What follows belongs to an exercise in optimizing a design on an open flow for small area, a short achievable clock period and few clock cycles; a production flow would make more cautious choices.
At most, simulation tests tie the RTL to the original design; equivalence was not proved.
Some runs may be left out. An edit can pass the tests and still lose a function that they never use.
Only the layout flow was run in runs 2 and 3; the RTL was not checked for function there.
Power and IR drop assume default switching activity.

**flow/run.sh**
```bash
#!/bin/bash
# synth_recipe.tcl (not shown) runs the flow's synth.tcl, then flattens the netlist and writes it again
# the make line also repeats each setting of config.mk as NAME=value (left out here)
make -C /OpenROAD-flow-scripts/flow DESIGN_CONFIG=/design/flow/config.mk WORK_HOME=/design/flow/orfs CLKGATE_MAP_FILE= SYNTH_SCRIPT=/design/flow/synth_recipe.tcl finish
```
**flow/config.mk**
```make
export PLATFORM = sky130hd
export DESIGN_NAME = cpu
export DESIGN_NICKNAME = cpu
export VERILOG_FILES = /design/flow/design.v
export SDC_FILE = /design/flow/constraint.sdc
export NUM_CORES = 4
export LEC_CHECK = 0
export CAP_MARGIN = 20
export CORE_MARGIN = 2
export CORE_UTILIZATION = 45
export PLACE_DENSITY = 0.6
export SETUP_SLACK_MARGIN = 5
export SLEW_MARGIN = 20
export TNS_END_PERCENT = 5
```
**flow/constraint.sdc**
```tcl
create_clock -name core_clock -period 10.5 [get_ports {clk}]
set_input_delay 2.1000 -clock core_clock [delete_from_list [all_inputs] [get_ports {clk}]]
set_output_delay 2.1000 -clock core_clock [all_outputs]
set_load 0.01 [all_outputs]
```
**flow/design.v**
```verilog
module alu (
    input [31:0] a,
    input [31:0] b,
    input [3:0] op,
    output [31:0] out
);
    reg [31:0] c;
    always @(*) 
    begin
        case(op)
            4'b0000 : c <= a + b; 
            4'b1000 : c <= a - b;
            4'b0001 : c <= a << b[4:0];
            4'b0010 : c <= $signed(a) < $signed(b) ? 1 : 0;
            4'b0011 : c <= a < b ? 1 : 0;
            4'b0100 : c <= a ^ b;
            4'b0101 : c <= a >> b[4:0];
            4'b1101 : c <= $signed(a) >>> b[4:0];
            4'b0110 : c <= a | b;
            4'b0111 : c <= a & b;
            default : c <= 0;
        endcase
    end
    assign out = c;
endmodule
module regfile(
    input RegWrite,
    input clk,
    input reset,
    input [4:0] rs1,
    input [4:0] rs2,
    input [4:0] rd,
    input [31:0] rwdata,
    output [31:0] rv1,
    output [31:0] rv2
);
    reg [31:0] bank [0:31];  
    integer i;
    always @(posedge clk)
    begin
        if (reset == 1)
        begin
            for (i=0 ; i<32 ; i=i+1)
                bank[i] <= 0;
        end
        else
        begin
            if (RegWrite && rd != 5'b0)     
                bank[rd] <= rwdata;
            else
                bank[0] <= 0;
        end   
    end
    assign rv1 = bank[rs1];
    assign rv2 = bank[rs2];
endmodule
module immgen(
    input [31:0] instr,
    output [31:0] imm
);
    reg [31:0] c;
    always @(*)
    begin
        case(instr[6:0])
            7'b0110111,      
            7'b0010111:      
                c           <= {instr[31:12], 12'b0};  
            7'b1101111:      
                c           <= $signed({instr[31], instr[19:12], instr[20], instr[30:21], 1'b0});
            7'b1100111,      
            7'b0010011,      
            7'b0000011:      
                c           <= $signed(instr[31:20]);
            7'b0100011:      
                c           <= $signed({instr[31:25], instr[11:7]});
            7'b1100011:      
                c           <= $signed({instr[31], instr[7], instr[30:25], instr[11:8], 1'b0});
            default:
                c           <= 0;
        endcase
    end
    assign imm = c;
endmodule
module mask_n_shift(
    input [1:0] twolsb,
    input [2:0] funct3,
    input [31:0] drdata,
    output reg [31:0] sliced_drdata
);
    always @(*)
    begin
        case(funct3)
            3'b000:  
            begin
                case(twolsb)
                    2'b00: sliced_drdata <= $signed({drdata[7:0]});
                    2'b01: sliced_drdata <= $signed({drdata[15:8]});
                    2'b10: sliced_drdata <= $signed({drdata[23:16]});
                    2'b11: sliced_drdata <= $signed({drdata[31:24]});
                    default: sliced_drdata <= 32'b0;    
                endcase
            end
            3'b001:  
            begin
                case(twolsb)
                    2'b00: sliced_drdata <= $signed({drdata[15:0]});
                    2'b10: sliced_drdata <= $signed({drdata[31:16]});
                    default: sliced_drdata <= 32'b0;
                endcase    
            end
            3'b010:  
            begin
                case(twolsb)
                    2'b00: sliced_drdata <= drdata;
                    default: sliced_drdata <= 32'b0;
                endcase
            end
            3'b100:  
            begin
                case(twolsb)
                    2'b00: sliced_drdata <= {24'b0, drdata[7:0]};
                    2'b01: sliced_drdata <= {24'b0, drdata[15:8]};
                    2'b10: sliced_drdata <= {24'b0, drdata[23:16]};
                    2'b11: sliced_drdata <= {24'b0, drdata[31:24]};
                    default: sliced_drdata <= 32'b0;    
                endcase
            end
            3'b101:  
            begin
                case(twolsb)
                    2'b00: sliced_drdata <= {16'b0, drdata[15:0]};
                    2'b10: sliced_drdata <= {16'b0, drdata[31:16]};
                    default: sliced_drdata <= 32'b0;
                endcase    
            end
            default:  
                sliced_drdata <= 32'b0;
        endcase
    end
endmodule
module control (
    input [31:0] instr,
    input [31:0] ALU_out,      
    input reset,                 
    output [2:0] B_Target,         
    output MemToReg,         
    output [3:0] ALUOp,      
    output [3:0] dwe,        
    output RegWrite,         
    output [2:0] ALU_rv1,          
    output [2:0] ALU_rv2          
);
    reg [2:0] B_Target_r, ALU_rv1_r, ALU_rv2_r;
    reg [3:0] ALUOp_r, dwe_r;
    reg RegWrite_r, MemToReg_r;
    assign B_Target     = B_Target_r;
    assign ALU_rv1      = ALU_rv1_r;
    assign ALU_rv2      = ALU_rv2_r;
    assign ALUOp        = ALUOp_r;
    assign dwe          = dwe_r;
    assign RegWrite     = RegWrite_r;
    assign MemToReg     = MemToReg_r;
    always @(*)
    begin
        case(instr[6:2])  
            5'b01101:        
            begin
                B_Target_r      <= 3'b100;                       
                MemToReg_r      <= 0;
                ALUOp_r         <= 4'b0000;                      
                dwe_r           <= 4'b0000;
                ALU_rv1_r       <= 3'b010;                       
                ALU_rv2_r       <= 3'b010;                       
                RegWrite_r      <= reset == 1 ? 0 : (instr[11:7] != 5'b0 ? 1 : 0);  
            end   
            5'b00101:        
            begin
                B_Target_r      <= 3'b100;                       
                MemToReg_r      <= 0;
                ALUOp_r         <= 4'b0000;                      
                dwe_r           <= 4'b0000;
                ALU_rv1_r       <= 3'b001;                       
                ALU_rv2_r       <= 3'b010;                       
                RegWrite_r      <= reset == 1 ? 0 : (instr[11:7] != 5'b0 ? 1 : 0);
            end
            5'b11011:        
            begin
                B_Target_r      <= 3'b010;                       
                MemToReg_r      <= 0;
                ALUOp_r         <= 4'b0000;                      
                dwe_r           <= 4'b0000;
                ALU_rv1_r       <= 3'b001;                       
                ALU_rv2_r       <= 3'b001;                       
                RegWrite_r      <= reset == 1 ? 0 : (instr[11:7] != 5'b0 ? 1 : 0);
            end
            5'b11001:        
            begin
                B_Target_r      <= 3'b001;                       
                MemToReg_r      <= 0;
                ALUOp_r         <= 4'b0000;                      
                dwe_r           <= 4'b0000;
                ALU_rv1_r       <= 3'b001;                       
                ALU_rv2_r       <= 3'b001;                       
                RegWrite_r      <= reset == 1 ? 0 : (instr[11:7] != 5'b0 ? 1 : 0);
            end
            5'b11000:        
            begin
                MemToReg_r      <= 0;
                dwe_r           <= 4'b0000;
                ALU_rv1_r       <= 3'b100;                       
                ALU_rv2_r       <= 3'b100;                       
                RegWrite_r      <= 0;
                case(instr[14:12])                           
                    3'b000 :
                    begin 
                        ALUOp_r     = 4'b1000;                     
                        B_Target_r  = ALU_out == 32'b0 ? 3'b010 : 3'b100;
                    end
                    3'b001 :
                    begin 
                        ALUOp_r     = 4'b1000;                     
                        B_Target_r  = ALU_out != 32'b0 ? 3'b010 : 3'b100;
                    end
                    3'b100 : 
                    begin
                        ALUOp_r     = 4'b0010;                     
                        B_Target_r  = ALU_out[0] == 1 ? 3'b010 : 3'b100;
                    end
                    3'b101 : 
                    begin
                        ALUOp_r     = 4'b0010;                     
                        B_Target_r  = ALU_out[0] == 0 ? 3'b010 : 3'b100;
                    end
                    3'b110 : 
                    begin
                        ALUOp_r     = 4'b0011;                     
                        B_Target_r  = ALU_out[0] == 1 ? 3'b010 : 3'b100;
                    end
                    3'b111 : 
                    begin
                        ALUOp_r     = 4'b0011;                     
                        B_Target_r  = ALU_out[0] == 0 ? 3'b010 : 3'b100;
                    end
                    default :                                      
                    begin
                        ALUOp_r     = 4'b0000;                     
                        B_Target_r  = 3'b100;                      
                    end
                endcase
            end
            5'b00000:        
            begin
                B_Target_r      <= 3'b100;                       
                MemToReg_r      <= 1;                            
                ALUOp_r         <= 4'b0000;                      
                ALU_rv1_r       <= 3'b100;                       
                ALU_rv2_r       <= 3'b010;                       
                RegWrite_r      <= reset == 1 ? 0 : (instr[11:7] != 5'b0 ? 1 : 0);
                dwe_r           <= 4'b0000;
            end
            5'b01000:        
            begin
                B_Target_r      <= 3'b100;                       
                MemToReg_r      <= 0;
                ALU_rv1_r       <= 3'b100;                       
                ALU_rv2_r       <= 3'b010;                       
                ALUOp_r         <= 4'b0000;                      
                RegWrite_r      <= 0;                            
                case(reset)
                    1: dwe_r <= 4'b0000;
                    0:  
                    begin
                    case(instr[14:12])
                        3'b000:  
                        begin
                            case(ALU_out[1:0])
                                2'b00:  dwe_r <= 4'b0001;
                                2'b01:  dwe_r <= 4'b0010;
                                2'b10:  dwe_r <= 4'b0100;
                                2'b11:  dwe_r <= 4'b1000;
                                default: dwe_r <= 4'b0000;  
                            endcase
                        end
                        3'b001:  
                        begin
                            case(ALU_out[1:0])
                                2'b00: dwe_r <= 4'b0011;
                                2'b10: dwe_r <= 4'b1100;
                                default:  
                                        dwe_r <= 4'b0000;
                            endcase
                        end
                        3'b010:  
                        begin
                            dwe_r <= ALU_out[1:0] == 2'b00 ? 4'b1111 : 4'b0000;
                        end
                        default: dwe_r <= 4'b0000;  
                    endcase
                    end
                endcase
            end
            5'b00100:        
            begin
                B_Target_r      <= 3'b100;                       
                MemToReg_r      <= 0;
                ALUOp_r         <= {instr[30], instr[14:12]} == 4'b1101 ? {instr[30], instr[14:12]} : {1'b0, instr[14:12]};    
                dwe_r           <= 4'b0000;
                ALU_rv1_r       <= 3'b100;                       
                ALU_rv2_r       <= 3'b010;                       
                RegWrite_r      <= reset == 1 ? 0 : (instr[11:7] != 5'b0 ? 1 : 0);
            end
            5'b01100:        
            begin
                B_Target_r      <= 3'b100;                       
                MemToReg_r      <= 0;
                ALUOp_r         <= {instr[30], instr[14:12]};    
                dwe_r           <= 4'b0000;
                ALU_rv1_r       <= 3'b100;                       
                ALU_rv2_r       <= 3'b100;                       
                RegWrite_r      <= reset == 1 ? 0 : (instr[11:7] != 5'b0 ? 1 : 0);
            end  
            default:         
            begin
                B_Target_r      <= 3'b100;                       
                MemToReg_r      <= 0;
                ALUOp_r         <= 4'b0000;                      
                dwe_r           <= 4'b0000;
                ALU_rv1_r       <= 3'b100;                       
                ALU_rv2_r       <= 3'b100;                       
                RegWrite_r      <= 0;
            end     
        endcase
    end
endmodule
module cpu (
    input clk, 
    input reset,
    output reg [31:0] iaddr,
    input [31:0] idata,
    output reg [31:0] daddr,
    input [31:0] drdata,
    output reg [31:0] dwdata,
    output reg [3:0] dwe
);
    reg [31:0] iaddr_r;
    wire [3:0] dwe_w;
    wire [31:0] daddr_w;
    wire [31:0] dwdata_w;
    wire [31:0] PC_new;
    wire [31:0] ALU_a, ALU_b, ALU_out;
    wire [4:0] rs1, rs2, rd;
    wire [31:0] rwdata;
    wire [31:0] rv1, rv2;
    wire [31:0] imm;
    wire [2:0] B_Target, ALU_rv1, ALU_rv2;
    wire MemToReg, RegWrite;
    wire [3:0] ALUOp;
    wire [31:0] twocopy, fourcopy;
    wire [31:0] sliced_drdata;
    wire [31:0] rv1_plus_imm_full;
    wire [31:0] rv1_plus_imm_except_last;
    assign rs1 = idata[19:15];
    assign rs2 = idata[24:20];
    assign rd  = idata[11:7];
    assign daddr_w = {ALU_out[31:2], 2'b00};       
    assign rwdata = MemToReg == 1 ? sliced_drdata : ALU_out;
    assign ALU_a = ALU_rv1 == 3'b100 ? rv1 : (ALU_rv1 == 3'b010 ? 32'b0 : (ALU_rv1 == 3'b001 ? iaddr : 32'b0));
    assign ALU_b = ALU_rv2 == 3'b100 ? rv2 : (ALU_rv2 == 3'b010 ? imm : (ALU_rv2 == 3'b001 ? {29'b0, 3'b100} : 32'b0));
    assign rv1_plus_imm_full = rv1 + imm;
    assign rv1_plus_imm_except_last = rv1_plus_imm_full[31:1];
    assign PC_new = B_Target == 3'b100 ? iaddr_r+4 : (B_Target == 3'b010 ? iaddr_r+imm : (B_Target == 3'b001 ? {rv1_plus_imm_except_last, 1'b0} : iaddr_r+4));
    assign twocopy = {rv2[15:0], rv2[15:0]};         
    assign fourcopy = {rv2[7:0], rv2[7:0], rv2[7:0], rv2[7:0]};  
    assign dwdata_w = idata[14:12] == 3'b000 ? fourcopy : (idata[14:12] == 3'b001 ? twocopy : (idata[14:12] == 3'b010 ? rv2 : 32'b0));
    always @(*)
    begin
        case(reset)
            0:
            begin
                daddr   <= daddr_w;
                dwe     <= dwe_w;
                dwdata  <= dwdata_w;
            end
            1:
            begin
                daddr   <= 0;
                dwe     <= 0;
                dwdata  <= 0;
            end
        endcase
    end
    always @(posedge clk) begin
        if (reset) begin
            iaddr <= 0;
            iaddr_r <= 0;
        end else begin 
            iaddr <= PC_new;
            iaddr_r <= PC_new;
        end
    end
    alu _alu(
        .a(ALU_a),
        .b(ALU_b),
        .op(ALUOp),
        .out(ALU_out)
    );
    regfile _regfile(
        .clk(clk),
        .RegWrite(RegWrite),
        .rs1(rs1),
        .rs2(rs2),
        .rd(rd),
        .rwdata(rwdata),
        .reset(reset),
        .rv1(rv1),
        .rv2(rv2)
    );
    immgen _immgen(
        .instr(idata),
        .imm(imm)
    );
    control _control(
        .instr(idata),
        .ALU_out(ALU_out),
        .reset(reset),
        .B_Target(B_Target),
        .MemToReg(MemToReg),
        .ALUOp(ALUOp),
        .dwe(dwe_w),
        .ALU_rv1(ALU_rv1),
        .ALU_rv2(ALU_rv2),
        .RegWrite(RegWrite)
    );
    mask_n_shift _mask_n_shift(
        .twolsb(ALU_out[1:0]),
        .funct3(idata[14:12]),
        .drdata(drdata),
        .sliced_drdata(sliced_drdata)
    );
endmodule
```
**Run 1: placed standard cells**

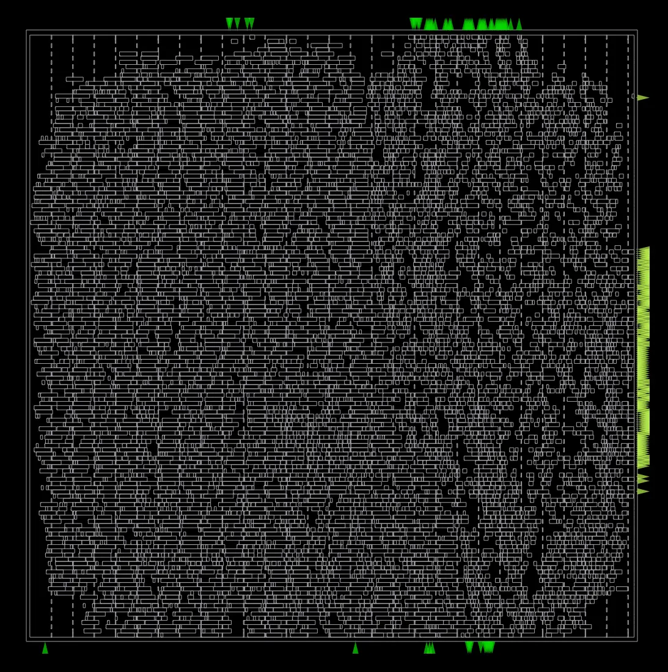
row cnt: 143
fin util: 57.5%
Fillers: 12800
Layout Cells excl Fill: 9198

**Run 1: placed cells, one color a class**

Scale bar: 100 um.
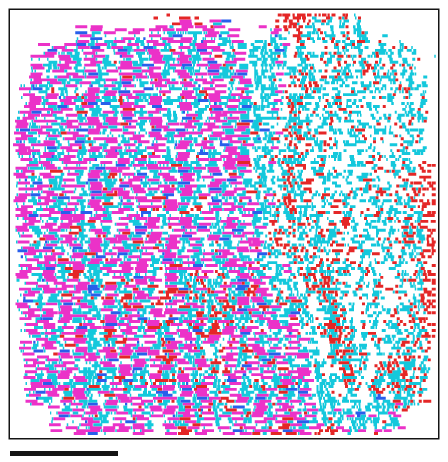
legend:
  red:
    class: other buffers and delay cells
    cells: 1167
    share_of_their_area: 14%
  blue:
    class: clock drivers and dummy loads
    cells: 207
    share_of_their_area: 4.4%
  magenta:
    class: flops
    cells: 1056
    share_of_their_area: 37%
  cyan:
    class: all other logic
    cells: 4733
    share_of_their_area: 45%
core area: 0.152 mm2
cell area after layout: 0.0873 mm2
Seq/total area: 36.0%

==> flow_summary.ini, run 1 <==
[status]
outcome = complete, no violations

[route]
drc = 0
wl_per_cell_um = 36.2
vias_per_cell = 6.74
firstDrtPassIters = 8

[cells_and_area]
multi_input_area_mm2 = 0.0374
buf_share_pct = 13.4
clkbuf_count = 126
dominant_cells = multi-input gates
final_cell_mix = nor2_1 (1254), edfxtp_1 (1024), buf_4 (769)

[timing]
setup_violations = 0
fmax_mhz = 104
timing.hold.ws_ns = 0.575

[clock_tree]
numCtsBuffers = 112
htreeDepth = 3
cts_tree = yes
cts.repair.resized = 482

[place]
placed_cells = 8774

[critical_path]
cp_slowest_cell = nor4_4
r2r-start = _regfile.bank[31][8]
critical_path_depth = 30

[power]
power_density_mw_per_mm2 = 171
p_seq_share_pct = 32.6

[yosys]
synth_area_mm2 = 0.0688
ys_async_sr_fraction_pct = 0
synth_top_family_by_area = multiplexers
synth_common_cells = nor2_1 (1289), edfxtp_1 (1024), mux2i_1 (728)

[hold_path]
worstHoldStart = iaddr[0]

[global_routing]
grtUsageMet1_pct = 50.7
grt_pass1_vias = 60300

[floorplanning]
die_h_um = 395
ioPinCount = 166
Testbench counts for the RTL of run 1, summed over its fixed seeds: cycles 115,203.
**Run 1: clock wires, drivers and flops**

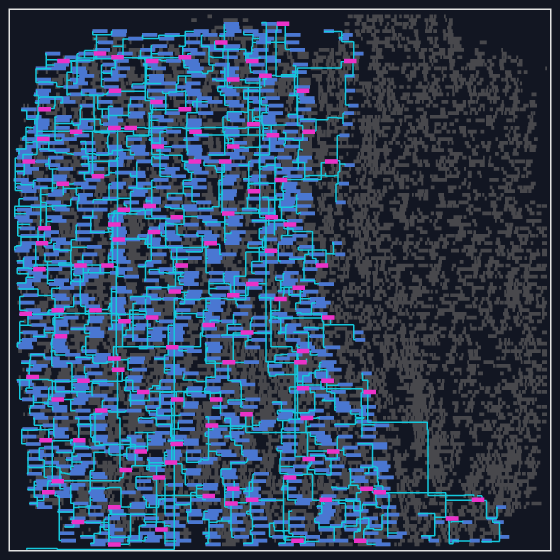
legend:
  blue:
    item: flip-flops
    count: 1056
  cyan:
    item: clock wires
    length: 13900 um
  magenta:
    item: cells driving clock nets
    count: 112
routed clock nets: 113
clock latency at the later pin of the worst-skew pair: 0.78 ns
Clk pwr share: 27.6%
clk pwr: 4.13 mW
Fin Clk Skew: 0.0708 ns

--- run 2 (changed files replaced; the others as in run 1) ---
==> flow/design.v <==
module alu (
    input  [31:0] a,
    input  [31:0] b,
    input  [2:0]  f3,
    input         sub,     
    input         sra,     
    output reg [31:0] out,
    output [31:0] sum,     
    output        eq,
    output        lt,
    output        ltu
);
    wire [32:0] s33 = {1'b0, a} + {1'b0, b ^ {32{sub}}} + {32'd0, sub};
    assign sum = s33[31:0];
    wire [31:0] x = a ^ b;
    assign eq  = (x == 32'd0);
    assign ltu = ~s33[32];
    assign lt  = (a[31] ^ b[31]) ? a[31] : s33[31];
    wire        left = (f3 == 3'b001);
    reg  [31:0] ra, rr;
    integer k;
    always @(*) for (k = 0; k < 32; k = k + 1) ra[k] = a[31 - k];
    wire [31:0] sin = left ? ra : a;
    wire [31:0] sr  = $signed({sra & ~left & a[31], sin}) >>> b[4:0];
    always @(*) for (k = 0; k < 32; k = k + 1) rr[k] = sr[31 - k];
    always @(*) begin
        case (f3)
            3'b000: out = sum;
            3'b001: out = rr;
            3'b010: out = {31'd0, lt};
            3'b011: out = {31'd0, ltu};
            3'b100: out = x;
            3'b101: out = sr;
            3'b110: out = a | b;
            default: out = a & b;
        endcase
    end
endmodule
module regfile (
    input clk,
    input reset,
    input we,
    input [4:0] rd,
    input [31:0] wdata,
    input [4:0] rs1,
    input [4:0] rs2,
    output reg [31:0] rv1,
    output reg [31:0] rv2
);
    reg [31:0] bank [1:31];
    wire [31:0] wd = reset ? 32'd0 : wdata;
    integer i;
    always @(posedge clk)
        for (i = 1; i < 32; i = i + 1)
            if (reset | (we & (rd == i)))
                bank[i] <= wd;
    always @(*) begin
        rv1 = 32'd0;
        rv2 = 32'd0;
        for (i = 1; i < 32; i = i + 1) begin
            rv1 = rv1 | (bank[i] & {32{rs1 == i}});
            rv2 = rv2 | (bank[i] & {32{rs2 == i}});
        end
    end
endmodule
module immgen (
    input  [31:0] instr,
    output [31:0] imm_i,
    output [31:0] imm_s,
    output [31:0] imm_u,
    output [31:0] imm_f     
);
    wire [4:0] opc = instr[6:2];
    wire [31:0] imm_j = {{12{instr[31]}}, instr[19:12], instr[20], instr[30:21], 1'b0};
    wire [31:0] imm_b = {{20{instr[31]}}, instr[7], instr[30:25], instr[11:8], 1'b0};
    assign imm_i = {{20{instr[31]}}, instr[31:20]};
    assign imm_s = {{20{instr[31]}}, instr[31:25], instr[11:7]};
    assign imm_u = {instr[31:12], 12'b0};
    assign imm_f = ~opc[4] ? imm_u : (opc[1] ? imm_j : imm_b);
endmodule
module mask_n_shift (
    input  [1:0]  twolsb,
    input  [2:0]  funct3,
    input  [31:0] drdata,
    output [31:0] sliced_drdata
);
    wire [7:0]  byte_v = twolsb[1] ? (twolsb[0] ? drdata[31:24] : drdata[23:16])
                                   : (twolsb[0] ? drdata[15:8]  : drdata[7:0]);
    wire [15:0] half_v = twolsb[1] ? drdata[31:16] : drdata[15:0];
    reg  [31:0] r;
    always @(*) begin
        case (funct3)
            3'b000:  r = {{24{byte_v[7]}}, byte_v};
            3'b001:  r = twolsb[0] ? 32'd0 : {{16{half_v[15]}}, half_v};
            3'b010:  r = (twolsb == 2'b00) ? drdata : 32'd0;
            3'b100:  r = {24'd0, byte_v};
            3'b101:  r = twolsb[0] ? 32'd0 : {16'd0, half_v};
            default: r = 32'd0;
        endcase
    end
    assign sliced_drdata = r;
endmodule
module control (
    input  [31:0] instr,
    output lui, auipc, jal, jalr, br, load, store, opimm, op,
    output wen,        
    output use_imm,    
    output pass_b,     
    output sub,        
    output sra         
);
    wire [4:0] opc = instr[6:2];
    assign lui   = opc == 5'b01101;
    assign auipc = opc == 5'b00101;
    assign jal   = opc == 5'b11011;
    assign jalr  = opc == 5'b11001;
    assign br    = opc == 5'b11000;
    assign load  = opc == 5'b00000;
    assign store = opc == 5'b01000;
    assign opimm = opc == 5'b00100;
    assign op    = opc == 5'b01100;
    assign wen     = (lui | auipc | jal | jalr | load | opimm | op) & (instr[11:7] != 5'd0);
    assign use_imm = load | store | opimm | jalr;
    assign pass_b  = lui | auipc | jal | jalr;
    assign sub     = (op & instr[30]) | ((op | opimm) & (instr[14:13] == 2'b01)) | br;
    assign sra     = instr[30];
endmodule
module cpu (
    input clk,
    input reset,
    output [31:0] iaddr,
    input [31:0] idata,
    output [31:0] daddr,
    input [31:0] drdata,
    output [31:0] dwdata,
    output [3:0] dwe
);
    reg  [31:0] pc_f;                           
    wire        redirect;                       
    wire [31:0] target;
    wire [31:0] pc = redirect ? target : pc_f;  
    assign iaddr = pc;
    wire [4:0] rs1 = idata[19:15];
    wire [4:0] rs2 = idata[24:20];
    wire [4:0] rd  = idata[11:7];
    wire d_lui, d_auipc, d_jal, d_jalr, d_br, d_load, d_store, d_opimm, d_op;
    wire d_wen, d_use_imm, d_pass_b, d_sub, d_sra;
    control _control (
        .instr(idata),
        .lui(d_lui), .auipc(d_auipc), .jal(d_jal), .jalr(d_jalr), .br(d_br),
        .load(d_load), .store(d_store), .opimm(d_opimm), .op(d_op),
        .wen(d_wen), .use_imm(d_use_imm), .pass_b(d_pass_b), .sub(d_sub), .sra(d_sra)
    );
    wire [31:0] imm_i, imm_s, imm_u, imm_f;
    immgen _immgen (.instr(idata), .imm_i(imm_i), .imm_s(imm_s), .imm_u(imm_u), .imm_f(imm_f));
    wire [31:0] pc4   = pc + 32'd4;
    wire [31:0] fsum  = pc + imm_f;             
    reg  [31:0] a_e, b_e, i_e;
    reg  [4:0]  rd_e;
    reg  [2:0]  f3_e;
    reg         v_e, wen_e, load_e, store_e, br_e, jalr_e, pass_e, useimm_e, sub_e, sra_e;
    wire [31:0] res_e;
    wire        we_e = v_e & wen_e;
    wire [31:0] rv1, rv2;
    regfile _regfile (
        .clk(clk), .reset(reset),
        .we(we_e), .rd(rd_e), .wdata(res_e),
        .rs1(rs1), .rs2(rs2), .rv1(rv1), .rv2(rv2)
    );
    wire fwd1 = we_e & (rd_e == rs1);
    wire fwd2 = we_e & (rd_e == rs2);
    wire [31:0] opa = fwd1 ? res_e : rv1;
    wire [31:0] opb = fwd2 ? res_e : rv2;
    always @(posedge clk) begin
        if (reset)
            pc_f <= 32'd0;
        else if (d_jal)
            pc_f <= fsum;
        else
            pc_f <= pc4;
        v_e      <= ~reset;
        a_e      <= opa;
        b_e      <= (d_jal | d_jalr) ? pc4 : d_lui ? imm_u : d_auipc ? fsum : opb;
        i_e      <= d_br ? fsum : d_store ? imm_s : imm_i;
        rd_e     <= rd;
        f3_e     <= idata[14:12];
        wen_e    <= d_wen;
        load_e   <= d_load;
        store_e  <= d_store;
        br_e     <= d_br;
        jalr_e   <= d_jalr;
        pass_e   <= d_pass_b;
        useimm_e <= d_use_imm;
        sub_e    <= d_sub;
        sra_e    <= d_sra;
    end
    wire [31:0] alu_out, sum;
    wire        eq, lt, ltu;
    alu _alu (
        .a(a_e), .b(useimm_e ? i_e : b_e), .f3(f3_e), .sub(sub_e), .sra(sra_e),
        .out(alu_out), .sum(sum), .eq(eq), .lt(lt), .ltu(ltu)
    );
    wire [31:0] ldata;
    mask_n_shift _mask_n_shift (.twolsb(sum[1:0]), .funct3(f3_e), .drdata(drdata), .sliced_drdata(ldata));
    assign res_e = load_e ? ldata : pass_e ? b_e : alu_out;
    reg taken;
    always @(*) begin
        case (f3_e)
            3'b000:  taken = eq;
            3'b001:  taken = ~eq;
            3'b100:  taken = lt;
            3'b101:  taken = ~lt;
            3'b110:  taken = ltu;
            3'b111:  taken = ~ltu;
            default: taken = 1'b0;
        endcase
    end
    assign redirect = v_e & ((br_e & taken) | jalr_e);
    assign target   = jalr_e ? {sum[31:1], 1'b0} : i_e;
    reg [3:0] be;
    always @(*) begin
        case (f3_e[1:0])
            2'b00:   be = 4'b0001 << sum[1:0];
            2'b01:   be = sum[0] ? 4'b0000 : (sum[1] ? 4'b1100 : 4'b0011);
            2'b10:   be = (sum[1:0] == 2'b00) ? 4'b1111 : 4'b0000;
            default: be = 4'b0000;
        endcase
    end
    assign dwe    = (v_e & store_e & ~f3_e[2] & ~reset) ? be : 4'b0000;
    assign daddr  = {sum[31:2], 2'b00};
    assign dwdata = {f3_e[1] ? b_e[31:24] : f3_e[0] ? b_e[15:8] : b_e[7:0],
                     f3_e[1] ? b_e[23:16] : b_e[7:0],
                     (f3_e[1] | f3_e[0]) ? b_e[15:8] : b_e[7:0],
                     b_e[7:0]};
endmodule
**Run 2: routed metal per tile**

The die is cut into 37 by 37 equal tiles; black is low, pale yellow is high, scaled to the fullest tile. Values are wire area over tile area, all layers added.
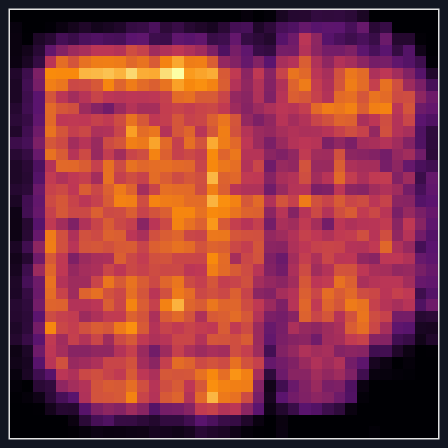
nearly empty tiles: 8.8%
fullest tile: 1.1
emptiest ninth of the die: bottom right
DRT Wirelength: 323 mm
gr usage total: 46.4%

**Run 2: placed standard cells**

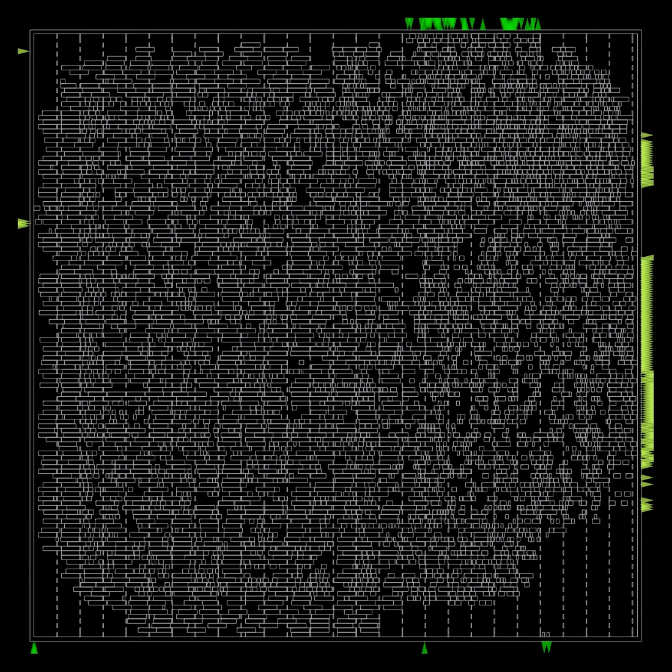
Fillers: 11100
Seq/total area: 45.5%
core area: 0.131 mm2
Layout Cells excl Fill: 7254

**Run 2: the worst timing path**

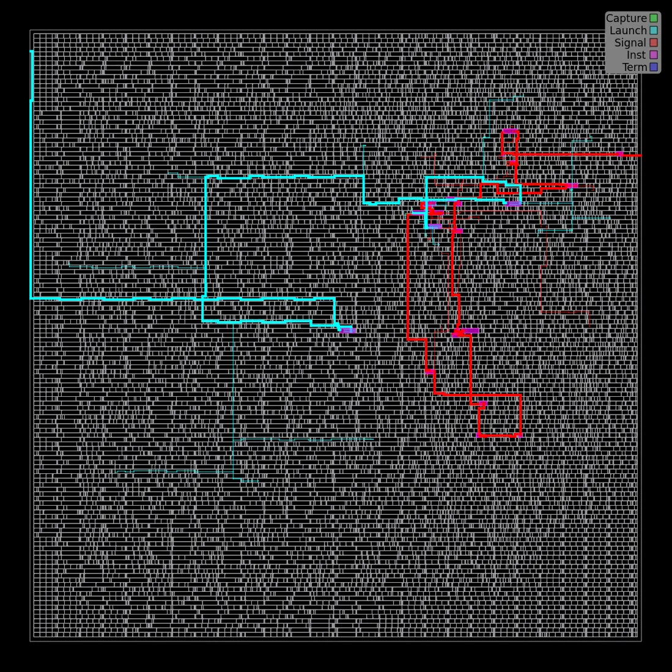
Final WS setup: 3.34 ns
Period minus WS final: 7.16 ns
fin util: 54.9%
final setup TNS: 0 ns

==> run 2 against run 1 <==
Compared with the run above: synthesized cell count decreased by 20%; fmax increased by 34%; hold slack improved by 0.11 ns; register-to-register slack improved by 0.49 ns; critical path depth decreased by 12; setup slack improved by 2.4 ns; final cell count decreased by 21%; design area decreased by 18%; non-clock buffer count decreased by 564; still clean; wire length decreased by 3.0%.
==> flow_summary.ini, run 2 <==
[route]
vias_per_cell = 7.78
wl_per_cell_um = 44.6
firstDrtPassIters = 10
drc = 0

[cells_and_area]
design_area_mm2 = 0.0719
buf_share_pct = 7.49
final_cell_mix = edfxtp_1 (992), buf_4 (382), a22oi_1 (377)
dominant_cells = flip-flops and latches
clkbuf_count = 135
multi_input_area_mm2 = 0.0272

[place]
gp_congestion = 1.03
port_buffers = 161
placed_cells = 6796
placed_area_mm2 = 0.0641

[critical_path]
critPathTopFamily = buffers and inverters
critical_path_depth = 18
crit_arrival_ns = 5.06
cp_slowest_cell = ha_1
endpoint = iaddr[23]
r2r-start = useimm_e

[power]
p_seq_share_pct = 42.1
p_clk_share_pct = 29.5
p_sw_mw = 5.21
powerClk_mw = 4.33
p_seq_mw = 6.18
power_density_mw_per_mm2 = 204

[global_routing]
grt_pass1_vias = 52200
grtUsageMet1_pct = 55.1
gr-usage-met2_pct = 65.6

[hold_path]
worstHoldStart = _regfile.bank[18][8]
hp-class = flip-flop to flip-flop

[yosys]
synth_common_cells = edfxtp_1 (992), a22oi_1 (377), clkbuf_1 (307)
ys_async_sr_fraction_pct = 0
yosys.area.top_type_share_pct = 50.3
yosys-top-cells-area = edfxtp_1 (50%), dfxtp_1 (4.9%), a22oi_1 (4.8%)
synth_area_mm2 = 0.0592
synth_top_family_by_area = compound AO/OA/AOI/OAI gates
avgSynthCellArea_um2 = 11.8
ys_warn_count = 5

[floorplanning]
row_count = 133
ioPinCount = 166
die_h_um = 367

[status]
outcome = complete, no violations

[clock_tree]
numCtsBuffers = 116
cts.repair.resized = 501
htreeDepth = 3
cts_tree = yes
clock_latency_ns = 0.79

[timing]
timing.hold.ws_ns = 0.685
setup_violations = 0
fin_skew_ns = 0.0596
hold_viol_final = 0
fmax_mhz = 140
## Run 3: files that changed since run 2, shown whole
==> flow/design.v <==
module alu (
    input  [31:0] a,
    input  [31:0] b,
    input  [2:0]  f3,
    input         sub,     
    input         sra,     
    output reg [31:0] out
);
    wire [32:0] s33 = {1'b0, a} + {1'b0, b ^ {32{sub}}} + {32'd0, sub};
    wire        ltu = ~s33[32];
    wire        lt  = (a[31] ^ b[31]) ? a[31] : s33[31];
    wire        left = (f3 == 3'b001);
    reg  [31:0] ra, rr;
    integer k;
    always @(*) for (k = 0; k < 32; k = k + 1) ra[k] = a[31 - k];
    wire [31:0] sin = left ? ra : a;
    wire [31:0] sr  = $signed({sra & ~left & a[31], sin}) >>> b[4:0];
    always @(*) for (k = 0; k < 32; k = k + 1) rr[k] = sr[31 - k];
    always @(*) begin
        case (f3)
            3'b000: out = s33[31:0];
            3'b001: out = rr;
            3'b010: out = {31'd0, lt};
            3'b011: out = {31'd0, ltu};
            3'b100: out = a ^ b;
            3'b101: out = sr;
            3'b110: out = a | b;
            default: out = a & b;
        endcase
    end
endmodule
module regfile (
    input clk,
    input reset,
    input we,
    input [4:0] rd,
    input [31:0] wdata,
    input [4:0] rs1,
    input [4:0] rs2,
    output reg [31:0] rv1,
    output reg [31:0] rv2
);
    reg [31:0] bank [1:31];
    wire [31:0] wd = reset ? 32'd0 : wdata;
    integer i;
    always @(posedge clk)
        for (i = 1; i < 32; i = i + 1)
            if (reset | (we & (rd == i)))
                bank[i] <= wd;
    always @(*) begin
        rv1 = 32'd0;
        rv2 = 32'd0;
        for (i = 1; i < 32; i = i + 1) begin
            rv1 = rv1 | (bank[i] & {32{rs1 == i}});
            rv2 = rv2 | (bank[i] & {32{rs2 == i}});
        end
    end
endmodule
module immgen (
    input  [31:0] instr,
    output [31:0] imm_i,
    output [31:0] imm_s,
    output [31:0] imm_u,
    output [31:0] imm_f     
);
    wire [4:0] opc = instr[6:2];
    wire [31:0] imm_j = {{12{instr[31]}}, instr[19:12], instr[20], instr[30:21], 1'b0};
    wire [31:0] imm_b = {{20{instr[31]}}, instr[7], instr[30:25], instr[11:8], 1'b0};
    assign imm_i = {{20{instr[31]}}, instr[31:20]};
    assign imm_s = {{20{instr[31]}}, instr[31:25], instr[11:7]};
    assign imm_u = {instr[31:12], 12'b0};
    assign imm_f = ~opc[4] ? imm_u : (opc[1] ? imm_j : imm_b);
endmodule
module mask_n_shift (
    input  [1:0]  twolsb,
    input  [2:0]  funct3,
    input  [31:0] drdata,
    output [31:0] sliced_drdata
);
    wire [7:0]  byte_v = twolsb[1] ? (twolsb[0] ? drdata[31:24] : drdata[23:16])
                                   : (twolsb[0] ? drdata[15:8]  : drdata[7:0]);
    wire [15:0] half_v = twolsb[1] ? drdata[31:16] : drdata[15:0];
    reg  [31:0] r;
    always @(*) begin
        case (funct3)
            3'b000:  r = {{24{byte_v[7]}}, byte_v};
            3'b001:  r = twolsb[0] ? 32'd0 : {{16{half_v[15]}}, half_v};
            3'b010:  r = (twolsb == 2'b00) ? drdata : 32'd0;
            3'b100:  r = {24'd0, byte_v};
            3'b101:  r = twolsb[0] ? 32'd0 : {16'd0, half_v};
            default: r = 32'd0;
        endcase
    end
    assign sliced_drdata = r;
endmodule
module control (
    input  [31:0] instr,
    output lui, auipc, jal, jalr, br, load, store, op,
    output wen,        
    output pass_b,     
    output sub,        
    output sra         
);
    wire [4:0] opc = instr[6:2];
    wire opimm;
    assign lui   = opc == 5'b01101;
    assign auipc = opc == 5'b00101;
    assign jal   = opc == 5'b11011;
    assign jalr  = opc == 5'b11001;
    assign br    = opc == 5'b11000;
    assign load  = opc == 5'b00000;
    assign store = opc == 5'b01000;
    assign opimm = opc == 5'b00100;
    assign op    = opc == 5'b01100;
    assign wen    = (lui | auipc | jal | jalr | load | opimm | op) & (instr[11:7] != 5'd0);
    assign pass_b = lui | auipc | jal | jalr;
    assign sub    = (op & instr[30]) | (instr[14:13] == 2'b01);
    assign sra    = instr[30];
endmodule
module cpu (
    input clk,
    input reset,
    output [31:0] iaddr,
    input [31:0] idata,
    output [31:0] daddr,
    input [31:0] drdata,
    output [31:0] dwdata,
    output [3:0] dwe
);
    reg  [31:0] pc_f;                  
    reg  [31:0] a_e, b_e, x_e;         
    reg  [4:0]  rd_e;
    reg  [2:0]  f3_e;
    reg  [3:0]  be_e;
    reg         v_e, redir_e, wen_e, load_e, pass_e, sub_e, sra_e;
    wire [31:0] pc = (v_e & redir_e) ? x_e : pc_f;    
    assign iaddr = pc;
    wire [4:0] rs1 = idata[19:15];
    wire [4:0] rs2 = idata[24:20];
    wire [2:0] f3  = idata[14:12];
    wire d_lui, d_auipc, d_jal, d_jalr, d_br, d_load, d_store, d_op;
    wire d_wen, d_pass, d_sub, d_sra;
    control _control (
        .instr(idata),
        .lui(d_lui), .auipc(d_auipc), .jal(d_jal), .jalr(d_jalr), .br(d_br),
        .load(d_load), .store(d_store), .op(d_op),
        .wen(d_wen), .pass_b(d_pass), .sub(d_sub), .sra(d_sra)
    );
    wire [31:0] imm_i, imm_s, imm_u, imm_f;
    immgen _immgen (.instr(idata), .imm_i(imm_i), .imm_s(imm_s), .imm_u(imm_u), .imm_f(imm_f));
    wire [31:0] res_e;
    wire        we_e = v_e & wen_e;
    wire [31:0] rv1, rv2;
    regfile _regfile (
        .clk(clk), .reset(reset),
        .we(we_e), .rd(rd_e), .wdata(res_e),
        .rs1(rs1), .rs2(rs2), .rv1(rv1), .rv2(rv2)
    );
    wire [31:0] opa = (we_e & (rd_e == rs1)) ? res_e : rv1;
    wire [31:0] opb = (we_e & (rd_e == rs2)) ? res_e : rv2;
    wire [31:0] pc4  = pc + 32'd4;
    wire [31:0] fsum = pc + imm_f;                           
    wire [31:0] asum = opa + (d_store ? imm_s : imm_i);      
    wire eq  = (opa == opb);
    wire ltu = (opa < opb);
    wire lt  = (opa[31] ^ opb[31]) ? opa[31] : ltu;
    reg  cond;
    always @(*) begin
        case (f3)
            3'b000:  cond = eq;
            3'b001:  cond = ~eq;
            3'b100:  cond = lt;
            3'b101:  cond = ~lt;
            3'b110:  cond = ltu;
            3'b111:  cond = ~ltu;
            default: cond = 1'b0;
        endcase
    end
    reg [3:0] be;
    always @(*) begin
        case (f3)
            3'b000:  be = 4'b0001 << asum[1:0];
            3'b001:  be = asum[0] ? 4'b0000 : (asum[1] ? 4'b1100 : 4'b0011);
            3'b010:  be = (asum[1:0] == 2'b00) ? 4'b1111 : 4'b0000;
            default: be = 4'b0000;
        endcase
    end
    wire [31:0] sdata = {f3[1] ? opb[31:24] : f3[0] ? opb[15:8] : opb[7:0],
                         f3[1] ? opb[23:16] : opb[7:0],
                         (f3[1] | f3[0]) ? opb[15:8] : opb[7:0],
                         opb[7:0]};
    always @(posedge clk) begin
        if (reset)
            pc_f <= 32'd0;
        else if (d_jal)
            pc_f <= fsum;
        else
            pc_f <= pc4;
        v_e     <= ~reset;
        redir_e <= d_jalr | (d_br & cond);
        x_e     <= d_br ? fsum : {asum[31:1], asum[0] & ~d_jalr};
        be_e    <= d_store ? be : 4'b0000;
        a_e     <= opa;
        b_e     <= d_store ? sdata :
                   d_op    ? opb :
                   (d_jal | d_jalr) ? pc4 :
                   d_lui   ? imm_u :
                   d_auipc ? fsum : imm_i;
        rd_e    <= idata[11:7];
        f3_e    <= f3;
        wen_e   <= d_wen;
        load_e  <= d_load;
        pass_e  <= d_pass;
        sub_e   <= d_sub;
        sra_e   <= d_sra;
    end
    wire [31:0] alu_out;
    alu _alu (.a(a_e), .b(b_e), .f3(f3_e), .sub(sub_e), .sra(sra_e), .out(alu_out));
    wire [31:0] ldata;
    mask_n_shift _mask_n_shift (.twolsb(x_e[1:0]), .funct3(f3_e), .drdata(drdata), .sliced_drdata(ldata));
    assign res_e  = load_e ? ldata : pass_e ? b_e : alu_out;
    assign daddr  = {x_e[31:2], 2'b00};
    assign dwe    = be_e & {4{v_e & ~reset}};
    assign dwdata = b_e;
endmodule
**Run 3: placed standard cells**

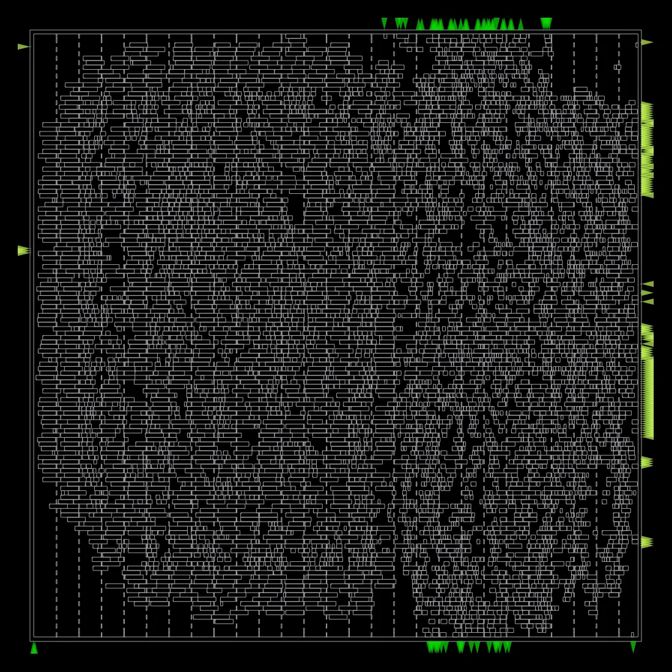
fin util: 55.7%
core area: 0.137 mm2
Seq/total area: 42.9%

**Run 3: routed metal per tile**

The die is cut into 38 by 38 equal tiles; black is low, pale yellow is high, scaled to the fullest tile. Values are wire area over tile area, all layers added.
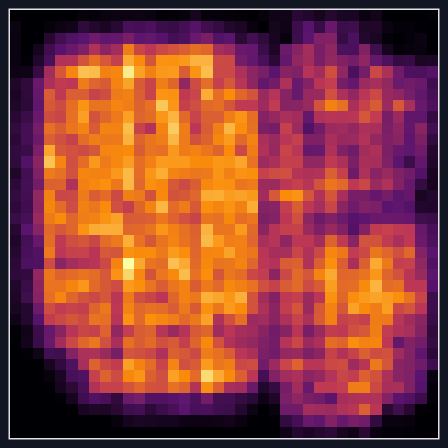
densest ninth of the die: middle
nearly empty tiles: 7.8%
fullest tile: 1.1
mean over tiles: 0.46
tiles over half the peak: 46%
DR WL/cell: 43.1 um
DRT Wirelength: 340 mm
vias: 61100
gr usage total: 46.9%

**Run 3: clock wires, drivers and flops**

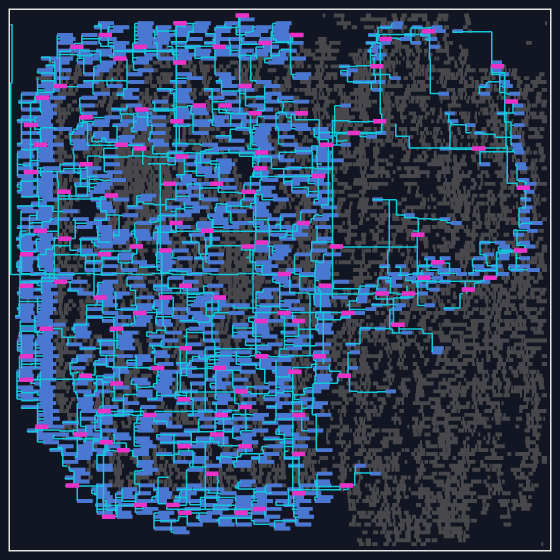
legend:
  cyan:
    item: clock wires
    length: 14100 um
  magenta:
    item: cells driving clock nets
    count: 117
  blue:
    item: flip-flops
    count: 1139
flops lie: widely spread
clk pwr: 4.36 mW
clock latency at the later pin of the worst-skew pair: 0.81 ns

==> run 3 against run 2 <==
Compared with the run above: combinational power is about 10% lower; die area is 4.6% higher; wire length is 5.2% higher; first-iteration DRC count is 4.3% higher; clock-buffer cell count is 6 lower; clock power hardly changed; clock skew is 0.041 ns higher; hold slack worse by 0.083 ns; sequential share of layout area is 2.6 points lower; flip-flop and latch count is 1 higher; fmax is 15% higher; global-route usage is 0.49 points higher.
==> flow_summary.ini, run 3 <==
[critical_path]
cp_slowest_cell = nor3_1
r2r-start = b_e[2]

[clock_tree]
numCtsBuffers = 117
cts_tree = yes
cts.repair.resized = 555
htreeDepth = 3

[place]
placed_cells = 7372
port_buffers = 161
gp_congestion = 1.05

[power]
p_clk_share_pct = 30.7
p_seq_share_pct = 42.8
p_seq_mw = 6.07
power_density_mw_per_mm2 = 186

[cells_and_area]
fin_cells = 7903
buf_share_pct = 9.14
multi_input_area_mm2 = 0.0299
design_area_mm2 = 0.0764
fillerInstances = 11600
dominant_cells = flip-flops and latches
clkbuf_count = 129
final_cell_mix = edfxtp_1 (992), a22oi_1 (533), buf_4 (443)

[route]
firstDrtPassIters = 13
drc = 0
vias_per_cell = 7.73

[timing]
setup_violations = 0
fin_skew_ns = 0.101
fin_setup_tns_ns = 0
timing.hold.ws_ns = 0.603

[yosys]
ys_warn_count = 5
avgSynthCellArea_um2 = 11.1
ys_async_sr_fraction_pct = 0
yosys-top-cells-area = edfxtp_1 (48%), a22oi_1 (6.5%), dfxtp_1 (4.7%)
synth_common_cells = edfxtp_1 (992), a22oi_1 (539), nand2_1 (444)

[status]
outcome = complete, no violations

[floorplanning]
row_count = 136
--- run 4 (changed files replaced; the others as in run 3) ---
==> flow/design.v <==
module regfile (
    input clk,
    input reset,
    input we,
    input [4:0] rd,
    input [31:0] wdata,
    input [4:0] rs1,
    input [4:0] rs2,
    output [31:0] rv1,
    output [31:0] rv2
);
    reg [31:0] bank [1:31];
    wire [31:0] wd = reset ? 32'd0 : wdata;
    wire [31:1] wr;                    
    wire [31:0] sel1, sel2;            
    integer i;
    always @(posedge clk)
        for (i = 1; i < 32; i = i + 1)
            if (reset | wr[i])
                bank[i] <= wd;
    assign sel1[0] = we & (rd == rs1) & (rd != 5'd0);
    assign sel2[0] = we & (rd == rs2) & (rd != 5'd0);
    genvar g, b;
    generate
        for (g = 1; g < 32; g = g + 1) begin : dec
            assign wr[g]   = we & (rd == g);
            assign sel1[g] = (rs1 == g) & ~wr[g];
            assign sel2[g] = (rs2 == g) & ~wr[g];
        end
        for (b = 0; b < 32; b = b + 1) begin : bits
            wire [31:0] col;
            assign col[0] = wdata[b];
            for (g = 1; g < 32; g = g + 1) begin : c
                assign col[g] = bank[g][b];
            end
            rdmux _m1 (.d(col), .s(sel1), .y(rv1[b]));
            rdmux _m2 (.d(col), .s(sel2), .y(rv2[b]));
        end
    endgenerate
endmodule
module rdmux (
    input  [31:0] d,
    input  [31:0] s,
    output y
);
    assign y = |(d & s);
endmodule
module cpu (
    input clk,
    input reset,
    output [31:0] iaddr,
    input [31:0] idata,
    output [31:0] daddr,
    input [31:0] drdata,
    output [31:0] dwdata,
    output [3:0] dwe
);
    reg  [31:0] pc_f;                  
    reg  [31:0] a_e, b_e;              
    reg  [11:0] x_e;                   
    reg         inc_e, dec_e;          
    reg  [4:0]  rd_e;
    reg  [2:0]  f3_e;
    reg  [3:0]  be_e;
    reg         redir_e, wen_e, load_e, pass_e, sub_e, sra_e;    
    wire [19:0] a_inc = a_e[31:12] + 20'd1;
    wire [19:0] a_dec = a_e[31:12] - 20'd1;
    wire [19:0] hi = inc_e ? a_inc : dec_e ? a_dec : a_e[31:12];
    wire [31:0] tgt = {hi, x_e};                         
    wire [31:0] pc = {redir_e ? (inc_e ? a_inc : dec_e ? a_dec : a_e[31:12]) : pc_f[31:12],
                      redir_e ? x_e : pc_f[11:0]};
    assign iaddr = pc;
    wire [4:0] rs1 = idata[19:15];
    wire [4:0] rs2 = idata[24:20];
    wire [2:0] f3  = idata[14:12];
    wire [4:0] opc   = idata[6:2];
    wire d_lui   = opc == 5'b01101;
    wire d_auipc = opc == 5'b00101;
    wire d_jal   = opc == 5'b11011;
    wire d_jalr  = opc == 5'b11001;
    wire d_br    = opc == 5'b11000;
    wire d_load  = opc == 5'b00000;
    wire d_store = opc == 5'b01000;
    wire d_opimm = opc == 5'b00100;
    wire d_op    = opc == 5'b01100;
    wire d_wen   = (d_lui | d_auipc | d_jal | d_jalr | d_load | d_opimm | d_op) & (idata[11:7] != 5'd0);
    wire d_pass  = d_lui | d_auipc | d_jal | d_jalr;
    wire d_sub   = (d_op & idata[30]) | (idata[14:13] == 2'b01);    
    wire d_sra   = idata[30];
    wire [31:0] imm_i = {{20{idata[31]}}, idata[31:20]};
    wire [31:0] imm_s = {{20{idata[31]}}, idata[31:25], idata[11:7]};
    wire [31:0] imm_u = {idata[31:12], 12'b0};
    wire [31:0] imm_j = {{12{idata[31]}}, idata[19:12], idata[20], idata[30:21], 1'b0};
    wire [31:0] imm_b = {{20{idata[31]}}, idata[7], idata[30:25], idata[11:8], 1'b0};
    wire [31:0] imm_f = ~opc[4] ? imm_u : (opc[1] ? imm_j : imm_b);    
    wire [31:0] res_e;
    wire [31:0] opa, opb;
    regfile _regfile (
        .clk(clk), .reset(reset),
        .we(wen_e), .rd(rd_e), .wdata(res_e),
        .rs1(rs1), .rs2(rs2), .rv1(opa), .rv2(opb)
    );
    wire [31:0] pc4  = pc + 32'd4;
    wire [31:0] fsum = pc + imm_f;                           
    wire [11:0] imm12 = d_store ? imm_s[11:0] : imm_i[11:0];
    wire [12:0] lsum = {1'b0, opa[11:0]} + {1'b0, imm12};   
    wire [11:0] asum = lsum[11:0];
    wire eq  = (opa == opb);
    wire ltu = (opa < opb);
    wire lt  = (opa[31] ^ opb[31]) ? opa[31] : ltu;
    reg  cond;
    always @(*) begin
        case (f3)
            3'b000:  cond = eq;
            3'b001:  cond = ~eq;
            3'b100:  cond = lt;
            3'b101:  cond = ~lt;
            3'b110:  cond = ltu;
            3'b111:  cond = ~ltu;
            default: cond = 1'b0;
        endcase
    end
    reg [3:0] be;
    always @(*) begin
        case (f3)
            3'b000:  be = 4'b0001 << asum[1:0];
            3'b001:  be = asum[0] ? 4'b0000 : (asum[1] ? 4'b1100 : 4'b0011);
            3'b010:  be = (asum[1:0] == 2'b00) ? 4'b1111 : 4'b0000;
            default: be = 4'b0000;
        endcase
    end
    wire [31:0] sdata = {f3[1] ? opb[31:24] : f3[0] ? opb[15:8] : opb[7:0],
                         f3[1] ? opb[23:16] : opb[7:0],
                         (f3[1] | f3[0]) ? opb[15:8] : opb[7:0],
                         opb[7:0]};
    always @(posedge clk) begin
        if (reset)
            pc_f <= 32'd0;
        else if (d_jal)
            pc_f <= fsum;
        else
            pc_f <= pc4;
        redir_e <= ~reset & (d_jalr | (d_br & cond));
        x_e     <= d_br ? fsum[11:0] : {asum[11:1], asum[0] & ~d_jalr};
        inc_e   <= ~d_br & lsum[12] & ~imm12[11];
        dec_e   <= ~d_br & ~lsum[12] & imm12[11];
        be_e    <= (d_store & ~reset) ? be : 4'b0000;
        a_e     <= d_br ? fsum : opa;
        b_e     <= d_store ? sdata :
                   d_op    ? opb :
                   (d_jal | d_jalr) ? pc4 :
                   d_lui   ? imm_u :
                   d_auipc ? fsum : imm_i;
        rd_e    <= idata[11:7];
        f3_e    <= f3;
        wen_e   <= d_wen & ~reset;
        load_e  <= d_load;
        pass_e  <= d_pass;
        sub_e   <= d_sub;
        sra_e   <= d_sra;
    end
    wire [32:0] s33 = {1'b0, a_e} + {1'b0, b_e ^ {32{sub_e}}} + {32'd0, sub_e};
    wire        altu = ~s33[32];
    wire        alt  = (a_e[31] ^ b_e[31]) ? a_e[31] : s33[31];
    wire        left = (f3_e == 3'b001);
    reg  [31:0] ra, rr;
    integer k;
    always @(*) for (k = 0; k < 32; k = k + 1) ra[k] = a_e[31 - k];
    wire [31:0] sin = left ? ra : a_e;
    wire [31:0] sr  = $signed({sra_e & ~left & a_e[31], sin}) >>> b_e[4:0];
    always @(*) for (k = 0; k < 32; k = k + 1) rr[k] = sr[31 - k];
    reg  [31:0] alu_out;
    always @(*) begin
        case (f3_e)
            3'b000: alu_out = s33[31:0];
            3'b001: alu_out = rr;
            3'b010: alu_out = {31'd0, alt};
            3'b011: alu_out = {31'd0, altu};
            3'b100: alu_out = a_e ^ b_e;
            3'b101: alu_out = sr;
            3'b110: alu_out = a_e | b_e;
            default: alu_out = a_e & b_e;
        endcase
    end
    wire [7:0]  lbyte = x_e[1] ? (x_e[0] ? drdata[31:24] : drdata[23:16])
                               : (x_e[0] ? drdata[15:8]  : drdata[7:0]);
    wire [15:0] lhalf = x_e[1] ? drdata[31:16] : drdata[15:0];
    reg  [31:0] ldata;
    always @(*) begin
        case (f3_e)
            3'b000:  ldata = {{24{lbyte[7]}}, lbyte};
            3'b001:  ldata = x_e[0] ? 32'd0 : {{16{lhalf[15]}}, lhalf};
            3'b010:  ldata = (x_e[1:0] == 2'b00) ? drdata : 32'd0;
            3'b100:  ldata = {24'd0, lbyte};
            3'b101:  ldata = x_e[0] ? 32'd0 : {16'd0, lhalf};
            default: ldata = 32'd0;
        endcase
    end
    assign res_e  = load_e ? ldata : pass_e ? b_e : alu_out;
    assign daddr  = {tgt[31:2], 2'b00};
    assign dwe    = be_e & {4{~reset}};
    assign dwdata = b_e;
endmodule
==> flow/config.mk <==
export PLATFORM = sky130hd
export DESIGN_NAME = cpu
export DESIGN_NICKNAME = cpu
export VERILOG_FILES = /design/flow/design.v
export SDC_FILE = /design/flow/constraint.sdc
export NUM_CORES = 4
export LEC_CHECK = 0
export CAP_MARGIN = 20
export CORE_MARGIN = 2
export CORE_UTILIZATION = 45
export PLACE_DENSITY = 0.6
export SETUP_SLACK_MARGIN = 5
export SLEW_MARGIN = 20
export SYNTH_HIERARCHICAL = 1
export SYNTH_MINIMUM_KEEP_SIZE = 0
export TNS_END_PERCENT = 5
**Run 4: routed metal per tile**

The die is cut into 37 by 37 equal tiles; black is low, pale yellow is high, scaled to the fullest tile. Values are wire area over tile area, all layers added.
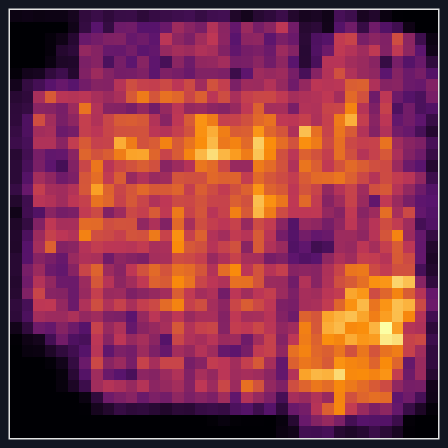
mean over tiles: 0.36
fullest tile: 0.91
emptiest ninth of the die: bottom left
gr usage total: 38.8%
DRT Wirelength: 271 mm
vias: 52100
DR WL/cell: 37.0 um

**Run 4: placed standard cells**

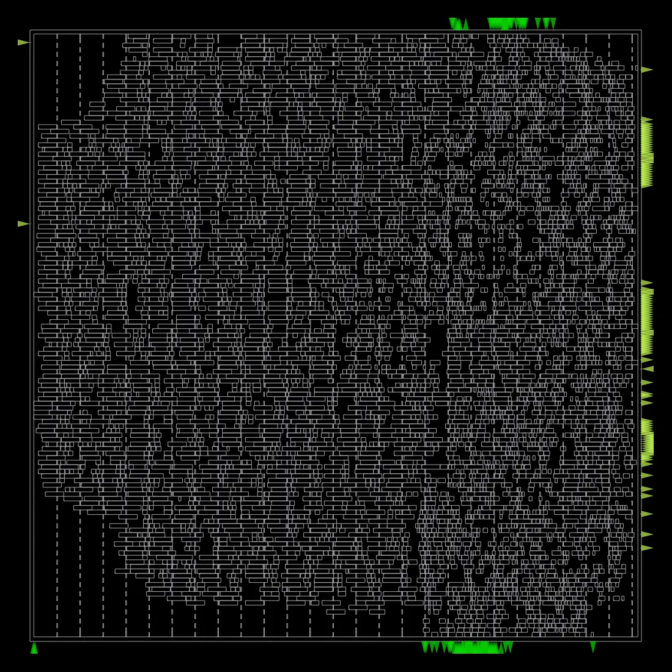
Fillers: 11300
Tap Count: 1755
fin util: 53.9%

**Run 4: clock wires, drivers and flops**

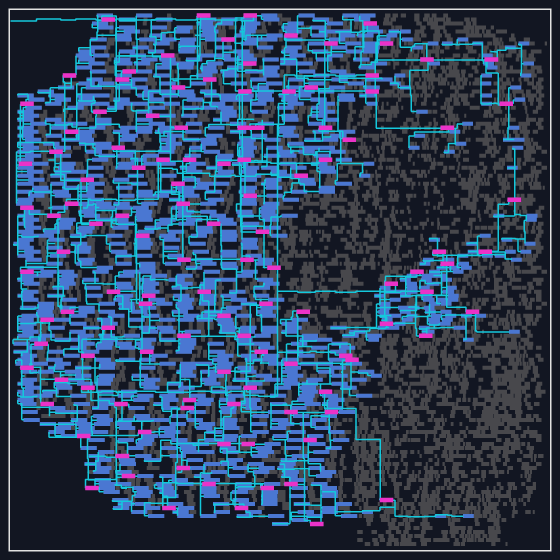
legend:
  cyan:
    item: clock wires
    length: 13700 um
  magenta:
    item: cells driving clock nets
    count: 118
  blue:
    item: flip-flops
    count: 1120
routed clock nets: 119
flops lie: widely spread
Clk pwr share: 31.7%
clock latency at the later pin of the worst-skew pair: 0.80 ns
clk pwr: 4.16 mW
Fin Clk Skew: 0.0862 ns

==> run 4 against run 3 <==
Compared with the run above: combinational power fell by 17%; global-route usage decreased by 8.1 points; hold slack improved by 0.0027 ns; clock power decreased by 4.6%; non-clock buffer count decreased by 222; die area fell by 4.3%; fmax decreased by 6.2%; largest cell class unchanged; register-to-register slack worse by 0.37 ns; design area shrank 7.4%.
==> flow_summary.ini, run 4 <==
[timing]
setup_ws_ns = 3.89
timing.hold.ws_ns = 0.605
setup_violations = 0

[power]
p_seq_share_pct = 44.5
power_density_mw_per_mm2 = 186
p_seq_mw = 5.85

[clock_tree]
cts_tree = yes
numCtsBuffers = 118
htreeDepth = 3

[yosys]
synth_common_cells = edfxtp_1 (992), a22oi_1 (973), nand2_1 (348)
ys_warn_count = 9
ys_async_sr_fraction_pct = 0
yosys-top-cells-area = edfxtp_1 (50%), a22oi_1 (12%), dfxtp_1 (4.3%)

[floorplanning]
coreArea_mm2 = 0.131
row_count = 133

[cells_and_area]
design_area_mm2 = 0.0707
buf_share_pct = 6.46
multi_input_area_mm2 = 0.0272
clkbuf_count = 150
seq_area_share_pct = 45.8
final_cell_mix = edfxtp_1 (992), a22oi_1 (967), nand2_1 (343)

[status]
outcome = complete, no violations

[place]
place_ws_ns = 2.43
placed_cells = 6985
gp_congestion = 1.04

[critical_path]
r2r-start = f3_e[1]
cp_slowest_cell = or4_4

[hold_path]
hold_depth = 2
hp-class = flip-flop to flip-flop

[route]
firstDrtPassIters = 7
vias_per_cell = 7.10
Testbench counts for the RTL of run 4, summed over its fixed seeds: cycles 115,251.
==> run 5: a larger rewrite; changed files in full <==
removed: flow/run.sh
==> flow/design.v <==
module regfile (
    input clk,
    input clr,
    input we,
    input [4:0] rd,
    input [31:0] wdata,
    input [4:0] rs1,
    input [4:0] rs2,
    output [31:0] rv1,
    output [31:0] rv2
);
    reg [31:0] bank [1:31];
    wire [31:0] wd = clr ? 32'd0 : wdata;
    integer i;
    always @(posedge clk)
        for (i = 1; i < 32; i = i + 1)
            if (clr | (we & (rd == i)))
                bank[i] <= wd;
    wire       f1 = we & (rd == rs1) & (rd != 5'd0);
    wire       f2 = we & (rd == rs2) & (rd != 5'd0);
    wire [7:0] lo1, lo2;
    wire [4:0] hi1, hi2;               
    genvar g, b;
    generate
        for (g = 0; g < 8; g = g + 1) begin : dlo
            assign lo1[g] = (rs1[2:0] == g);
            assign lo2[g] = (rs2[2:0] == g);
        end
        for (g = 0; g < 4; g = g + 1) begin : dhi
            assign hi1[g] = (rs1[4:3] == g) & ~f1;
            assign hi2[g] = (rs2[4:3] == g) & ~f2;
        end
    endgenerate
    assign hi1[4] = f1;
    assign hi2[4] = f2;
    generate
        for (b = 0; b < 32; b = b + 1) begin : bits
            wire [3:0] g1, g2;
            rgrp7 _a1 (.d({bank[7][b], bank[6][b], bank[5][b], bank[4][b], bank[3][b], bank[2][b], bank[1][b]}),
                       .s(lo1[7:1]), .y(g1[0]));
            rgrp7 _a2 (.d({bank[7][b], bank[6][b], bank[5][b], bank[4][b], bank[3][b], bank[2][b], bank[1][b]}),
                       .s(lo2[7:1]), .y(g2[0]));
            for (g = 1; g < 4; g = g + 1) begin : grp
                wire [7:0] d = {bank[8*g+7][b], bank[8*g+6][b], bank[8*g+5][b], bank[8*g+4][b],
                                bank[8*g+3][b], bank[8*g+2][b], bank[8*g+1][b], bank[8*g][b]};
                rgrp8 _b1 (.d(d), .s(lo1), .y(g1[g]));
                rgrp8 _b2 (.d(d), .s(lo2), .y(g2[g]));
            end
            rfin _f1 (.d({wdata[b], g1}), .s(hi1), .y(rv1[b]));
            rfin _f2 (.d({wdata[b], g2}), .s(hi2), .y(rv2[b]));
        end
    endgenerate
endmodule
module rgrp8 (input [7:0] d, input [7:0] s, output y);
    assign y = |(d & s);
endmodule
module rgrp7 (input [6:0] d, input [6:0] s, output y);
    assign y = |(d & s);
endmodule
module rfin (input [4:0] d, input [4:0] s, output y);
    assign y = |(d & s);
endmodule
module cpu (
    input clk,
    input reset,
    output [31:0] iaddr,
    input [31:0] idata,
    output [31:0] daddr,
    input [31:0] drdata,
    output [31:0] dwdata,
    output [3:0] dwe
);
    reg  [31:0] pc_f;                  
    reg  [31:0] a_e, b_e;              
    reg  [11:0] x_e;                   
    reg  [4:0]  rd_e;
    reg  [2:0]  f3_e;
    reg  [3:0]  be_e;                  
    reg         wen_e;                 
    reg         cin_e, sra_e;        
    reg         clr;                 
    reg         go_e;                
    reg         jalr_e, br_e;
    reg         c12_e, s12_e;        
    reg         eq_e, lt_e, ltu_e;   
    reg         o_add, o_sll, o_slt, o_sltu, o_xor, o_sr, o_or, o_and;    
    reg         r_b;                                     
    reg  [3:0]  r_l;                                     
    reg         r_m0, r_m1;                              
    reg         r_w;                                     
    reg  [3:0]  r_sb;                                    
    reg  [3:0]  r_sh;                                    
    wire [19:0] a_inc, a_dec;
    incdec20 _incdec (.a(a_e[31:12]), .inc(a_inc), .dec(a_dec));
    wire        d_inc = c12_e & ~s12_e;
    wire        d_dec = ~c12_e & s12_e;
    reg         cond;
    always @(*) begin
        case (f3_e)
            3'b000:  cond = eq_e;
            3'b001:  cond = ~eq_e;
            3'b100:  cond = lt_e;
            3'b101:  cond = ~lt_e;
            3'b110:  cond = ltu_e;
            3'b111:  cond = ~ltu_e;
            default: cond = 1'b0;
        endcase
    end
    wire        ia_x    = jalr_e | (br_e & cond);           
    wire        ia_pc   = go_e & ~ia_x;
    wire        ia_inc  = jalr_e & d_inc;
    wire        ia_dec  = jalr_e & d_dec;
    wire        ia_keep = (br_e & cond) | (jalr_e & ~d_inc & ~d_dec);
    wire [31:0] pc;                    
    assign pc[31:12] = ({20{ia_inc}} & a_inc) | ({20{ia_dec}} & a_dec) |
                       ({20{ia_keep}} & a_e[31:12]) | ({20{ia_pc}} & pc_f[31:12]);
    assign pc[11:0]  = ({12{ia_x}} & x_e) | ({12{ia_pc}} & pc_f[11:0]);
    assign iaddr = pc;
    wire [4:0] rs1 = idata[19:15];
    wire [4:0] rs2 = idata[24:20];
    wire [2:0] f3  = idata[14:12];
    wire [4:0] opc   = idata[6:2];
    wire d_lui   = opc == 5'b01101;
    wire d_auipc = opc == 5'b00101;
    wire d_jal   = opc == 5'b11011;
    wire d_jalr  = opc == 5'b11001;
    wire d_br    = opc == 5'b11000;
    wire d_load  = opc == 5'b00000;
    wire d_store = opc == 5'b01000;
    wire d_opimm = opc == 5'b00100;
    wire d_op    = opc == 5'b01100;
    wire d_wen   = (d_lui | d_auipc | d_jal | d_jalr | d_load | d_opimm | d_op) & (idata[11:7] != 5'd0);
    wire d_pass  = d_lui | d_auipc | d_jal | d_jalr;
    wire [31:0] imm_i = {{20{idata[31]}}, idata[31:20]};
    wire [31:0] imm_s = {{20{idata[31]}}, idata[31:25], idata[11:7]};
    wire [31:0] imm_u = {idata[31:12], 12'b0};
    wire [31:0] imm_j = {{12{idata[31]}}, idata[19:12], idata[20], idata[30:21], 1'b0};
    wire [31:0] imm_b = {{20{idata[31]}}, idata[7], idata[30:25], idata[11:8], 1'b0};
    wire [31:0] imm_f = ~opc[4] ? imm_u : (opc[1] ? imm_j : imm_b);    
    wire [31:0] res_e;
    wire [31:0] opa, opb;
    regfile _regfile (
        .clk(clk), .clr(clr),
        .we(wen_e), .rd(rd_e), .wdata(res_e),
        .rs1(rs1), .rs2(rs2), .rv1(opa), .rv2(opb)
    );
    wire [31:0] pc4, fsum;
    inc30 _pc4 (.a(pc[31:2]), .y(pc4[31:2]));
    assign pc4[1:0] = pc[1:0];
    add32 _fsum (.a(pc), .b(imm_f), .y(fsum));                
    wire [11:0] imm12 = d_store ? imm_s[11:0] : imm_i[11:0];
    wire [12:0] lsum;                                         
    add12 _lsum (.a(opa[11:0]), .b(imm12), .y(lsum));
    wire [1:0]  lo2 = lsum[1:0];
    wire eq, lt, ltu;
    cmp32 _cmp (.a(opa), .b(opb), .eq(eq), .lt(lt), .ltu(ltu));
    wire d_sub = (d_op & idata[30] & (f3 == 3'b000)) | ((d_op | d_opimm) & (f3[2:1] == 2'b01));   
    wire d_alu = d_op | d_opimm;
    reg [3:0] be;
    always @(*) begin
        case (f3)
            3'b000:  be = 4'b0001 << lo2;
            3'b001:  be = lo2[0] ? 4'b0000 : (lo2[1] ? 4'b1100 : 4'b0011);
            3'b010:  be = (lo2 == 2'b00) ? 4'b1111 : 4'b0000;
            default: be = 4'b0000;
        endcase
    end
    wire [31:0] sdata = {f3[1] ? opb[31:24] : f3[0] ? opb[15:8] : opb[7:0],
                         f3[1] ? opb[23:16] : opb[7:0],
                         (f3[1] | f3[0]) ? opb[15:8] : opb[7:0],
                         opb[7:0]};
    wire ld_b  = d_load & (f3[1:0] == 2'b00);                  
    wire ld_h  = d_load & (f3[1:0] == 2'b01) & ~lo2[0];        
    wire ld_w  = d_load & (f3 == 3'b010) & (lo2 == 2'b00);     
    wire ld_s  = ~f3[2];                                       
    wire [3:0] lane = 4'b0001 << lo2;
    always @(posedge clk) begin
        clr     <= reset;
        pc_f    <= d_jal ? fsum : pc4;
        x_e     <= d_br ? fsum[11:0] : {lsum[11:1], lsum[0] & ~d_jalr};
        a_e     <= d_br ? fsum : opa;
        b_e     <= d_store ? sdata :
                   d_op    ? (opb ^ {32{d_sub}}) :
                   (d_jal | d_jalr) ? pc4 :
                   d_lui   ? imm_u :
                   d_auipc ? fsum : (imm_i ^ {32{d_sub}});
        be_e    <= (d_store & ~reset) ? be : 4'b0000;
        rd_e    <= idata[11:7];
        f3_e    <= f3;
        wen_e   <= d_wen & ~reset;
        cin_e   <= d_sub;
        sra_e   <= idata[30];
        o_add   <= d_alu & (f3 == 3'b000);
        o_sll   <= d_alu & (f3 == 3'b001);
        o_slt   <= d_alu & (f3 == 3'b010);
        o_sltu  <= d_alu & (f3 == 3'b011);
        o_xor   <= d_alu & (f3 == 3'b100);
        o_sr    <= d_alu & (f3 == 3'b101);
        o_or    <= d_alu & (f3 == 3'b110);
        o_and   <= d_alu & (f3 == 3'b111);
        go_e    <= ~reset;             
        jalr_e  <= d_jalr & ~reset;
        br_e    <= d_br & ~reset;
        c12_e   <= lsum[12];
        s12_e   <= imm12[11] & ~d_br;
        eq_e    <= eq;
        lt_e    <= lt;
        ltu_e   <= ltu;
        r_b     <= d_pass;
        r_l     <= {4{ld_b}} & lane | {3'b000, ld_h & ~lo2[1] | ld_w} | {1'b0, ld_h & lo2[1], 2'b00};
        r_m0    <= (ld_h & ~lo2[1]) | ld_w;
        r_m1    <= ld_h & lo2[1];
        r_w     <= ld_w;
        r_sb    <= {4{ld_b & ld_s}} & lane;
        r_sh    <= ({4{ld_b & ld_s}} & lane) | {ld_h & ld_s & lo2[1], 1'b0, ld_h & ld_s & ~lo2[1], 1'b0};
    end
    wire [32:0] s33;
    add33 _add (.a(a_e), .b(b_e), .cin(cin_e), .y(s33));
    wire        altu = ~s33[32];
    wire        alt  = (a_e[31] == b_e[31]) ? a_e[31] : s33[31];
    wire [31:0] sr;
    shr32 _shr (.a(a_e), .left(o_sll), .fill(sra_e & ~o_sll & a_e[31]), .sh(b_e[4:0]), .y(sr));
    reg  [31:0] rr;
    integer k;
    always @(*) for (k = 0; k < 32; k = k + 1) rr[k] = sr[31 - k];
    wire [31:0] alu_out = ({32{o_add}} & s33[31:0]) | ({32{o_sll}} & rr) | ({32{o_sr}} & sr) |
                          {31'd0, (o_slt & alt) | (o_sltu & altu)} |
                          ({32{o_xor}} & (a_e ^ b_e)) | ({32{o_or}} & (a_e | b_e)) |
                          ({32{o_and}} & (a_e & b_e));
    wire [7:0] lbyte = ({8{r_l[0]}} & drdata[7:0])   | ({8{r_l[1]}} & drdata[15:8]) |
                       ({8{r_l[2]}} & drdata[23:16]) | ({8{r_l[3]}} & drdata[31:24]);
    wire       sgnb  = (r_sb[0] & drdata[7]) | (r_sb[1] & drdata[15]) |
                       (r_sb[2] & drdata[23]) | (r_sb[3] & drdata[31]);
    wire       sgnh  = (r_sh[0] & drdata[7]) | (r_sh[1] & drdata[15]) |
                       (r_sh[2] & drdata[23]) | (r_sh[3] & drdata[31]);
    wire [31:0] ldata = {({16{r_w}} & drdata[31:16]) | {16{sgnh}},
                         ({8{r_m0}} & drdata[15:8]) | ({8{r_m1}} & drdata[31:24]) | {8{sgnb}},
                         lbyte};
    assign res_e  = ldata | ({32{r_b}} & b_e) | alu_out;
    assign daddr  = {({20{d_inc}} & a_inc) | ({20{d_dec}} & a_dec) | ({20{~d_inc & ~d_dec}} & a_e[31:12]),
                     x_e[11:2], 2'b00};
    assign dwe    = be_e & {4{~reset}};
    assign dwdata = b_e;
endmodule
module add12 (input [11:0] a, input [11:0] b, output [12:0] y);
    assign y = {1'b0, a} + {1'b0, b};
endmodule
module add32 (input [31:0] a, input [31:0] b, output [31:0] y);
    assign y = a + b;
endmodule
module inc30 (input [29:0] a, output [29:0] y);
    assign y = a + 30'd1;
endmodule
module incdec20 (input [19:0] a, output [19:0] inc, output [19:0] dec);
    assign inc = a + 20'd1;
    assign dec = a - 20'd1;
endmodule
module add33 (input [31:0] a, input [31:0] b, input cin, output [32:0] y);
    assign y = {1'b0, a} + {1'b0, b} + {32'd0, cin};
endmodule
module shr32 (input [31:0] a, input left, input fill, input [4:0] sh, output [31:0] y);
    reg  [31:0] ra;
    integer k;
    always @(*) for (k = 0; k < 32; k = k + 1) ra[k] = a[31 - k];
    wire [31:0] sin = left ? ra : a;
    assign y = $signed({fill, sin}) >>> sh;
endmodule
module cmp32 (input [31:0] a, input [31:0] b, output eq, output lt, output ltu);
    assign eq  = (a == b);
    assign ltu = (a < b);
    assign lt  = (a[31] ^ b[31]) ? a[31] : ltu;
endmodule
==> flow/flow/run.sh <==
#!/bin/bash
# The standard layout (standard.sh: standard synthesis, floorplan,
# placement, CTS, routing), with two changes to how it is made:
#  - the port buffers are buf_4 cells instead of the default delay-cell
#    buffers, which the timing repair cannot resize;
#  - the timing repair aims for a setup margin of 5.8 ns.
# The clock, the constraints and the synthesis are the standard flow's own.
set -euo pipefail
bash standard.sh SETUP_SLACK_MARGIN=5.8 "BUFFER_PORTS_ARGS=-buffer_cell sky130_fd_sc_hd__buf_4" finish > standard_flow.log 2>&1
==> flow/standard.sh <==
#!/bin/bash
# synth_recipe.tcl (not shown) runs the flow's synth.tcl, then flattens the netlist and writes it again
# the make line also repeats each setting of config.mk as NAME=value (left out here)
make -C /OpenROAD-flow-scripts/flow DESIGN_CONFIG=/design/flow/config.mk WORK_HOME=/design/flow/orfs CLKGATE_MAP_FILE= SYNTH_SCRIPT=/design/flow/synth_recipe.tcl "${@:-finish}"
**Run 5: the worst timing path**

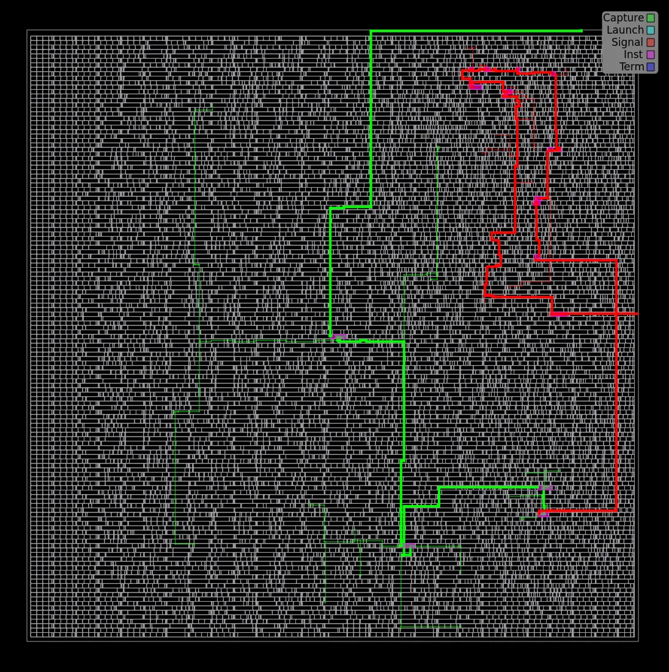
Period minus WS final: 5.21 ns
Final WS setup: 5.29 ns
Layout Cells excl Fill: 7476
fin util: 54.5%

**Run 5: placed standard cells**

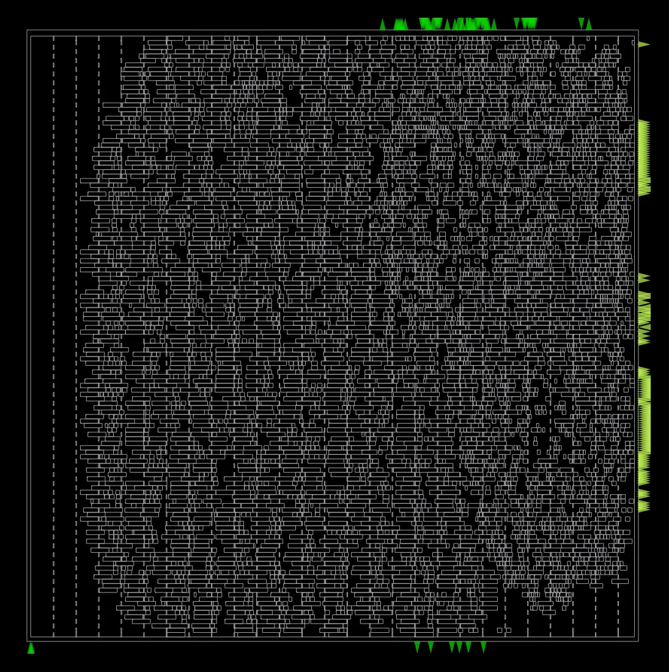
FF+latch count: 1146
core area: 0.135 mm2
Fillers: 11500
Tap Count: 1781
row cnt: 135

**Run 5: clock wires, drivers and flops**

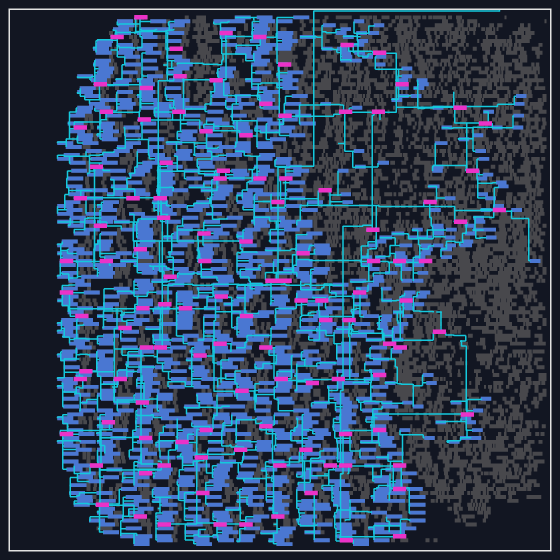
legend:
  cyan:
    item: clock wires
    length: 13700 um
  blue:
    item: flip-flops
    count: 1146
  magenta:
    item: cells driving clock nets
    count: 117
routed clock nets: 118
Clk pwr share: 33.2%
clock latency at the later pin of the worst-skew pair: 0.76 ns
Fin Clk Skew: 0.0538 ns

==> run 5 against run 4 <==
Compared with the run above: wire length shrank 0.71%; sequential power shrank 6.3%; combinational power shrank 8.0%; first-iteration DRC count grew 16%.
==> flow_summary.ini, run 5 <==
[place]
place_ws_ns = 3.95
gp_congestion = 1.04
placed_cells = 7063

[critical_path]
crit_chain = buf_16 -> clkinvlp_4 -> buf_6 -> nor2_2 -> fa_1 -> a21o_1 -> a311o_1 -> nand4_1 -> a211oi_1 -> nor2_1 -> xnor2_1 -> mux2_2 -> a21oi_1 -> o22ai_1 -> a21o_1
cp_slowest_cell = a211oi_1
worstRegToRegCells = 16
r2r-start = f3_e[2]

[status]
outcome = complete, no violations

[cells_and_area]
buf_share_pct = 6.71
final_cell_mix = a22oi_1 (1008), edfxtp_1 (992), nand2_1 (376)
multi_input_area_mm2 = 0.0293
seq_area_share_pct = 44.6
design_area_mm2 = 0.0738
n_all_inverters = 167
clkbuf_count = 137
regMostFlops = _regfile.bank

[power]
p_seq_share_pct = 43.8
p_seq_mw = 5.48
powerClk_mw = 4.16
power_density_mw_per_mm2 = 169

[yosys]
synth_common_cells = a22oi_1 (1039), edfxtp_1 (992), nand2_1 (424)
yosys.area.top_type_share_pct = 48.4
yosys-top-cells-area = edfxtp_1 (48%), a22oi_1 (13%), dfxtp_1 (5.0%)
ys_warn_count = 10
ys_async_sr_fraction_pct = 0

[clock_tree]
numCtsBuffers = 117
cts_tree = yes

[hold_path]
hold_depth = 3
holdPathEnd = pc_f[0]
hp-class = flip-flop to flip-flop

[timing]
setup_violations = 0
timing.hold.ws_ns = 0.824

[route]
wl_per_cell_um = 36.0
vias = 54400
Testbench counts for the RTL of run 5, summed over its fixed seeds: cycles 115,251.
## Run 6: what changed since run 5
--- a/flow/design.v
+++ b/flow/design.v
@@ -158,2 +158,6 @@
     wire d_alu = d_op | d_opimm;
+    wire d_sll = d_alu & (f3 == 3'b001);
+    reg  [31:0] opa_rev;
+    integer m;
+    always @(*) for (m = 0; m < 32; m = m + 1) opa_rev[m] = opa[31 - m];
     reg [3:0] be;
@@ -180,3 +184,3 @@
         x_e     <= d_br ? fsum[11:0] : {lsum[11:1], lsum[0] & ~d_jalr};
-        a_e     <= d_br ? fsum : opa;
+        a_e     <= d_br ? fsum : d_sll ? opa_rev : opa;    
         b_e     <= d_store ? sdata :
@@ -221,3 +225,3 @@
     wire [31:0] sr;
-    shr32 _shr (.a(a_e), .left(o_sll), .fill(sra_e & ~o_sll & a_e[31]), .sh(b_e[4:0]), .y(sr));
+    shr32 _shr (.a(a_e), .fill(sra_e & ~o_sll & a_e[31]), .sh(b_e[4:0]), .y(sr));
     reg  [31:0] rr;
@@ -260,8 +264,28 @@
 endmodule
-module shr32 (input [31:0] a, input left, input fill, input [4:0] sh, output [31:0] y);
-    reg  [31:0] ra;
+module shr32 (input [31:0] a, input fill, input [4:0] sh, output [31:0] y);
     integer k;
-    always @(*) for (k = 0; k < 32; k = k + 1) ra[k] = a[31 - k];
-    wire [31:0] sin = left ? ra : a;
-    assign y = $signed({fill, sin}) >>> sh;
+    wire [63:0] x0 = {{32{fill}}, a};
+    reg  [34:0] x1;
+    reg  [31:0] x2;
+    always @(*) begin
+        for (k = 0; k < 35; k = k + 1)
+            case (sh[1:0])
+                2'd0: x1[k] = x0[k];
+                2'd1: x1[k] = x0[k + 1];
+                2'd2: x1[k] = x0[k + 2];
+                default: x1[k] = x0[k + 3];
+            endcase
+    end
+    wire [63:0] x1e = {{29{fill}}, x1};
+    always @(*) begin
+        for (k = 0; k < 32; k = k + 1)
+            case (sh[3:2])
+                2'd0: x2[k] = x1e[k];
+                2'd1: x2[k] = x1e[k + 4];
+                2'd2: x2[k] = x1e[k + 8];
+                default: x2[k] = x1e[k + 12];
+            endcase
+    end
+    wire [47:0] x2e = {{16{fill}}, x2};
+    assign y = sh[4] ? x2e[47:16] : x2;
 endmodule
--- a/flow/config.mk
+++ b/flow/config.mk
@@ -9,4 +9,4 @@
 export CORE_MARGIN = 2
-export CORE_UTILIZATION = 45
-export PLACE_DENSITY = 0.6
+export CORE_UTILIZATION = 62
+export PLACE_DENSITY = 0.8
 export SETUP_SLACK_MARGIN = 5
**Run 6: placed standard cells**

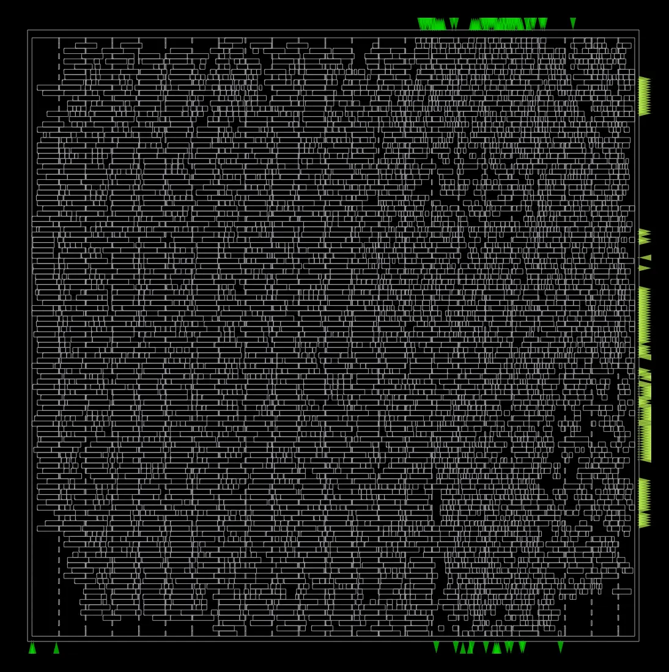
Seq/total area: 46.4%
Layout Cells excl Fill: 6794
Fillers: 6337
core area: 0.0969 mm2

**Run 6: the worst timing path**

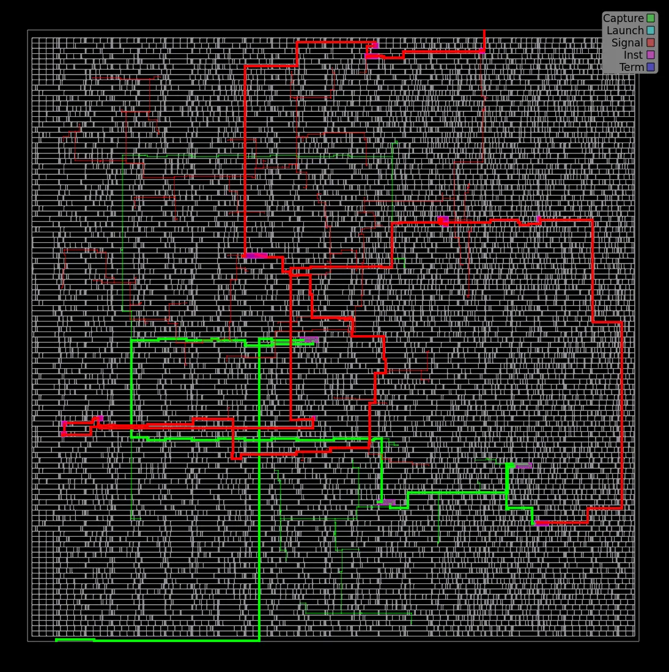
Period minus WS final: 5.47 ns
Final WS setup: 5.03 ns
fin util: 73.2%

**Run 6: selected gate families**

Scale bar: 100 um.
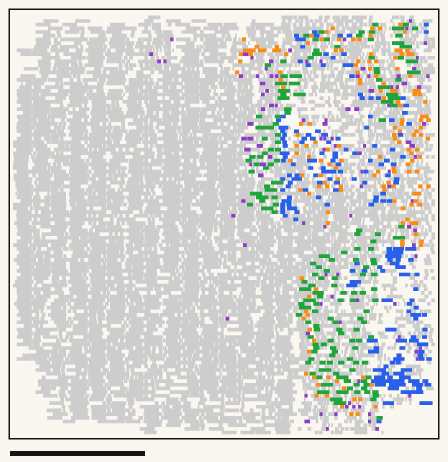
legend:
  purple:
    family: AND and OR gates
    cells: 105
    most_used: and3_1
  blue:
    family: multiplexers
    cells: 196
    most_used: mux2i_1
  orange:
    family: XOR/XNOR gates
    cells: 162
    most_used: xnor2_1
  green:
    family: adder and majority cells
    cells: 179
    most_used: ha_1
commonest non-fill, non-tap cell in the layout: a22oi_1
fraction of area in multi-input gates: 39.4%

==> run 6 against run 5 <==
Compared with the run above: synthesized cell count decreased by 2.2%; sequential power about the same; via count increased by 0.50%; register-to-register slack got worse by 0.20 ns; critical path depth decreased by 3; sequential share of layout area increased by 1.8 points; critical path type unchanged; critical endpoint is now b_e[25].
==> flow_summary.ini, run 6 <==
[global_routing]
grt_usage_pct = 48.2
gr-usage-met2_pct = 70.7

[cells_and_area]
sequential_cell_total = 1146
regMostFlops = _regfile.bank
n_all_inverters = 159
n_all_buffers = 410
clkbuf_count = 136
final_cell_mix = a22oi_1 (1029), edfxtp_1 (992), buf_4 (330)
multi_input_area_mm2 = 0.0279

[hold_path]
holdPathEnd = pc_f[1]
hold_depth = 2
hp-class = flip-flop to flip-flop

[clock_tree]
cts_tree = yes
clock_latency_ns = 0.76
numCtsBuffers = 111
clkTransAtPathRegs_ns = 0.07
cts_sinks = 1146

[critical_path]
worstRegToRegCells = 21
crit_chain = buf_4 -> nor3b_4 -> buf_4 -> bufbuf_16 -> a22oi_1 -> nand4_1 -> a22oi_1 -> nand2_1 -> mux2i_1 -> o21ai_0 -> a22oi_1 -> nand3_1
cp_slowest_cell = nand2_1
cp-startpoint = idata[20]
r2r-start = b_e[0]

[route]
wl_per_cell_um = 36.4
vias_per_cell = 8.05
drc = 0
drt_wl_total_mm = 247

[timing]
fin_skew_ns = 0.0396
tightest_slew_ns = 1.25
setup_violations = 0

[power]
power_density_mw_per_mm2 = 178
powerClk_mw = 4.33
p_seq_mw = 5.49
p_seq_share_pct = 43.5
p_clk_share_pct = 34.3

[place]
place_ws_ns = 3.63
post-dp-hpwl_mm = 141
placed_cells = 6456

[floorplanning]
tap_cells = 1276
die_h_um = 317
row_count = 114

[yosys]
yosys-top-cells-area = edfxtp_1 (49%), a22oi_1 (13%), dfxtp_1 (5.1%)
synth_common_cells = a22oi_1 (1044), edfxtp_1 (992), nand2_1 (347)
yosys.area.top_type_share_pct = 49.1
ys.flop_type = edfxtp_1
avgSynthCellArea_um2 = 12.0
ys_async_sr_fraction_pct = 0

[status]
outcome = complete, no violations
Testbench counts for the RTL of run 6, summed over its fixed seeds: cycles 115,251.
## Run 7: what changed since run 6
--- a/flow/config.mk
+++ b/flow/config.mk
@@ -10,2 +10,4 @@
 export CORE_UTILIZATION = 62
+export CTS_CLUSTER_DIAMETER = 100
+export CTS_CLUSTER_SIZE = 30
 export PLACE_DENSITY = 0.8
**Run 7: selected gate families**

Scale bar: 100 um.
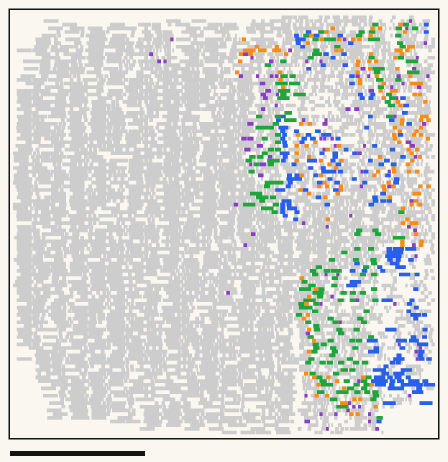
legend:
  purple:
    family: AND and OR gates
    cells: 105
    most_used: and3_1
  green:
    family: adder and majority cells
    cells: 179
    most_used: ha_1
  blue:
    family: multiplexers
    cells: 196
    most_used: mux2i_1
  orange:
    family: XOR/XNOR gates
    cells: 162
    most_used: xnor2_1
fraction of area in multi-input gates: 40.9%
Layout Cells excl Fill: 6658

**Run 7: the worst timing path**

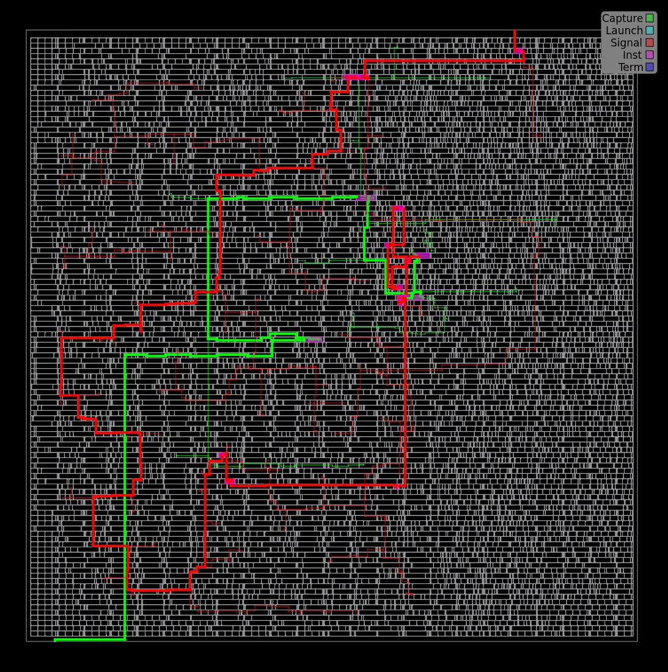
Period minus WS final: 5.37 ns
fin util: 70.6%

**Run 7: placed standard cells**

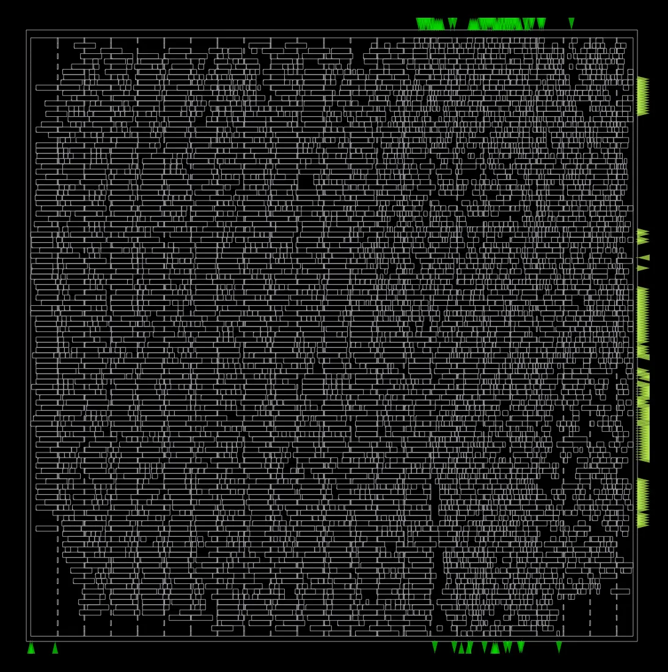
Fillers: 6698
row cnt: 114
Tap Count: 1276
Seq/total area: 48.1%

==> run 7 against run 6 <==
Compared with the run above: critical path depth rose by 2; hold slack better by 0.016 ns; wire length down 1.4%; setup slack improved by 0.10 ns; sequential share of layout area rose by 1.7 points; global-route usage decreased by 0.93 points; sequential power hardly changed; still clean; largest cell class unchanged; critical endpoint is now lt_e.
==> flow_summary.ini, run 7 <==
[cells_and_area]
num-nets-final = 5605
multi_input_area_mm2 = 0.0279
n_all_buffers = 421
sequential_cell_total = 1146
final_cell_mix = a22oi_1 (1027), edfxtp_1 (992), buf_4 (341)
n_all_inverters = 159
regMostFlops = _regfile.bank

[hold_path]
holdPathEnd = pc_f[1]
hold_depth = 2
hp-class = flip-flop to flip-flop

[timing]
rsz0062_at_grt = true
setup_violations = 0
slew_viol_final = 0
setup_ws_ns = 5.13
tightest_slew_ns = 1.24
fin_skew_ns = 0.0331

[yosys]
yosys-top-cells-area = edfxtp_1 (49%), a22oi_1 (13%), dfxtp_1 (5.1%)
ys.flop_type = edfxtp_1
yosysSeqAreaShare_pct = 54.2
synthSimpleGateAreaFrac_pct = 10.3
avgSynthCellArea_um2 = 12.0
yosys.area.top_type_share_pct = 49.1
synth_area_leader_cell = edfxtp_1
ys_async_sr_fraction_pct = 0

[route]
drt_wl_total_mm = 244
wl_per_cell_um = 36.6
vias_per_cell = 8.15
drc = 0

[floorplanning]
die_h_um = 317
ioPinCount = 166

[power]
p_seq_mw = 5.48
p_clk_share_pct = 21.8
powerClk_mw = 2.30
p_seq_share_pct = 51.7

[place]
place_ws_ns = 3.63
post-dp-hpwl_mm = 141
placed_cells = 6456

[critical_path]
cp_slowest_cell = a22oi_1
worstReg2RegEnd = lt_e
cp-startpoint = idata[15]
worstRegToRegCells = 20

[clock_tree]
clock_latency_ns = 0.70
cts_tree = yes
numCtsBuffers = 47
cts_sinks = 1146
clkTransAtPathRegs_ns = 0.10

[global_routing]
gr-usage-met2_pct = 69.9
grt_usage_pct = 47.3

[status]
outcome = complete, no violations
## Run 8: what changed since run 7
--- a/flow/config.mk
+++ b/flow/config.mk
@@ -9,6 +9,6 @@
 export CORE_MARGIN = 2
-export CORE_UTILIZATION = 62
+export CORE_UTILIZATION = 45
 export CTS_CLUSTER_DIAMETER = 100
 export CTS_CLUSTER_SIZE = 30
-export PLACE_DENSITY = 0.8
+export PLACE_DENSITY = 0.6
 export SETUP_SLACK_MARGIN = 5
**Run 8: the worst timing path**

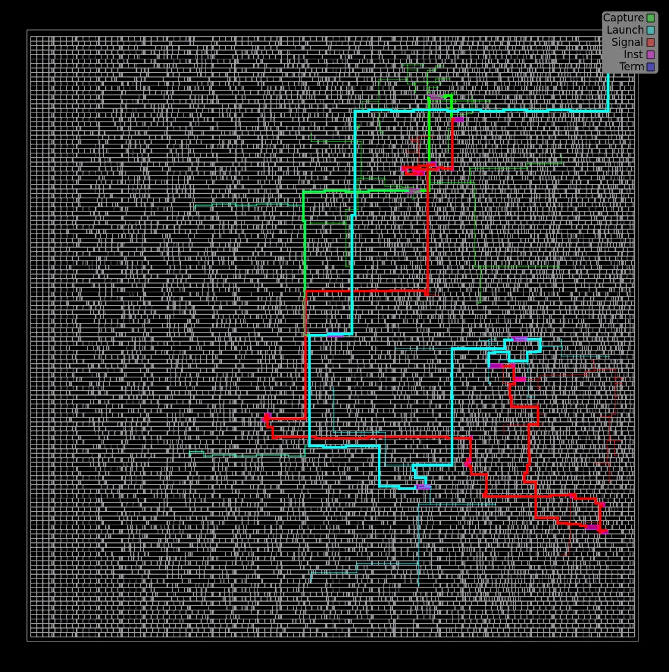
Layout Cells excl Fill: 7116
Period minus WS final: 5.34 ns
fin util: 51.4%
Final WS setup: 5.16 ns

**Run 8: routed metal per tile**

The die is cut into 37 by 37 equal tiles; black is low, pale yellow is high, scaled to the fullest tile. Values are wire area over tile area, all layers added.
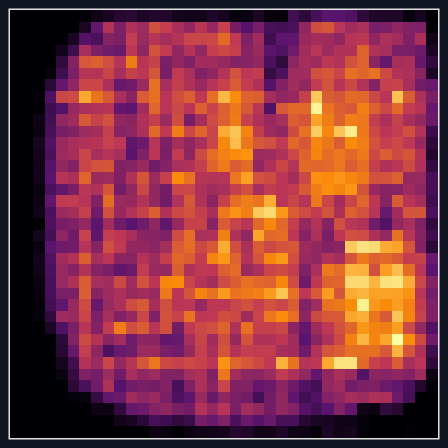
nearly empty tiles: 12%
emptiest ninth of the die: bottom left
tiles over half the peak: 35%
fullest tile: 0.83
mean over tiles: 0.33
DR WL/cell: 36.2 um
vias: 52000
DRT Wirelength: 258 mm
gr usage total: 36.3%

**Run 8: clock wires, drivers and flops**

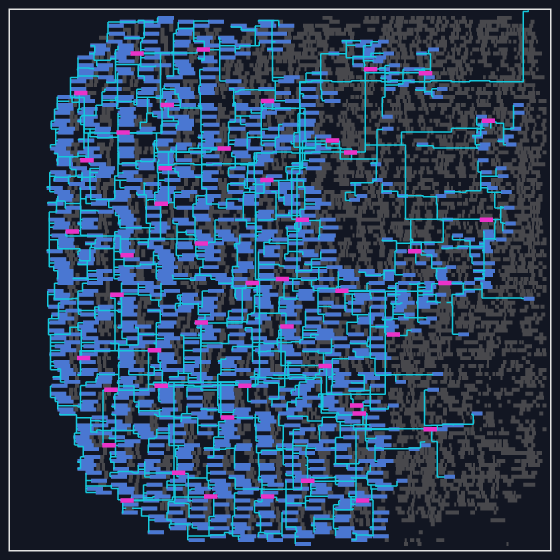
legend:
  magenta:
    item: cells driving clock nets
    count: 47
  blue:
    item: flip-flops
    count: 1146
  cyan:
    item: clock wires
    length: 12300 um
routed clock nets: 48
clock latency at the later pin of the worst-skew pair: 0.72 ns
clk pwr: 2.35 mW

==> run 8 against run 7 <==
Compared with the run above: register-to-register slack improved by 0.02 ns; setup slack better by 0.030 ns; flip-flop and latch count is the same; utilization fell by 19 points; largest cell class unchanged.
==> flow_summary.ini, run 8 <==
[clock_tree]
cts.path.max_buffers = 3
cts_sinks = 1146
numCtsBuffers = 47
clkTransAtPathRegs_ns = 0.12
cts_tree = yes

[critical_path]
worstReg2RegEnd = x_e[11]
cp_slowest_cell = mux4_2
cp-startpoint = b_e[0]
worstRegToRegCells = 18

[yosys]
synth_most_common_cell = a22oi_1
yosys.area.top_type_share_pct = 49.1
ys.flop_type = edfxtp_1
synth_compound_area_share_pct = 23.0
synthSimpleGateAreaFrac_pct = 10.3
yosysSeqAreaShare_pct = 54.2
synth_area_leader_cell = edfxtp_1
avgSynthCellArea_um2 = 12.0
yosys-top-cells-area = edfxtp_1 (49%), a22oi_1 (13%), dfxtp_1 (5.1%)

[floorplanning]
tap_cells = 1768
ioPinCount = 166
row_count = 134
die_h_um = 371

[timing]
tightest_slew_ns = 1.14
slew_viol_final = 0
fin_skew_ns = 0.0415
setup_violations = 0

[power]
p_seq_share_pct = 51.7
p_seq_mw = 5.46
p_int_mw = 7.07

[route]
drc = 0
vias_per_cell = 7.31

[cells_and_area]
sequential_cell_total = 1146
n_all_inverters = 159
multi_input_area_mm2 = 0.0279
fillerInstances = 11600
seq_area_share_pct = 47.9
final_cell_mix = a22oi_1 (1027), edfxtp_1 (992), buf_4 (306)
num-nets-final = 5571
multi_input_area_share_pct = 40.5

[hold_path]
holdPathEnd = pc_f[0]
hold_depth = 2
hp-class = flip-flop to flip-flop

[place]
place_ws_ns = 3.83
post-dp-hpwl_mm = 154
placed_cells = 6943

[status]
outcome = complete, no violations
## Run 9: what changed since run 8
--- a/flow/design.v
+++ b/flow/design.v
@@ -110,5 +110,5 @@
     wire        ia_pc   = go_e & ~ia_x;
-    wire        ia_inc  = jalr_e & d_inc;
-    wire        ia_dec  = jalr_e & d_dec;
-    wire        ia_keep = (br_e & cond) | (jalr_e & ~d_inc & ~d_dec);
+    wire        ia_inc  = ia_x & d_inc;
+    wire        ia_dec  = ia_x & d_dec;
+    wire        ia_keep = ia_x & ~d_inc & ~d_dec;
     wire [31:0] pc;                    
@@ -138,3 +138,2 @@
     wire [31:0] imm_b = {{20{idata[31]}}, idata[7], idata[30:25], idata[11:8], 1'b0};
-    wire [31:0] imm_f = ~opc[4] ? imm_u : (opc[1] ? imm_j : imm_b);    
     wire [31:0] res_e;
@@ -149,4 +148,6 @@
     assign pc4[1:0] = pc[1:0];
-    add32 _fsum (.a(pc), .b(imm_f), .y(fsum));                
-    wire [11:0] imm12 = d_store ? imm_s[11:0] : imm_i[11:0];
+    add32 _fsum (.a(pc), .b(imm_j), .y(fsum));                
+    wire [12:0] bsum;                                         
+    add12 _bsum (.a(pc[11:0]), .b(imm_b[11:0]), .y(bsum));
+    wire [11:0] imm12 = d_store ? imm_s[11:0] : imm_i[11:0];    
     wire [12:0] lsum;                                         
@@ -171,6 +172,2 @@
     end
-    wire [31:0] sdata = {f3[1] ? opb[31:24] : f3[0] ? opb[15:8] : opb[7:0],
-                         f3[1] ? opb[23:16] : opb[7:0],
-                         (f3[1] | f3[0]) ? opb[15:8] : opb[7:0],
-                         opb[7:0]};
     wire ld_b  = d_load & (f3[1:0] == 2'b00);                  
@@ -183,9 +180,7 @@
         pc_f    <= d_jal ? fsum : pc4;
-        x_e     <= d_br ? fsum[11:0] : {lsum[11:1], lsum[0] & ~d_jalr};
-        a_e     <= d_br ? fsum : d_sll ? opa_rev : opa;    
-        b_e     <= d_store ? sdata :
-                   d_op    ? (opb ^ {32{d_sub}}) :
+        x_e     <= d_br ? bsum[11:0] : {lsum[11:1], lsum[0] & ~d_jalr};
+        a_e     <= (d_br | d_auipc) ? pc : d_sll ? opa_rev : opa;    
+        b_e     <= (d_store | d_op) ? (opb ^ {32{d_sub}}) :
                    (d_jal | d_jalr) ? pc4 :
-                   d_lui   ? imm_u :
-                   d_auipc ? fsum : (imm_i ^ {32{d_sub}});
+                   (d_lui | d_auipc) ? imm_u : (imm_i ^ {32{d_sub}});
         be_e    <= (d_store & ~reset) ? be : 4'b0000;
@@ -196,3 +191,3 @@
         sra_e   <= idata[30];
-        o_add   <= d_alu & (f3 == 3'b000);
+        o_add   <= (d_alu & (f3 == 3'b000)) | d_auipc;
         o_sll   <= d_alu & (f3 == 3'b001);
@@ -207,4 +202,4 @@
         br_e    <= d_br & ~reset;
-        c12_e   <= lsum[12];
-        s12_e   <= imm12[11] & ~d_br;
+        c12_e   <= d_br ? bsum[12] : lsum[12];
+        s12_e   <= d_br ? imm_b[12] : imm12[11];
         eq_e    <= eq;
@@ -212,3 +207,3 @@
         ltu_e   <= ltu;
-        r_b     <= d_pass;
+        r_b     <= d_pass & ~d_auipc;
         r_l     <= {4{ld_b}} & lane | {3'b000, ld_h & ~lo2[1] | ld_w} | {1'b0, ld_h & lo2[1], 2'b00};
@@ -246,3 +241,6 @@
     assign dwe    = be_e & {4{~reset}};
-    assign dwdata = b_e;
+    assign dwdata = {f3_e[1] ? b_e[31:24] : f3_e[0] ? b_e[15:8] : b_e[7:0],
+                     f3_e[1] ? b_e[23:16] : b_e[7:0],
+                     (f3_e[1] | f3_e[0]) ? b_e[15:8] : b_e[7:0],
+                     b_e[7:0]};
 endmodule
**Run 9: clock wires, drivers and flops**

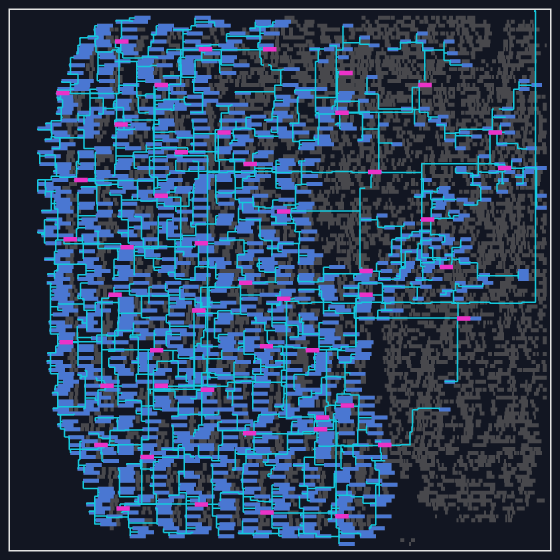
legend:
  magenta:
    item: cells driving clock nets
    count: 48
  blue:
    item: flip-flops
    count: 1146
  cyan:
    item: clock wires
    length: 12500 um
routed clock nets: 49
Fin Clk Skew: 0.0492 ns
clock latency at the later pin of the worst-skew pair: 0.74 ns
Clk pwr share: 22.6%

**Run 9: the worst timing path**

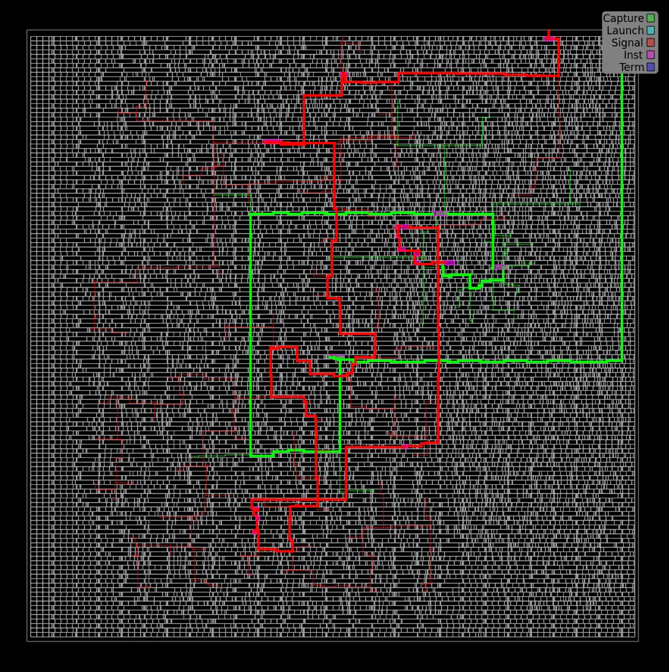
Final WS setup: 5.25 ns
Period minus WS final: 5.25 ns
Layout Cells excl Fill: 7129
fin util: 52.0%

**Run 9: routed metal per tile**

The die is cut into 37 by 37 equal tiles; black is low, pale yellow is high, scaled to the fullest tile. Values are wire area over tile area, all layers added.
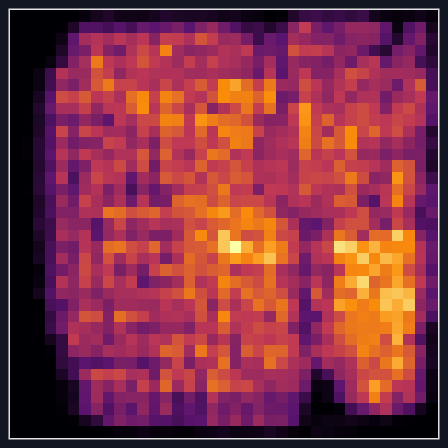
fullest tile: 0.86
mean over tiles: 0.34
densest ninth of the die: middle
emptiest ninth of the die: bottom left
vias: 52500
DRT Wirelength: 261 mm

==> run 9 against run 8 <==
Compared with the run above: still clean on timing, DRC and antenna; total power up 0.84%; die area about the same; first-iteration DRC count up 1.1%; via count up 0.80%; utilization up 0.60 points; sequential power up 1%; clock-buffer cell count down 2; sequential share of layout area down 0.53 points; design area up 1.2%; wire length up 1.4%; setup slack better by 0.088 ns; flip-flop and latch count unchanged; critical path type is now input pin to flip-flop; critical endpoint is now lt_e.
==> flow_summary.ini, run 9 <==
[yosys]
yosys.area.top_type_share_pct = 49.1
synthSimpleGateAreaFrac_pct = 10.0
synth_most_common_cell = a22oi_1
synth_area_leader_cell = edfxtp_1
synth_common_cells = a22oi_1 (1037), edfxtp_1 (992), nand4_1 (288)
avgSynthCellArea_um2 = 12.0
synth_adder_area_share_pct = 4.02
ys_warn_count = 10
yosys-top-cells-area = edfxtp_1 (49%), a22oi_1 (13%), dfxtp_1 (5.1%)
ys.flop_type = edfxtp_1
yosysSeqAreaShare_pct = 54.2
ys_async_sr_fraction_pct = 0

[global_routing]
grt_usage_pct = 36.8
gr-usage-met3_pct = 9.12

[clock_tree]
numCtsBuffers = 48
cts_tree = yes
cts_sinks = 1146
clkTransAtPathRegs_ns = 0.12
cts.path.max_buffers = 3

[place]
post-dp-hpwl_mm = 151
gp_congestion = 1.01
place_ws_ns = 3.57
placed_cells = 6909

[cells_and_area]
regArea_mm2 = 0.0329
num-nets-final = 5594
num-multi-input-gates = 3545
multi_input_area_share_pct = 40.1
final_cell_mix = a22oi_1 (1023), edfxtp_1 (992), buf_4 (336)
fillerInstances = 11500
sequential_cell_total = 1146
n_all_inverters = 167
seq_area_share_pct = 47.4
multi_input_area_mm2 = 0.0279

[critical_path]
worstRegToRegCells = 19
worstReg2RegEnd = x_e[9]
crit_arrival_ns = 5.88
cp_slowest_cell = a22oi_1

[timing]
rsz0062_at_grt = true
slew_viol_final = 0
setup_violations = 0
tightest_slew_ns = 1.10

[floorplanning]
ioPinCount = 166
tap_cells = 1768
dieArea_mm2 = 0.138
row_count = 134
die_h_um = 371

[route]
drc = 0
vias_per_cell = 7.36
wl_met3_mm = 32.4

[hold_path]
hold_depth = 2
hp-class = flip-flop to flip-flop
holdPathEnd = a_e[27]

[power]
p_int_mw = 7.13
p_sw_mw = 3.52
p_seq_mw = 5.53
leakage_nw = 25.0
p_seq_share_pct = 51.9

[status]
outcome = complete, no violations
Testbench counts for the RTL of run 9, summed over its fixed seeds: cycles 115,251.
## Run 10: what changed since run 9
--- a/flow/design.v
+++ b/flow/design.v
@@ -145,6 +145,4 @@
     );
-    wire [31:0] pc4, fsum;
-    inc30 _pc4 (.a(pc[31:2]), .y(pc4[31:2]));
-    assign pc4[1:0] = pc[1:0];
-    add32 _fsum (.a(pc), .b(imm_j), .y(fsum));                
+    wire [31:0] fsum;                                         
+    add32 _fsum (.a(pc), .b(d_jal ? imm_j : 32'd4), .y(fsum));
     wire [12:0] bsum;                                         
@@ -179,7 +177,8 @@
         clr     <= reset;
-        pc_f    <= d_jal ? fsum : pc4;
+        pc_f    <= fsum;
         x_e     <= d_br ? bsum[11:0] : {lsum[11:1], lsum[0] & ~d_jalr};
-        a_e     <= (d_br | d_auipc) ? pc : d_sll ? opa_rev : opa;    
+        a_e     <= (d_br | d_auipc | d_jal) ? pc : d_sll ? opa_rev : opa;    
         b_e     <= (d_store | d_op) ? (opb ^ {32{d_sub}}) :
-                   (d_jal | d_jalr) ? pc4 :
+                   d_jal   ? 32'd4 :                  
+                   d_jalr  ? fsum :                   
                    (d_lui | d_auipc) ? imm_u : (imm_i ^ {32{d_sub}});
@@ -191,3 +190,3 @@
         sra_e   <= idata[30];
-        o_add   <= (d_alu & (f3 == 3'b000)) | d_auipc;
+        o_add   <= (d_alu & (f3 == 3'b000)) | d_auipc | d_jal;
         o_sll   <= d_alu & (f3 == 3'b001);
@@ -207,3 +206,3 @@
         ltu_e   <= ltu;
-        r_b     <= d_pass & ~d_auipc;
+        r_b     <= d_pass & ~d_auipc & ~d_jal;
         r_l     <= {4{ld_b}} & lane | {3'b000, ld_h & ~lo2[1] | ld_w} | {1'b0, ld_h & lo2[1], 2'b00};
@@ -252,5 +251,2 @@
 endmodule
-module inc30 (input [29:0] a, output [29:0] y);
-    assign y = a + 30'd1;
-endmodule
 module incdec20 (input [19:0] a, output [19:0] inc, output [19:0] dec);
**Run 10: placed cells, one color a class**

Scale bar: 100 um.
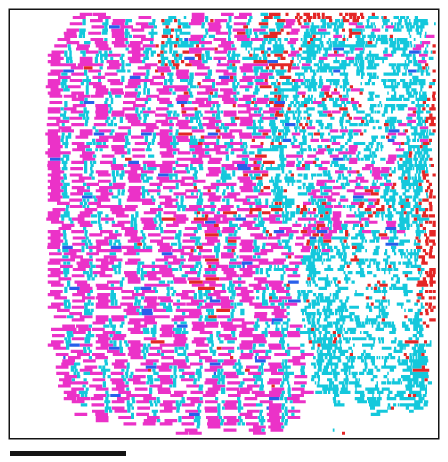
legend:
  magenta:
    class: flops
    cells: 1146
    share_of_their_area: 49%
  blue:
    class: clock drivers and dummy loads
    cells: 67
    share_of_their_area: 2.2%
  cyan:
    class: all other logic
    cells: 3638
    share_of_their_area: 42%
  red:
    class: other buffers and delay cells
    cells: 446
    share_of_their_area: 6.6%
row cnt: 134
cell area after layout: 0.0691 mm2
Seq/total area: 47.7%
core area: 0.133 mm2

**Run 10: placed standard cells**

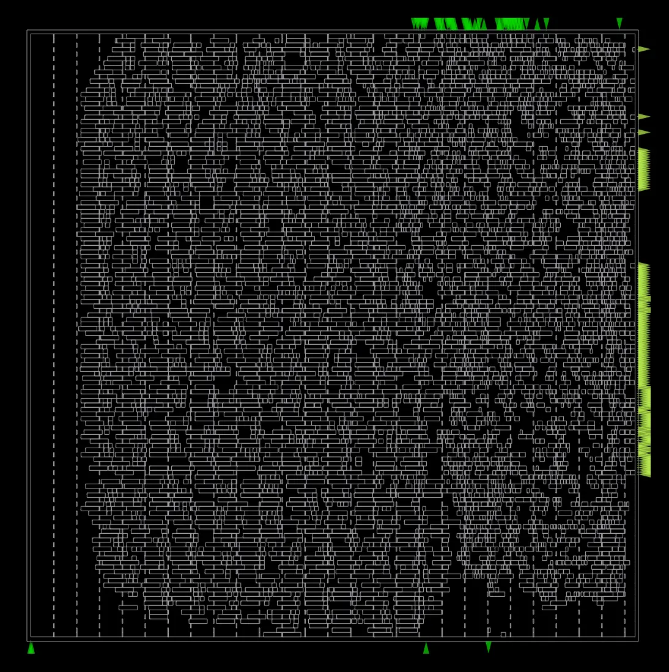
Tap Count: 1768
Fillers: 11400
fin util: 51.9%
Layout Cells excl Fill: 7073

**Run 10: clock wires, drivers and flops**

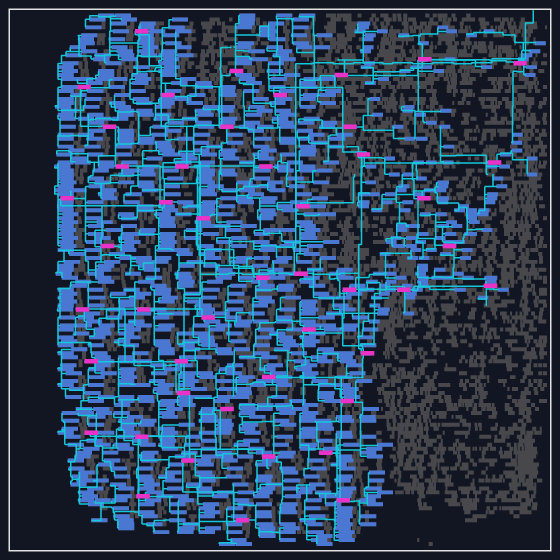
legend:
  cyan:
    item: clock wires
    length: 12200 um
  blue:
    item: flip-flops
    count: 1146
  magenta:
    item: cells driving clock nets
    count: 47
routed clock nets: 48
clock latency at the later pin of the worst-skew pair: 0.73 ns
Clk pwr share: 22.4%

==> run 10 against run 9 <==
Compared with the run above: first-iteration DRC count down 5.8%; clock-buffer cell count shrank 2; non-clock buffer count rose by 18; area after synthesis down 0.84%; register-to-register slack gained 0.06 ns; design area decreased by 0.61%; synthesized cell count is 1.8% lower; hold slack improved by 0.20 ns; sequential share of layout area up 0.27 points; critical endpoint unchanged.
==> flow_summary.ini, run 10 <==
[timing]
setup_violations = 0
setup_ws_ns = 5.27
slew_viol_final = 0
fin_skew_ns = 0.0813
rsz0062_at_grt = true

[clock_tree]
clkTransAtPathRegs_ns = 0.12
cts.path.max_buffers = 3

[yosys]
ys.flop_type = edfxtp_1
yosys-top-cells-area = edfxtp_1 (50%), a22oi_1 (13%), dfxtp_1 (5.1%)
synthSimpleGateAreaFrac_pct = 10.0
synth_common_cells = a22oi_1 (1048), edfxtp_1 (992), nand2_1 (341)
synth_most_common_cell = a22oi_1

[cells_and_area]
sequential_cell_total = 1146
multi_input_area_share_pct = 39.7
n_all_inverters = 182
num-multi-input-gates = 3456
multi_input_area_mm2 = 0.0274
num-nets-final = 5536
regArea_mm2 = 0.0329

[route]
wl_met3_mm = 31.8
drt_wl_total_mm = 260

[status]
outcome = complete, no violations

[global_routing]
grt_usage_pct = 36.8

[critical_path]
cp_slowest_cell = a22oi_1
worstReg2RegEnd = lt_e
crit_arrival_ns = 5.87

[hold_path]
hold_depth = 3
holdPathEnd = a_e[5]

[power]
leakage_nw = 25.0
p_int_mw = 7.15
p_seq_mw = 5.51
p_sw_mw = 3.47

[floorplanning]
ioPinCount = 166

[place]
place_ws_ns = 3.71
gp_congestion = 0.999
Testbench counts for the RTL of run 10, summed over its fixed seeds: cycles 115,251.
## Run 11: what changed since run 10
--- a/flow/config.mk
+++ b/flow/config.mk
@@ -10,3 +10,3 @@
 export CORE_UTILIZATION = 45
-export CTS_CLUSTER_DIAMETER = 100
+export CTS_CLUSTER_DIAMETER = 80
 export CTS_CLUSTER_SIZE = 30
**Run 11: the worst timing path**

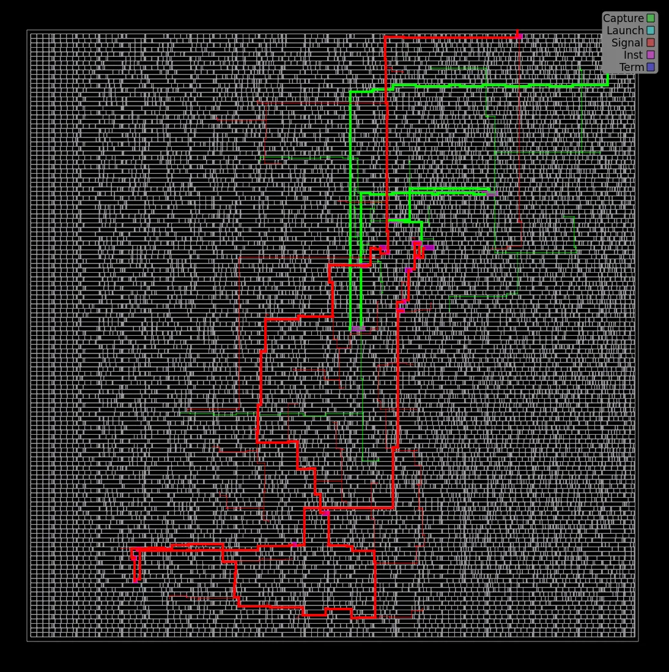
Layout Cells excl Fill: 7077
Final WS setup: 5.22 ns
fin util: 52.0%
Period minus WS final: 5.28 ns

**Run 11: routed metal per tile**

The die is cut into 37 by 37 equal tiles; black is low, pale yellow is high, scaled to the fullest tile. Values are wire area over tile area, all layers added.
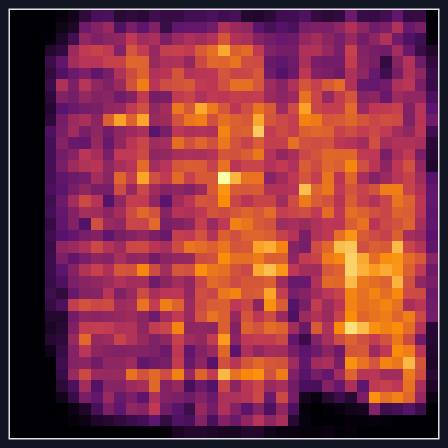
emptiest ninth of the die: bottom left
nearly empty tiles: 12%
mean over tiles: 0.34
tiles over half the peak: 36%
vias: 51600
DRT Wirelength: 258 mm
gr usage total: 36.5%
DR WL/cell: 36.5 um

**Run 11: placed standard cells**

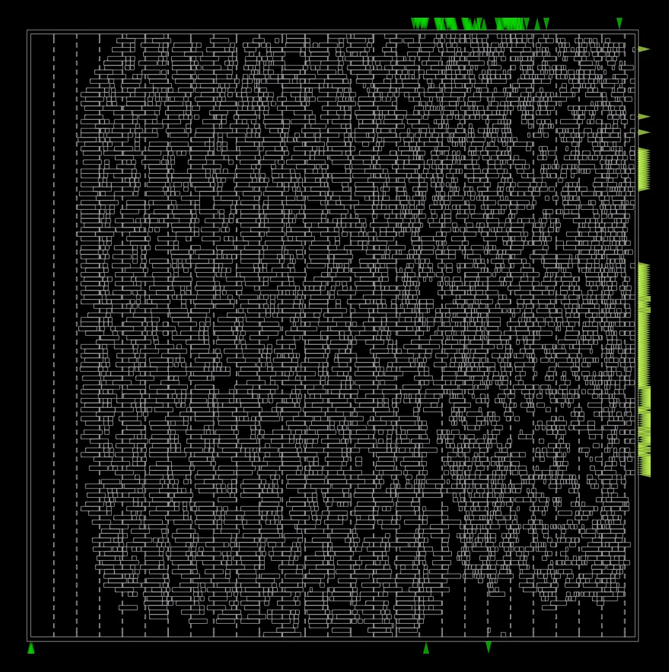
Fillers: 11400
Seq/total area: 47.6%

==> run 11 against run 10 <==
Compared with the run above: fmax fell by 0.88%; non-clock buffer count is 9 lower; still clean on timing, DRC and antenna; highest routed layer unchanged; setup slack worse by 0.046 ns; wire length is 0.67% lower; register-to-register slack worse by 0.08 ns; via count decreased by 0.32%; clock skew down 0.025 ns; synthesized cell count did not move.
==> flow_summary.ini, run 11 <==
[cells_and_area]
num-multi-input-gates = 3456
sequential_cell_total = 1146
n_all_inverters = 182
antenna_cells = 4
design_area_mm2 = 0.0692
multi_input_area_share_pct = 39.5
num-nets-final = 5533
buf_share_pct = 6.17

[yosys]
yosys-top-cells-area = edfxtp_1 (50%), a22oi_1 (13%), dfxtp_1 (5.1%)
synth_most_common_cell = a22oi_1
ys.flop_type = edfxtp_1
synthMuxAreaShare_pct = 4.06
synth_common_cells = a22oi_1 (1048), edfxtp_1 (992), nand2_1 (341)

[hold_path]
hold_depth = 3
holdPathEnd = a_e[5]

[power]
p_sw_mw = 3.57
p_seq_mw = 5.51
p_int_mw = 7.28
p_clk_share_pct = 24.1
leakage_nw = 25.1

[critical_path]
cp_slowest_cell = or4_4
crit_arrival_ns = 5.88
worstReg2RegEnd = lt_e
worstRegToRegCells = 17

[clock_tree]
cts.path.max_buffers = 3
clock_latency_ns = 0.74
clkTransAtPathRegs_ns = 0.12

[global_routing]
grt_pass1_vias = 48300

[floorplanning]
coreArea_mm2 = 0.133
tap_cells = 1768
ioPinCount = 166

[place]
gp_congestion = 0.999
place_ws_ns = 3.71

[timing]
fin_skew_ns = 0.0565
slew_viol_final = 0
setup_violations = 0

[status]
outcome = complete, no violations

[route]
wl_met3_mm = 32.0

==> screenshots <==
The worst timing path.
picture 1
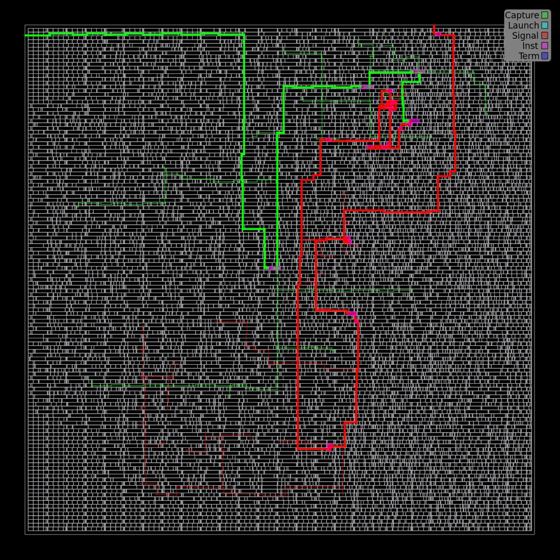
picture 2
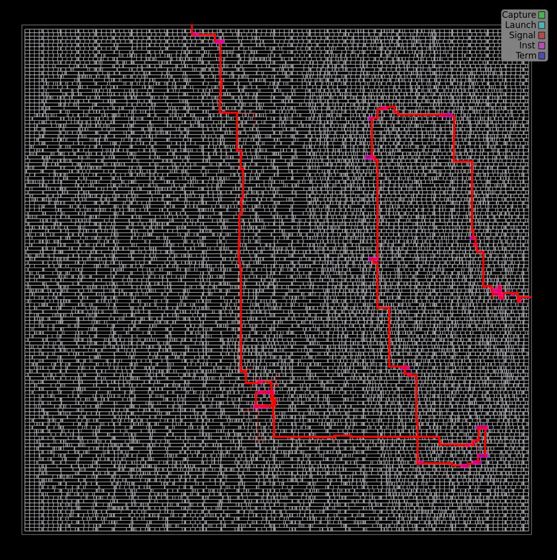
Picture 2 comes from run 1.
Picture 1 comes from run 4.
Of these, most cells: picture 2


## Gallery

Routed metal per tile.
(a)
The die is cut into 37 by 37 equal tiles; black is low, pale yellow is high, scaled to the fullest tile. Values are wire area over tile area, all layers added.
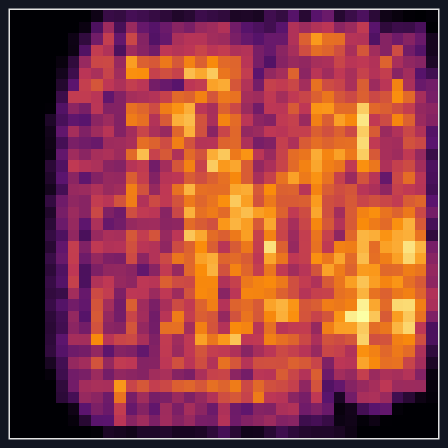
(b)
The die is cut into 37 by 37 equal tiles; black is low, pale yellow is high, scaled to the fullest tile. Values are wire area over tile area, all layers added.
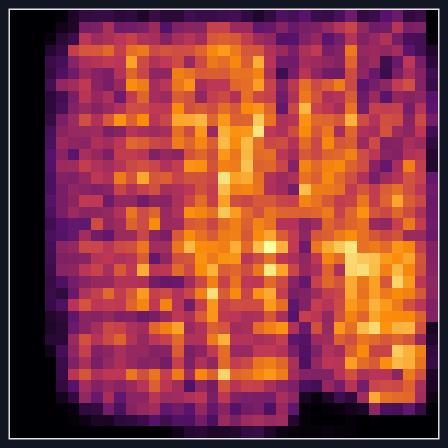
(c)
The die is cut into 39 by 39 equal tiles; black is low, pale yellow is high, scaled to the fullest tile. Values are wire area over tile area, all layers added.
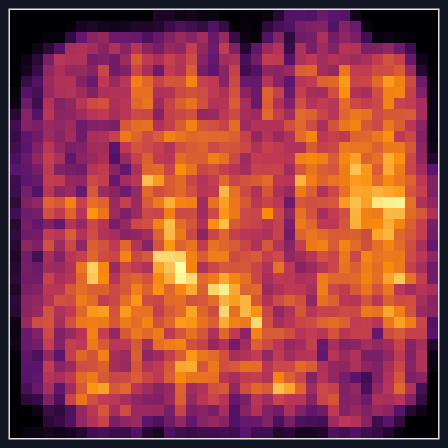
(c) comes from run 1.
(b) comes from run 10.
(a) comes from run 5.

-- port drivers added, routing unchanged --
Ports are ideal in the flow. The routed layouts listed here were re-timed in OpenROAD.
Step 1 (the two cells are an assumption about what drives the block):
set clk [get_ports {clk}]
set_driving_cell -lib_cell sky130_fd_sc_hd__clkbuf_16 $clk
set_driving_cell -lib_cell sky130_fd_sc_hd__buf_2 [delete_from_list [all_inputs] $clk]
Step 2 adds t to the input delays and takes it off the output delays; t is the mean of the earliest and latest rising clock arrival at the registers after step 1. Input paths then give back, and output paths get back, about the clock's delay inside the block.
Slacks: ideal / step 1 / step 2; pairs: ideal / step 1.
| run | t (ns) | slack for setup (ns) | worst setup path after step 2 | clock arrival spread, ns | worst slew at a driven data input, ns |
|---|---|---|---|---|---|
| run 1 | 0.822 | 0.907 / 0.608 / 0.608 | input to output | 0.071 / 0.071 | 0.41 |
| run 2 | 0.843 | 3.345 / 3.266 / 2.879 | input to register | 0.060 / 0.060 | 0.22 |
| run 3 | 0.840 | 4.295 / 4.296 / 3.457 | input to register | 0.101 / 0.101 | 0.14 |
| run 4 | 0.837 | 3.889 / 3.952 / 3.115 | input to register | 0.086 / 0.086 | 0.16 |
| run 5 | 0.815 | 5.292 / 5.245 / 4.430 | input to register | 0.054 / 0.054 | 0.12 |
| run 6 | 0.805 | 5.030 / 5.065 / 4.260 | input to register | 0.046 / 0.047 | 0.16 |
| run 7 | 0.758 | 5.131 / 5.141 / 4.413 | input to register | 0.035 / 0.035 | 0.11 |
| run 8 | 0.784 | 5.160 / 5.160 / 4.441 | input to register | 0.043 / 0.043 | 0.09 |
| run 9 | 0.815 | 5.248 / 5.259 / 4.476 | input to register | 0.050 / 0.051 | 0.08 |
| run 10 | 0.777 | 5.269 / 5.264 / 4.534 | input to register | 0.082 / 0.082 | 0.08 |
| run 11 | 0.795 | 5.222 / 5.250 / 4.484 | input to register | 0.058 / 0.059 | 0.08 |
After both steps setup and hold are still met in every run listed. For run 5, which loses most, drivers alone change the setup slack by -0.047 ns; drivers and shift together by -0.862 ns.
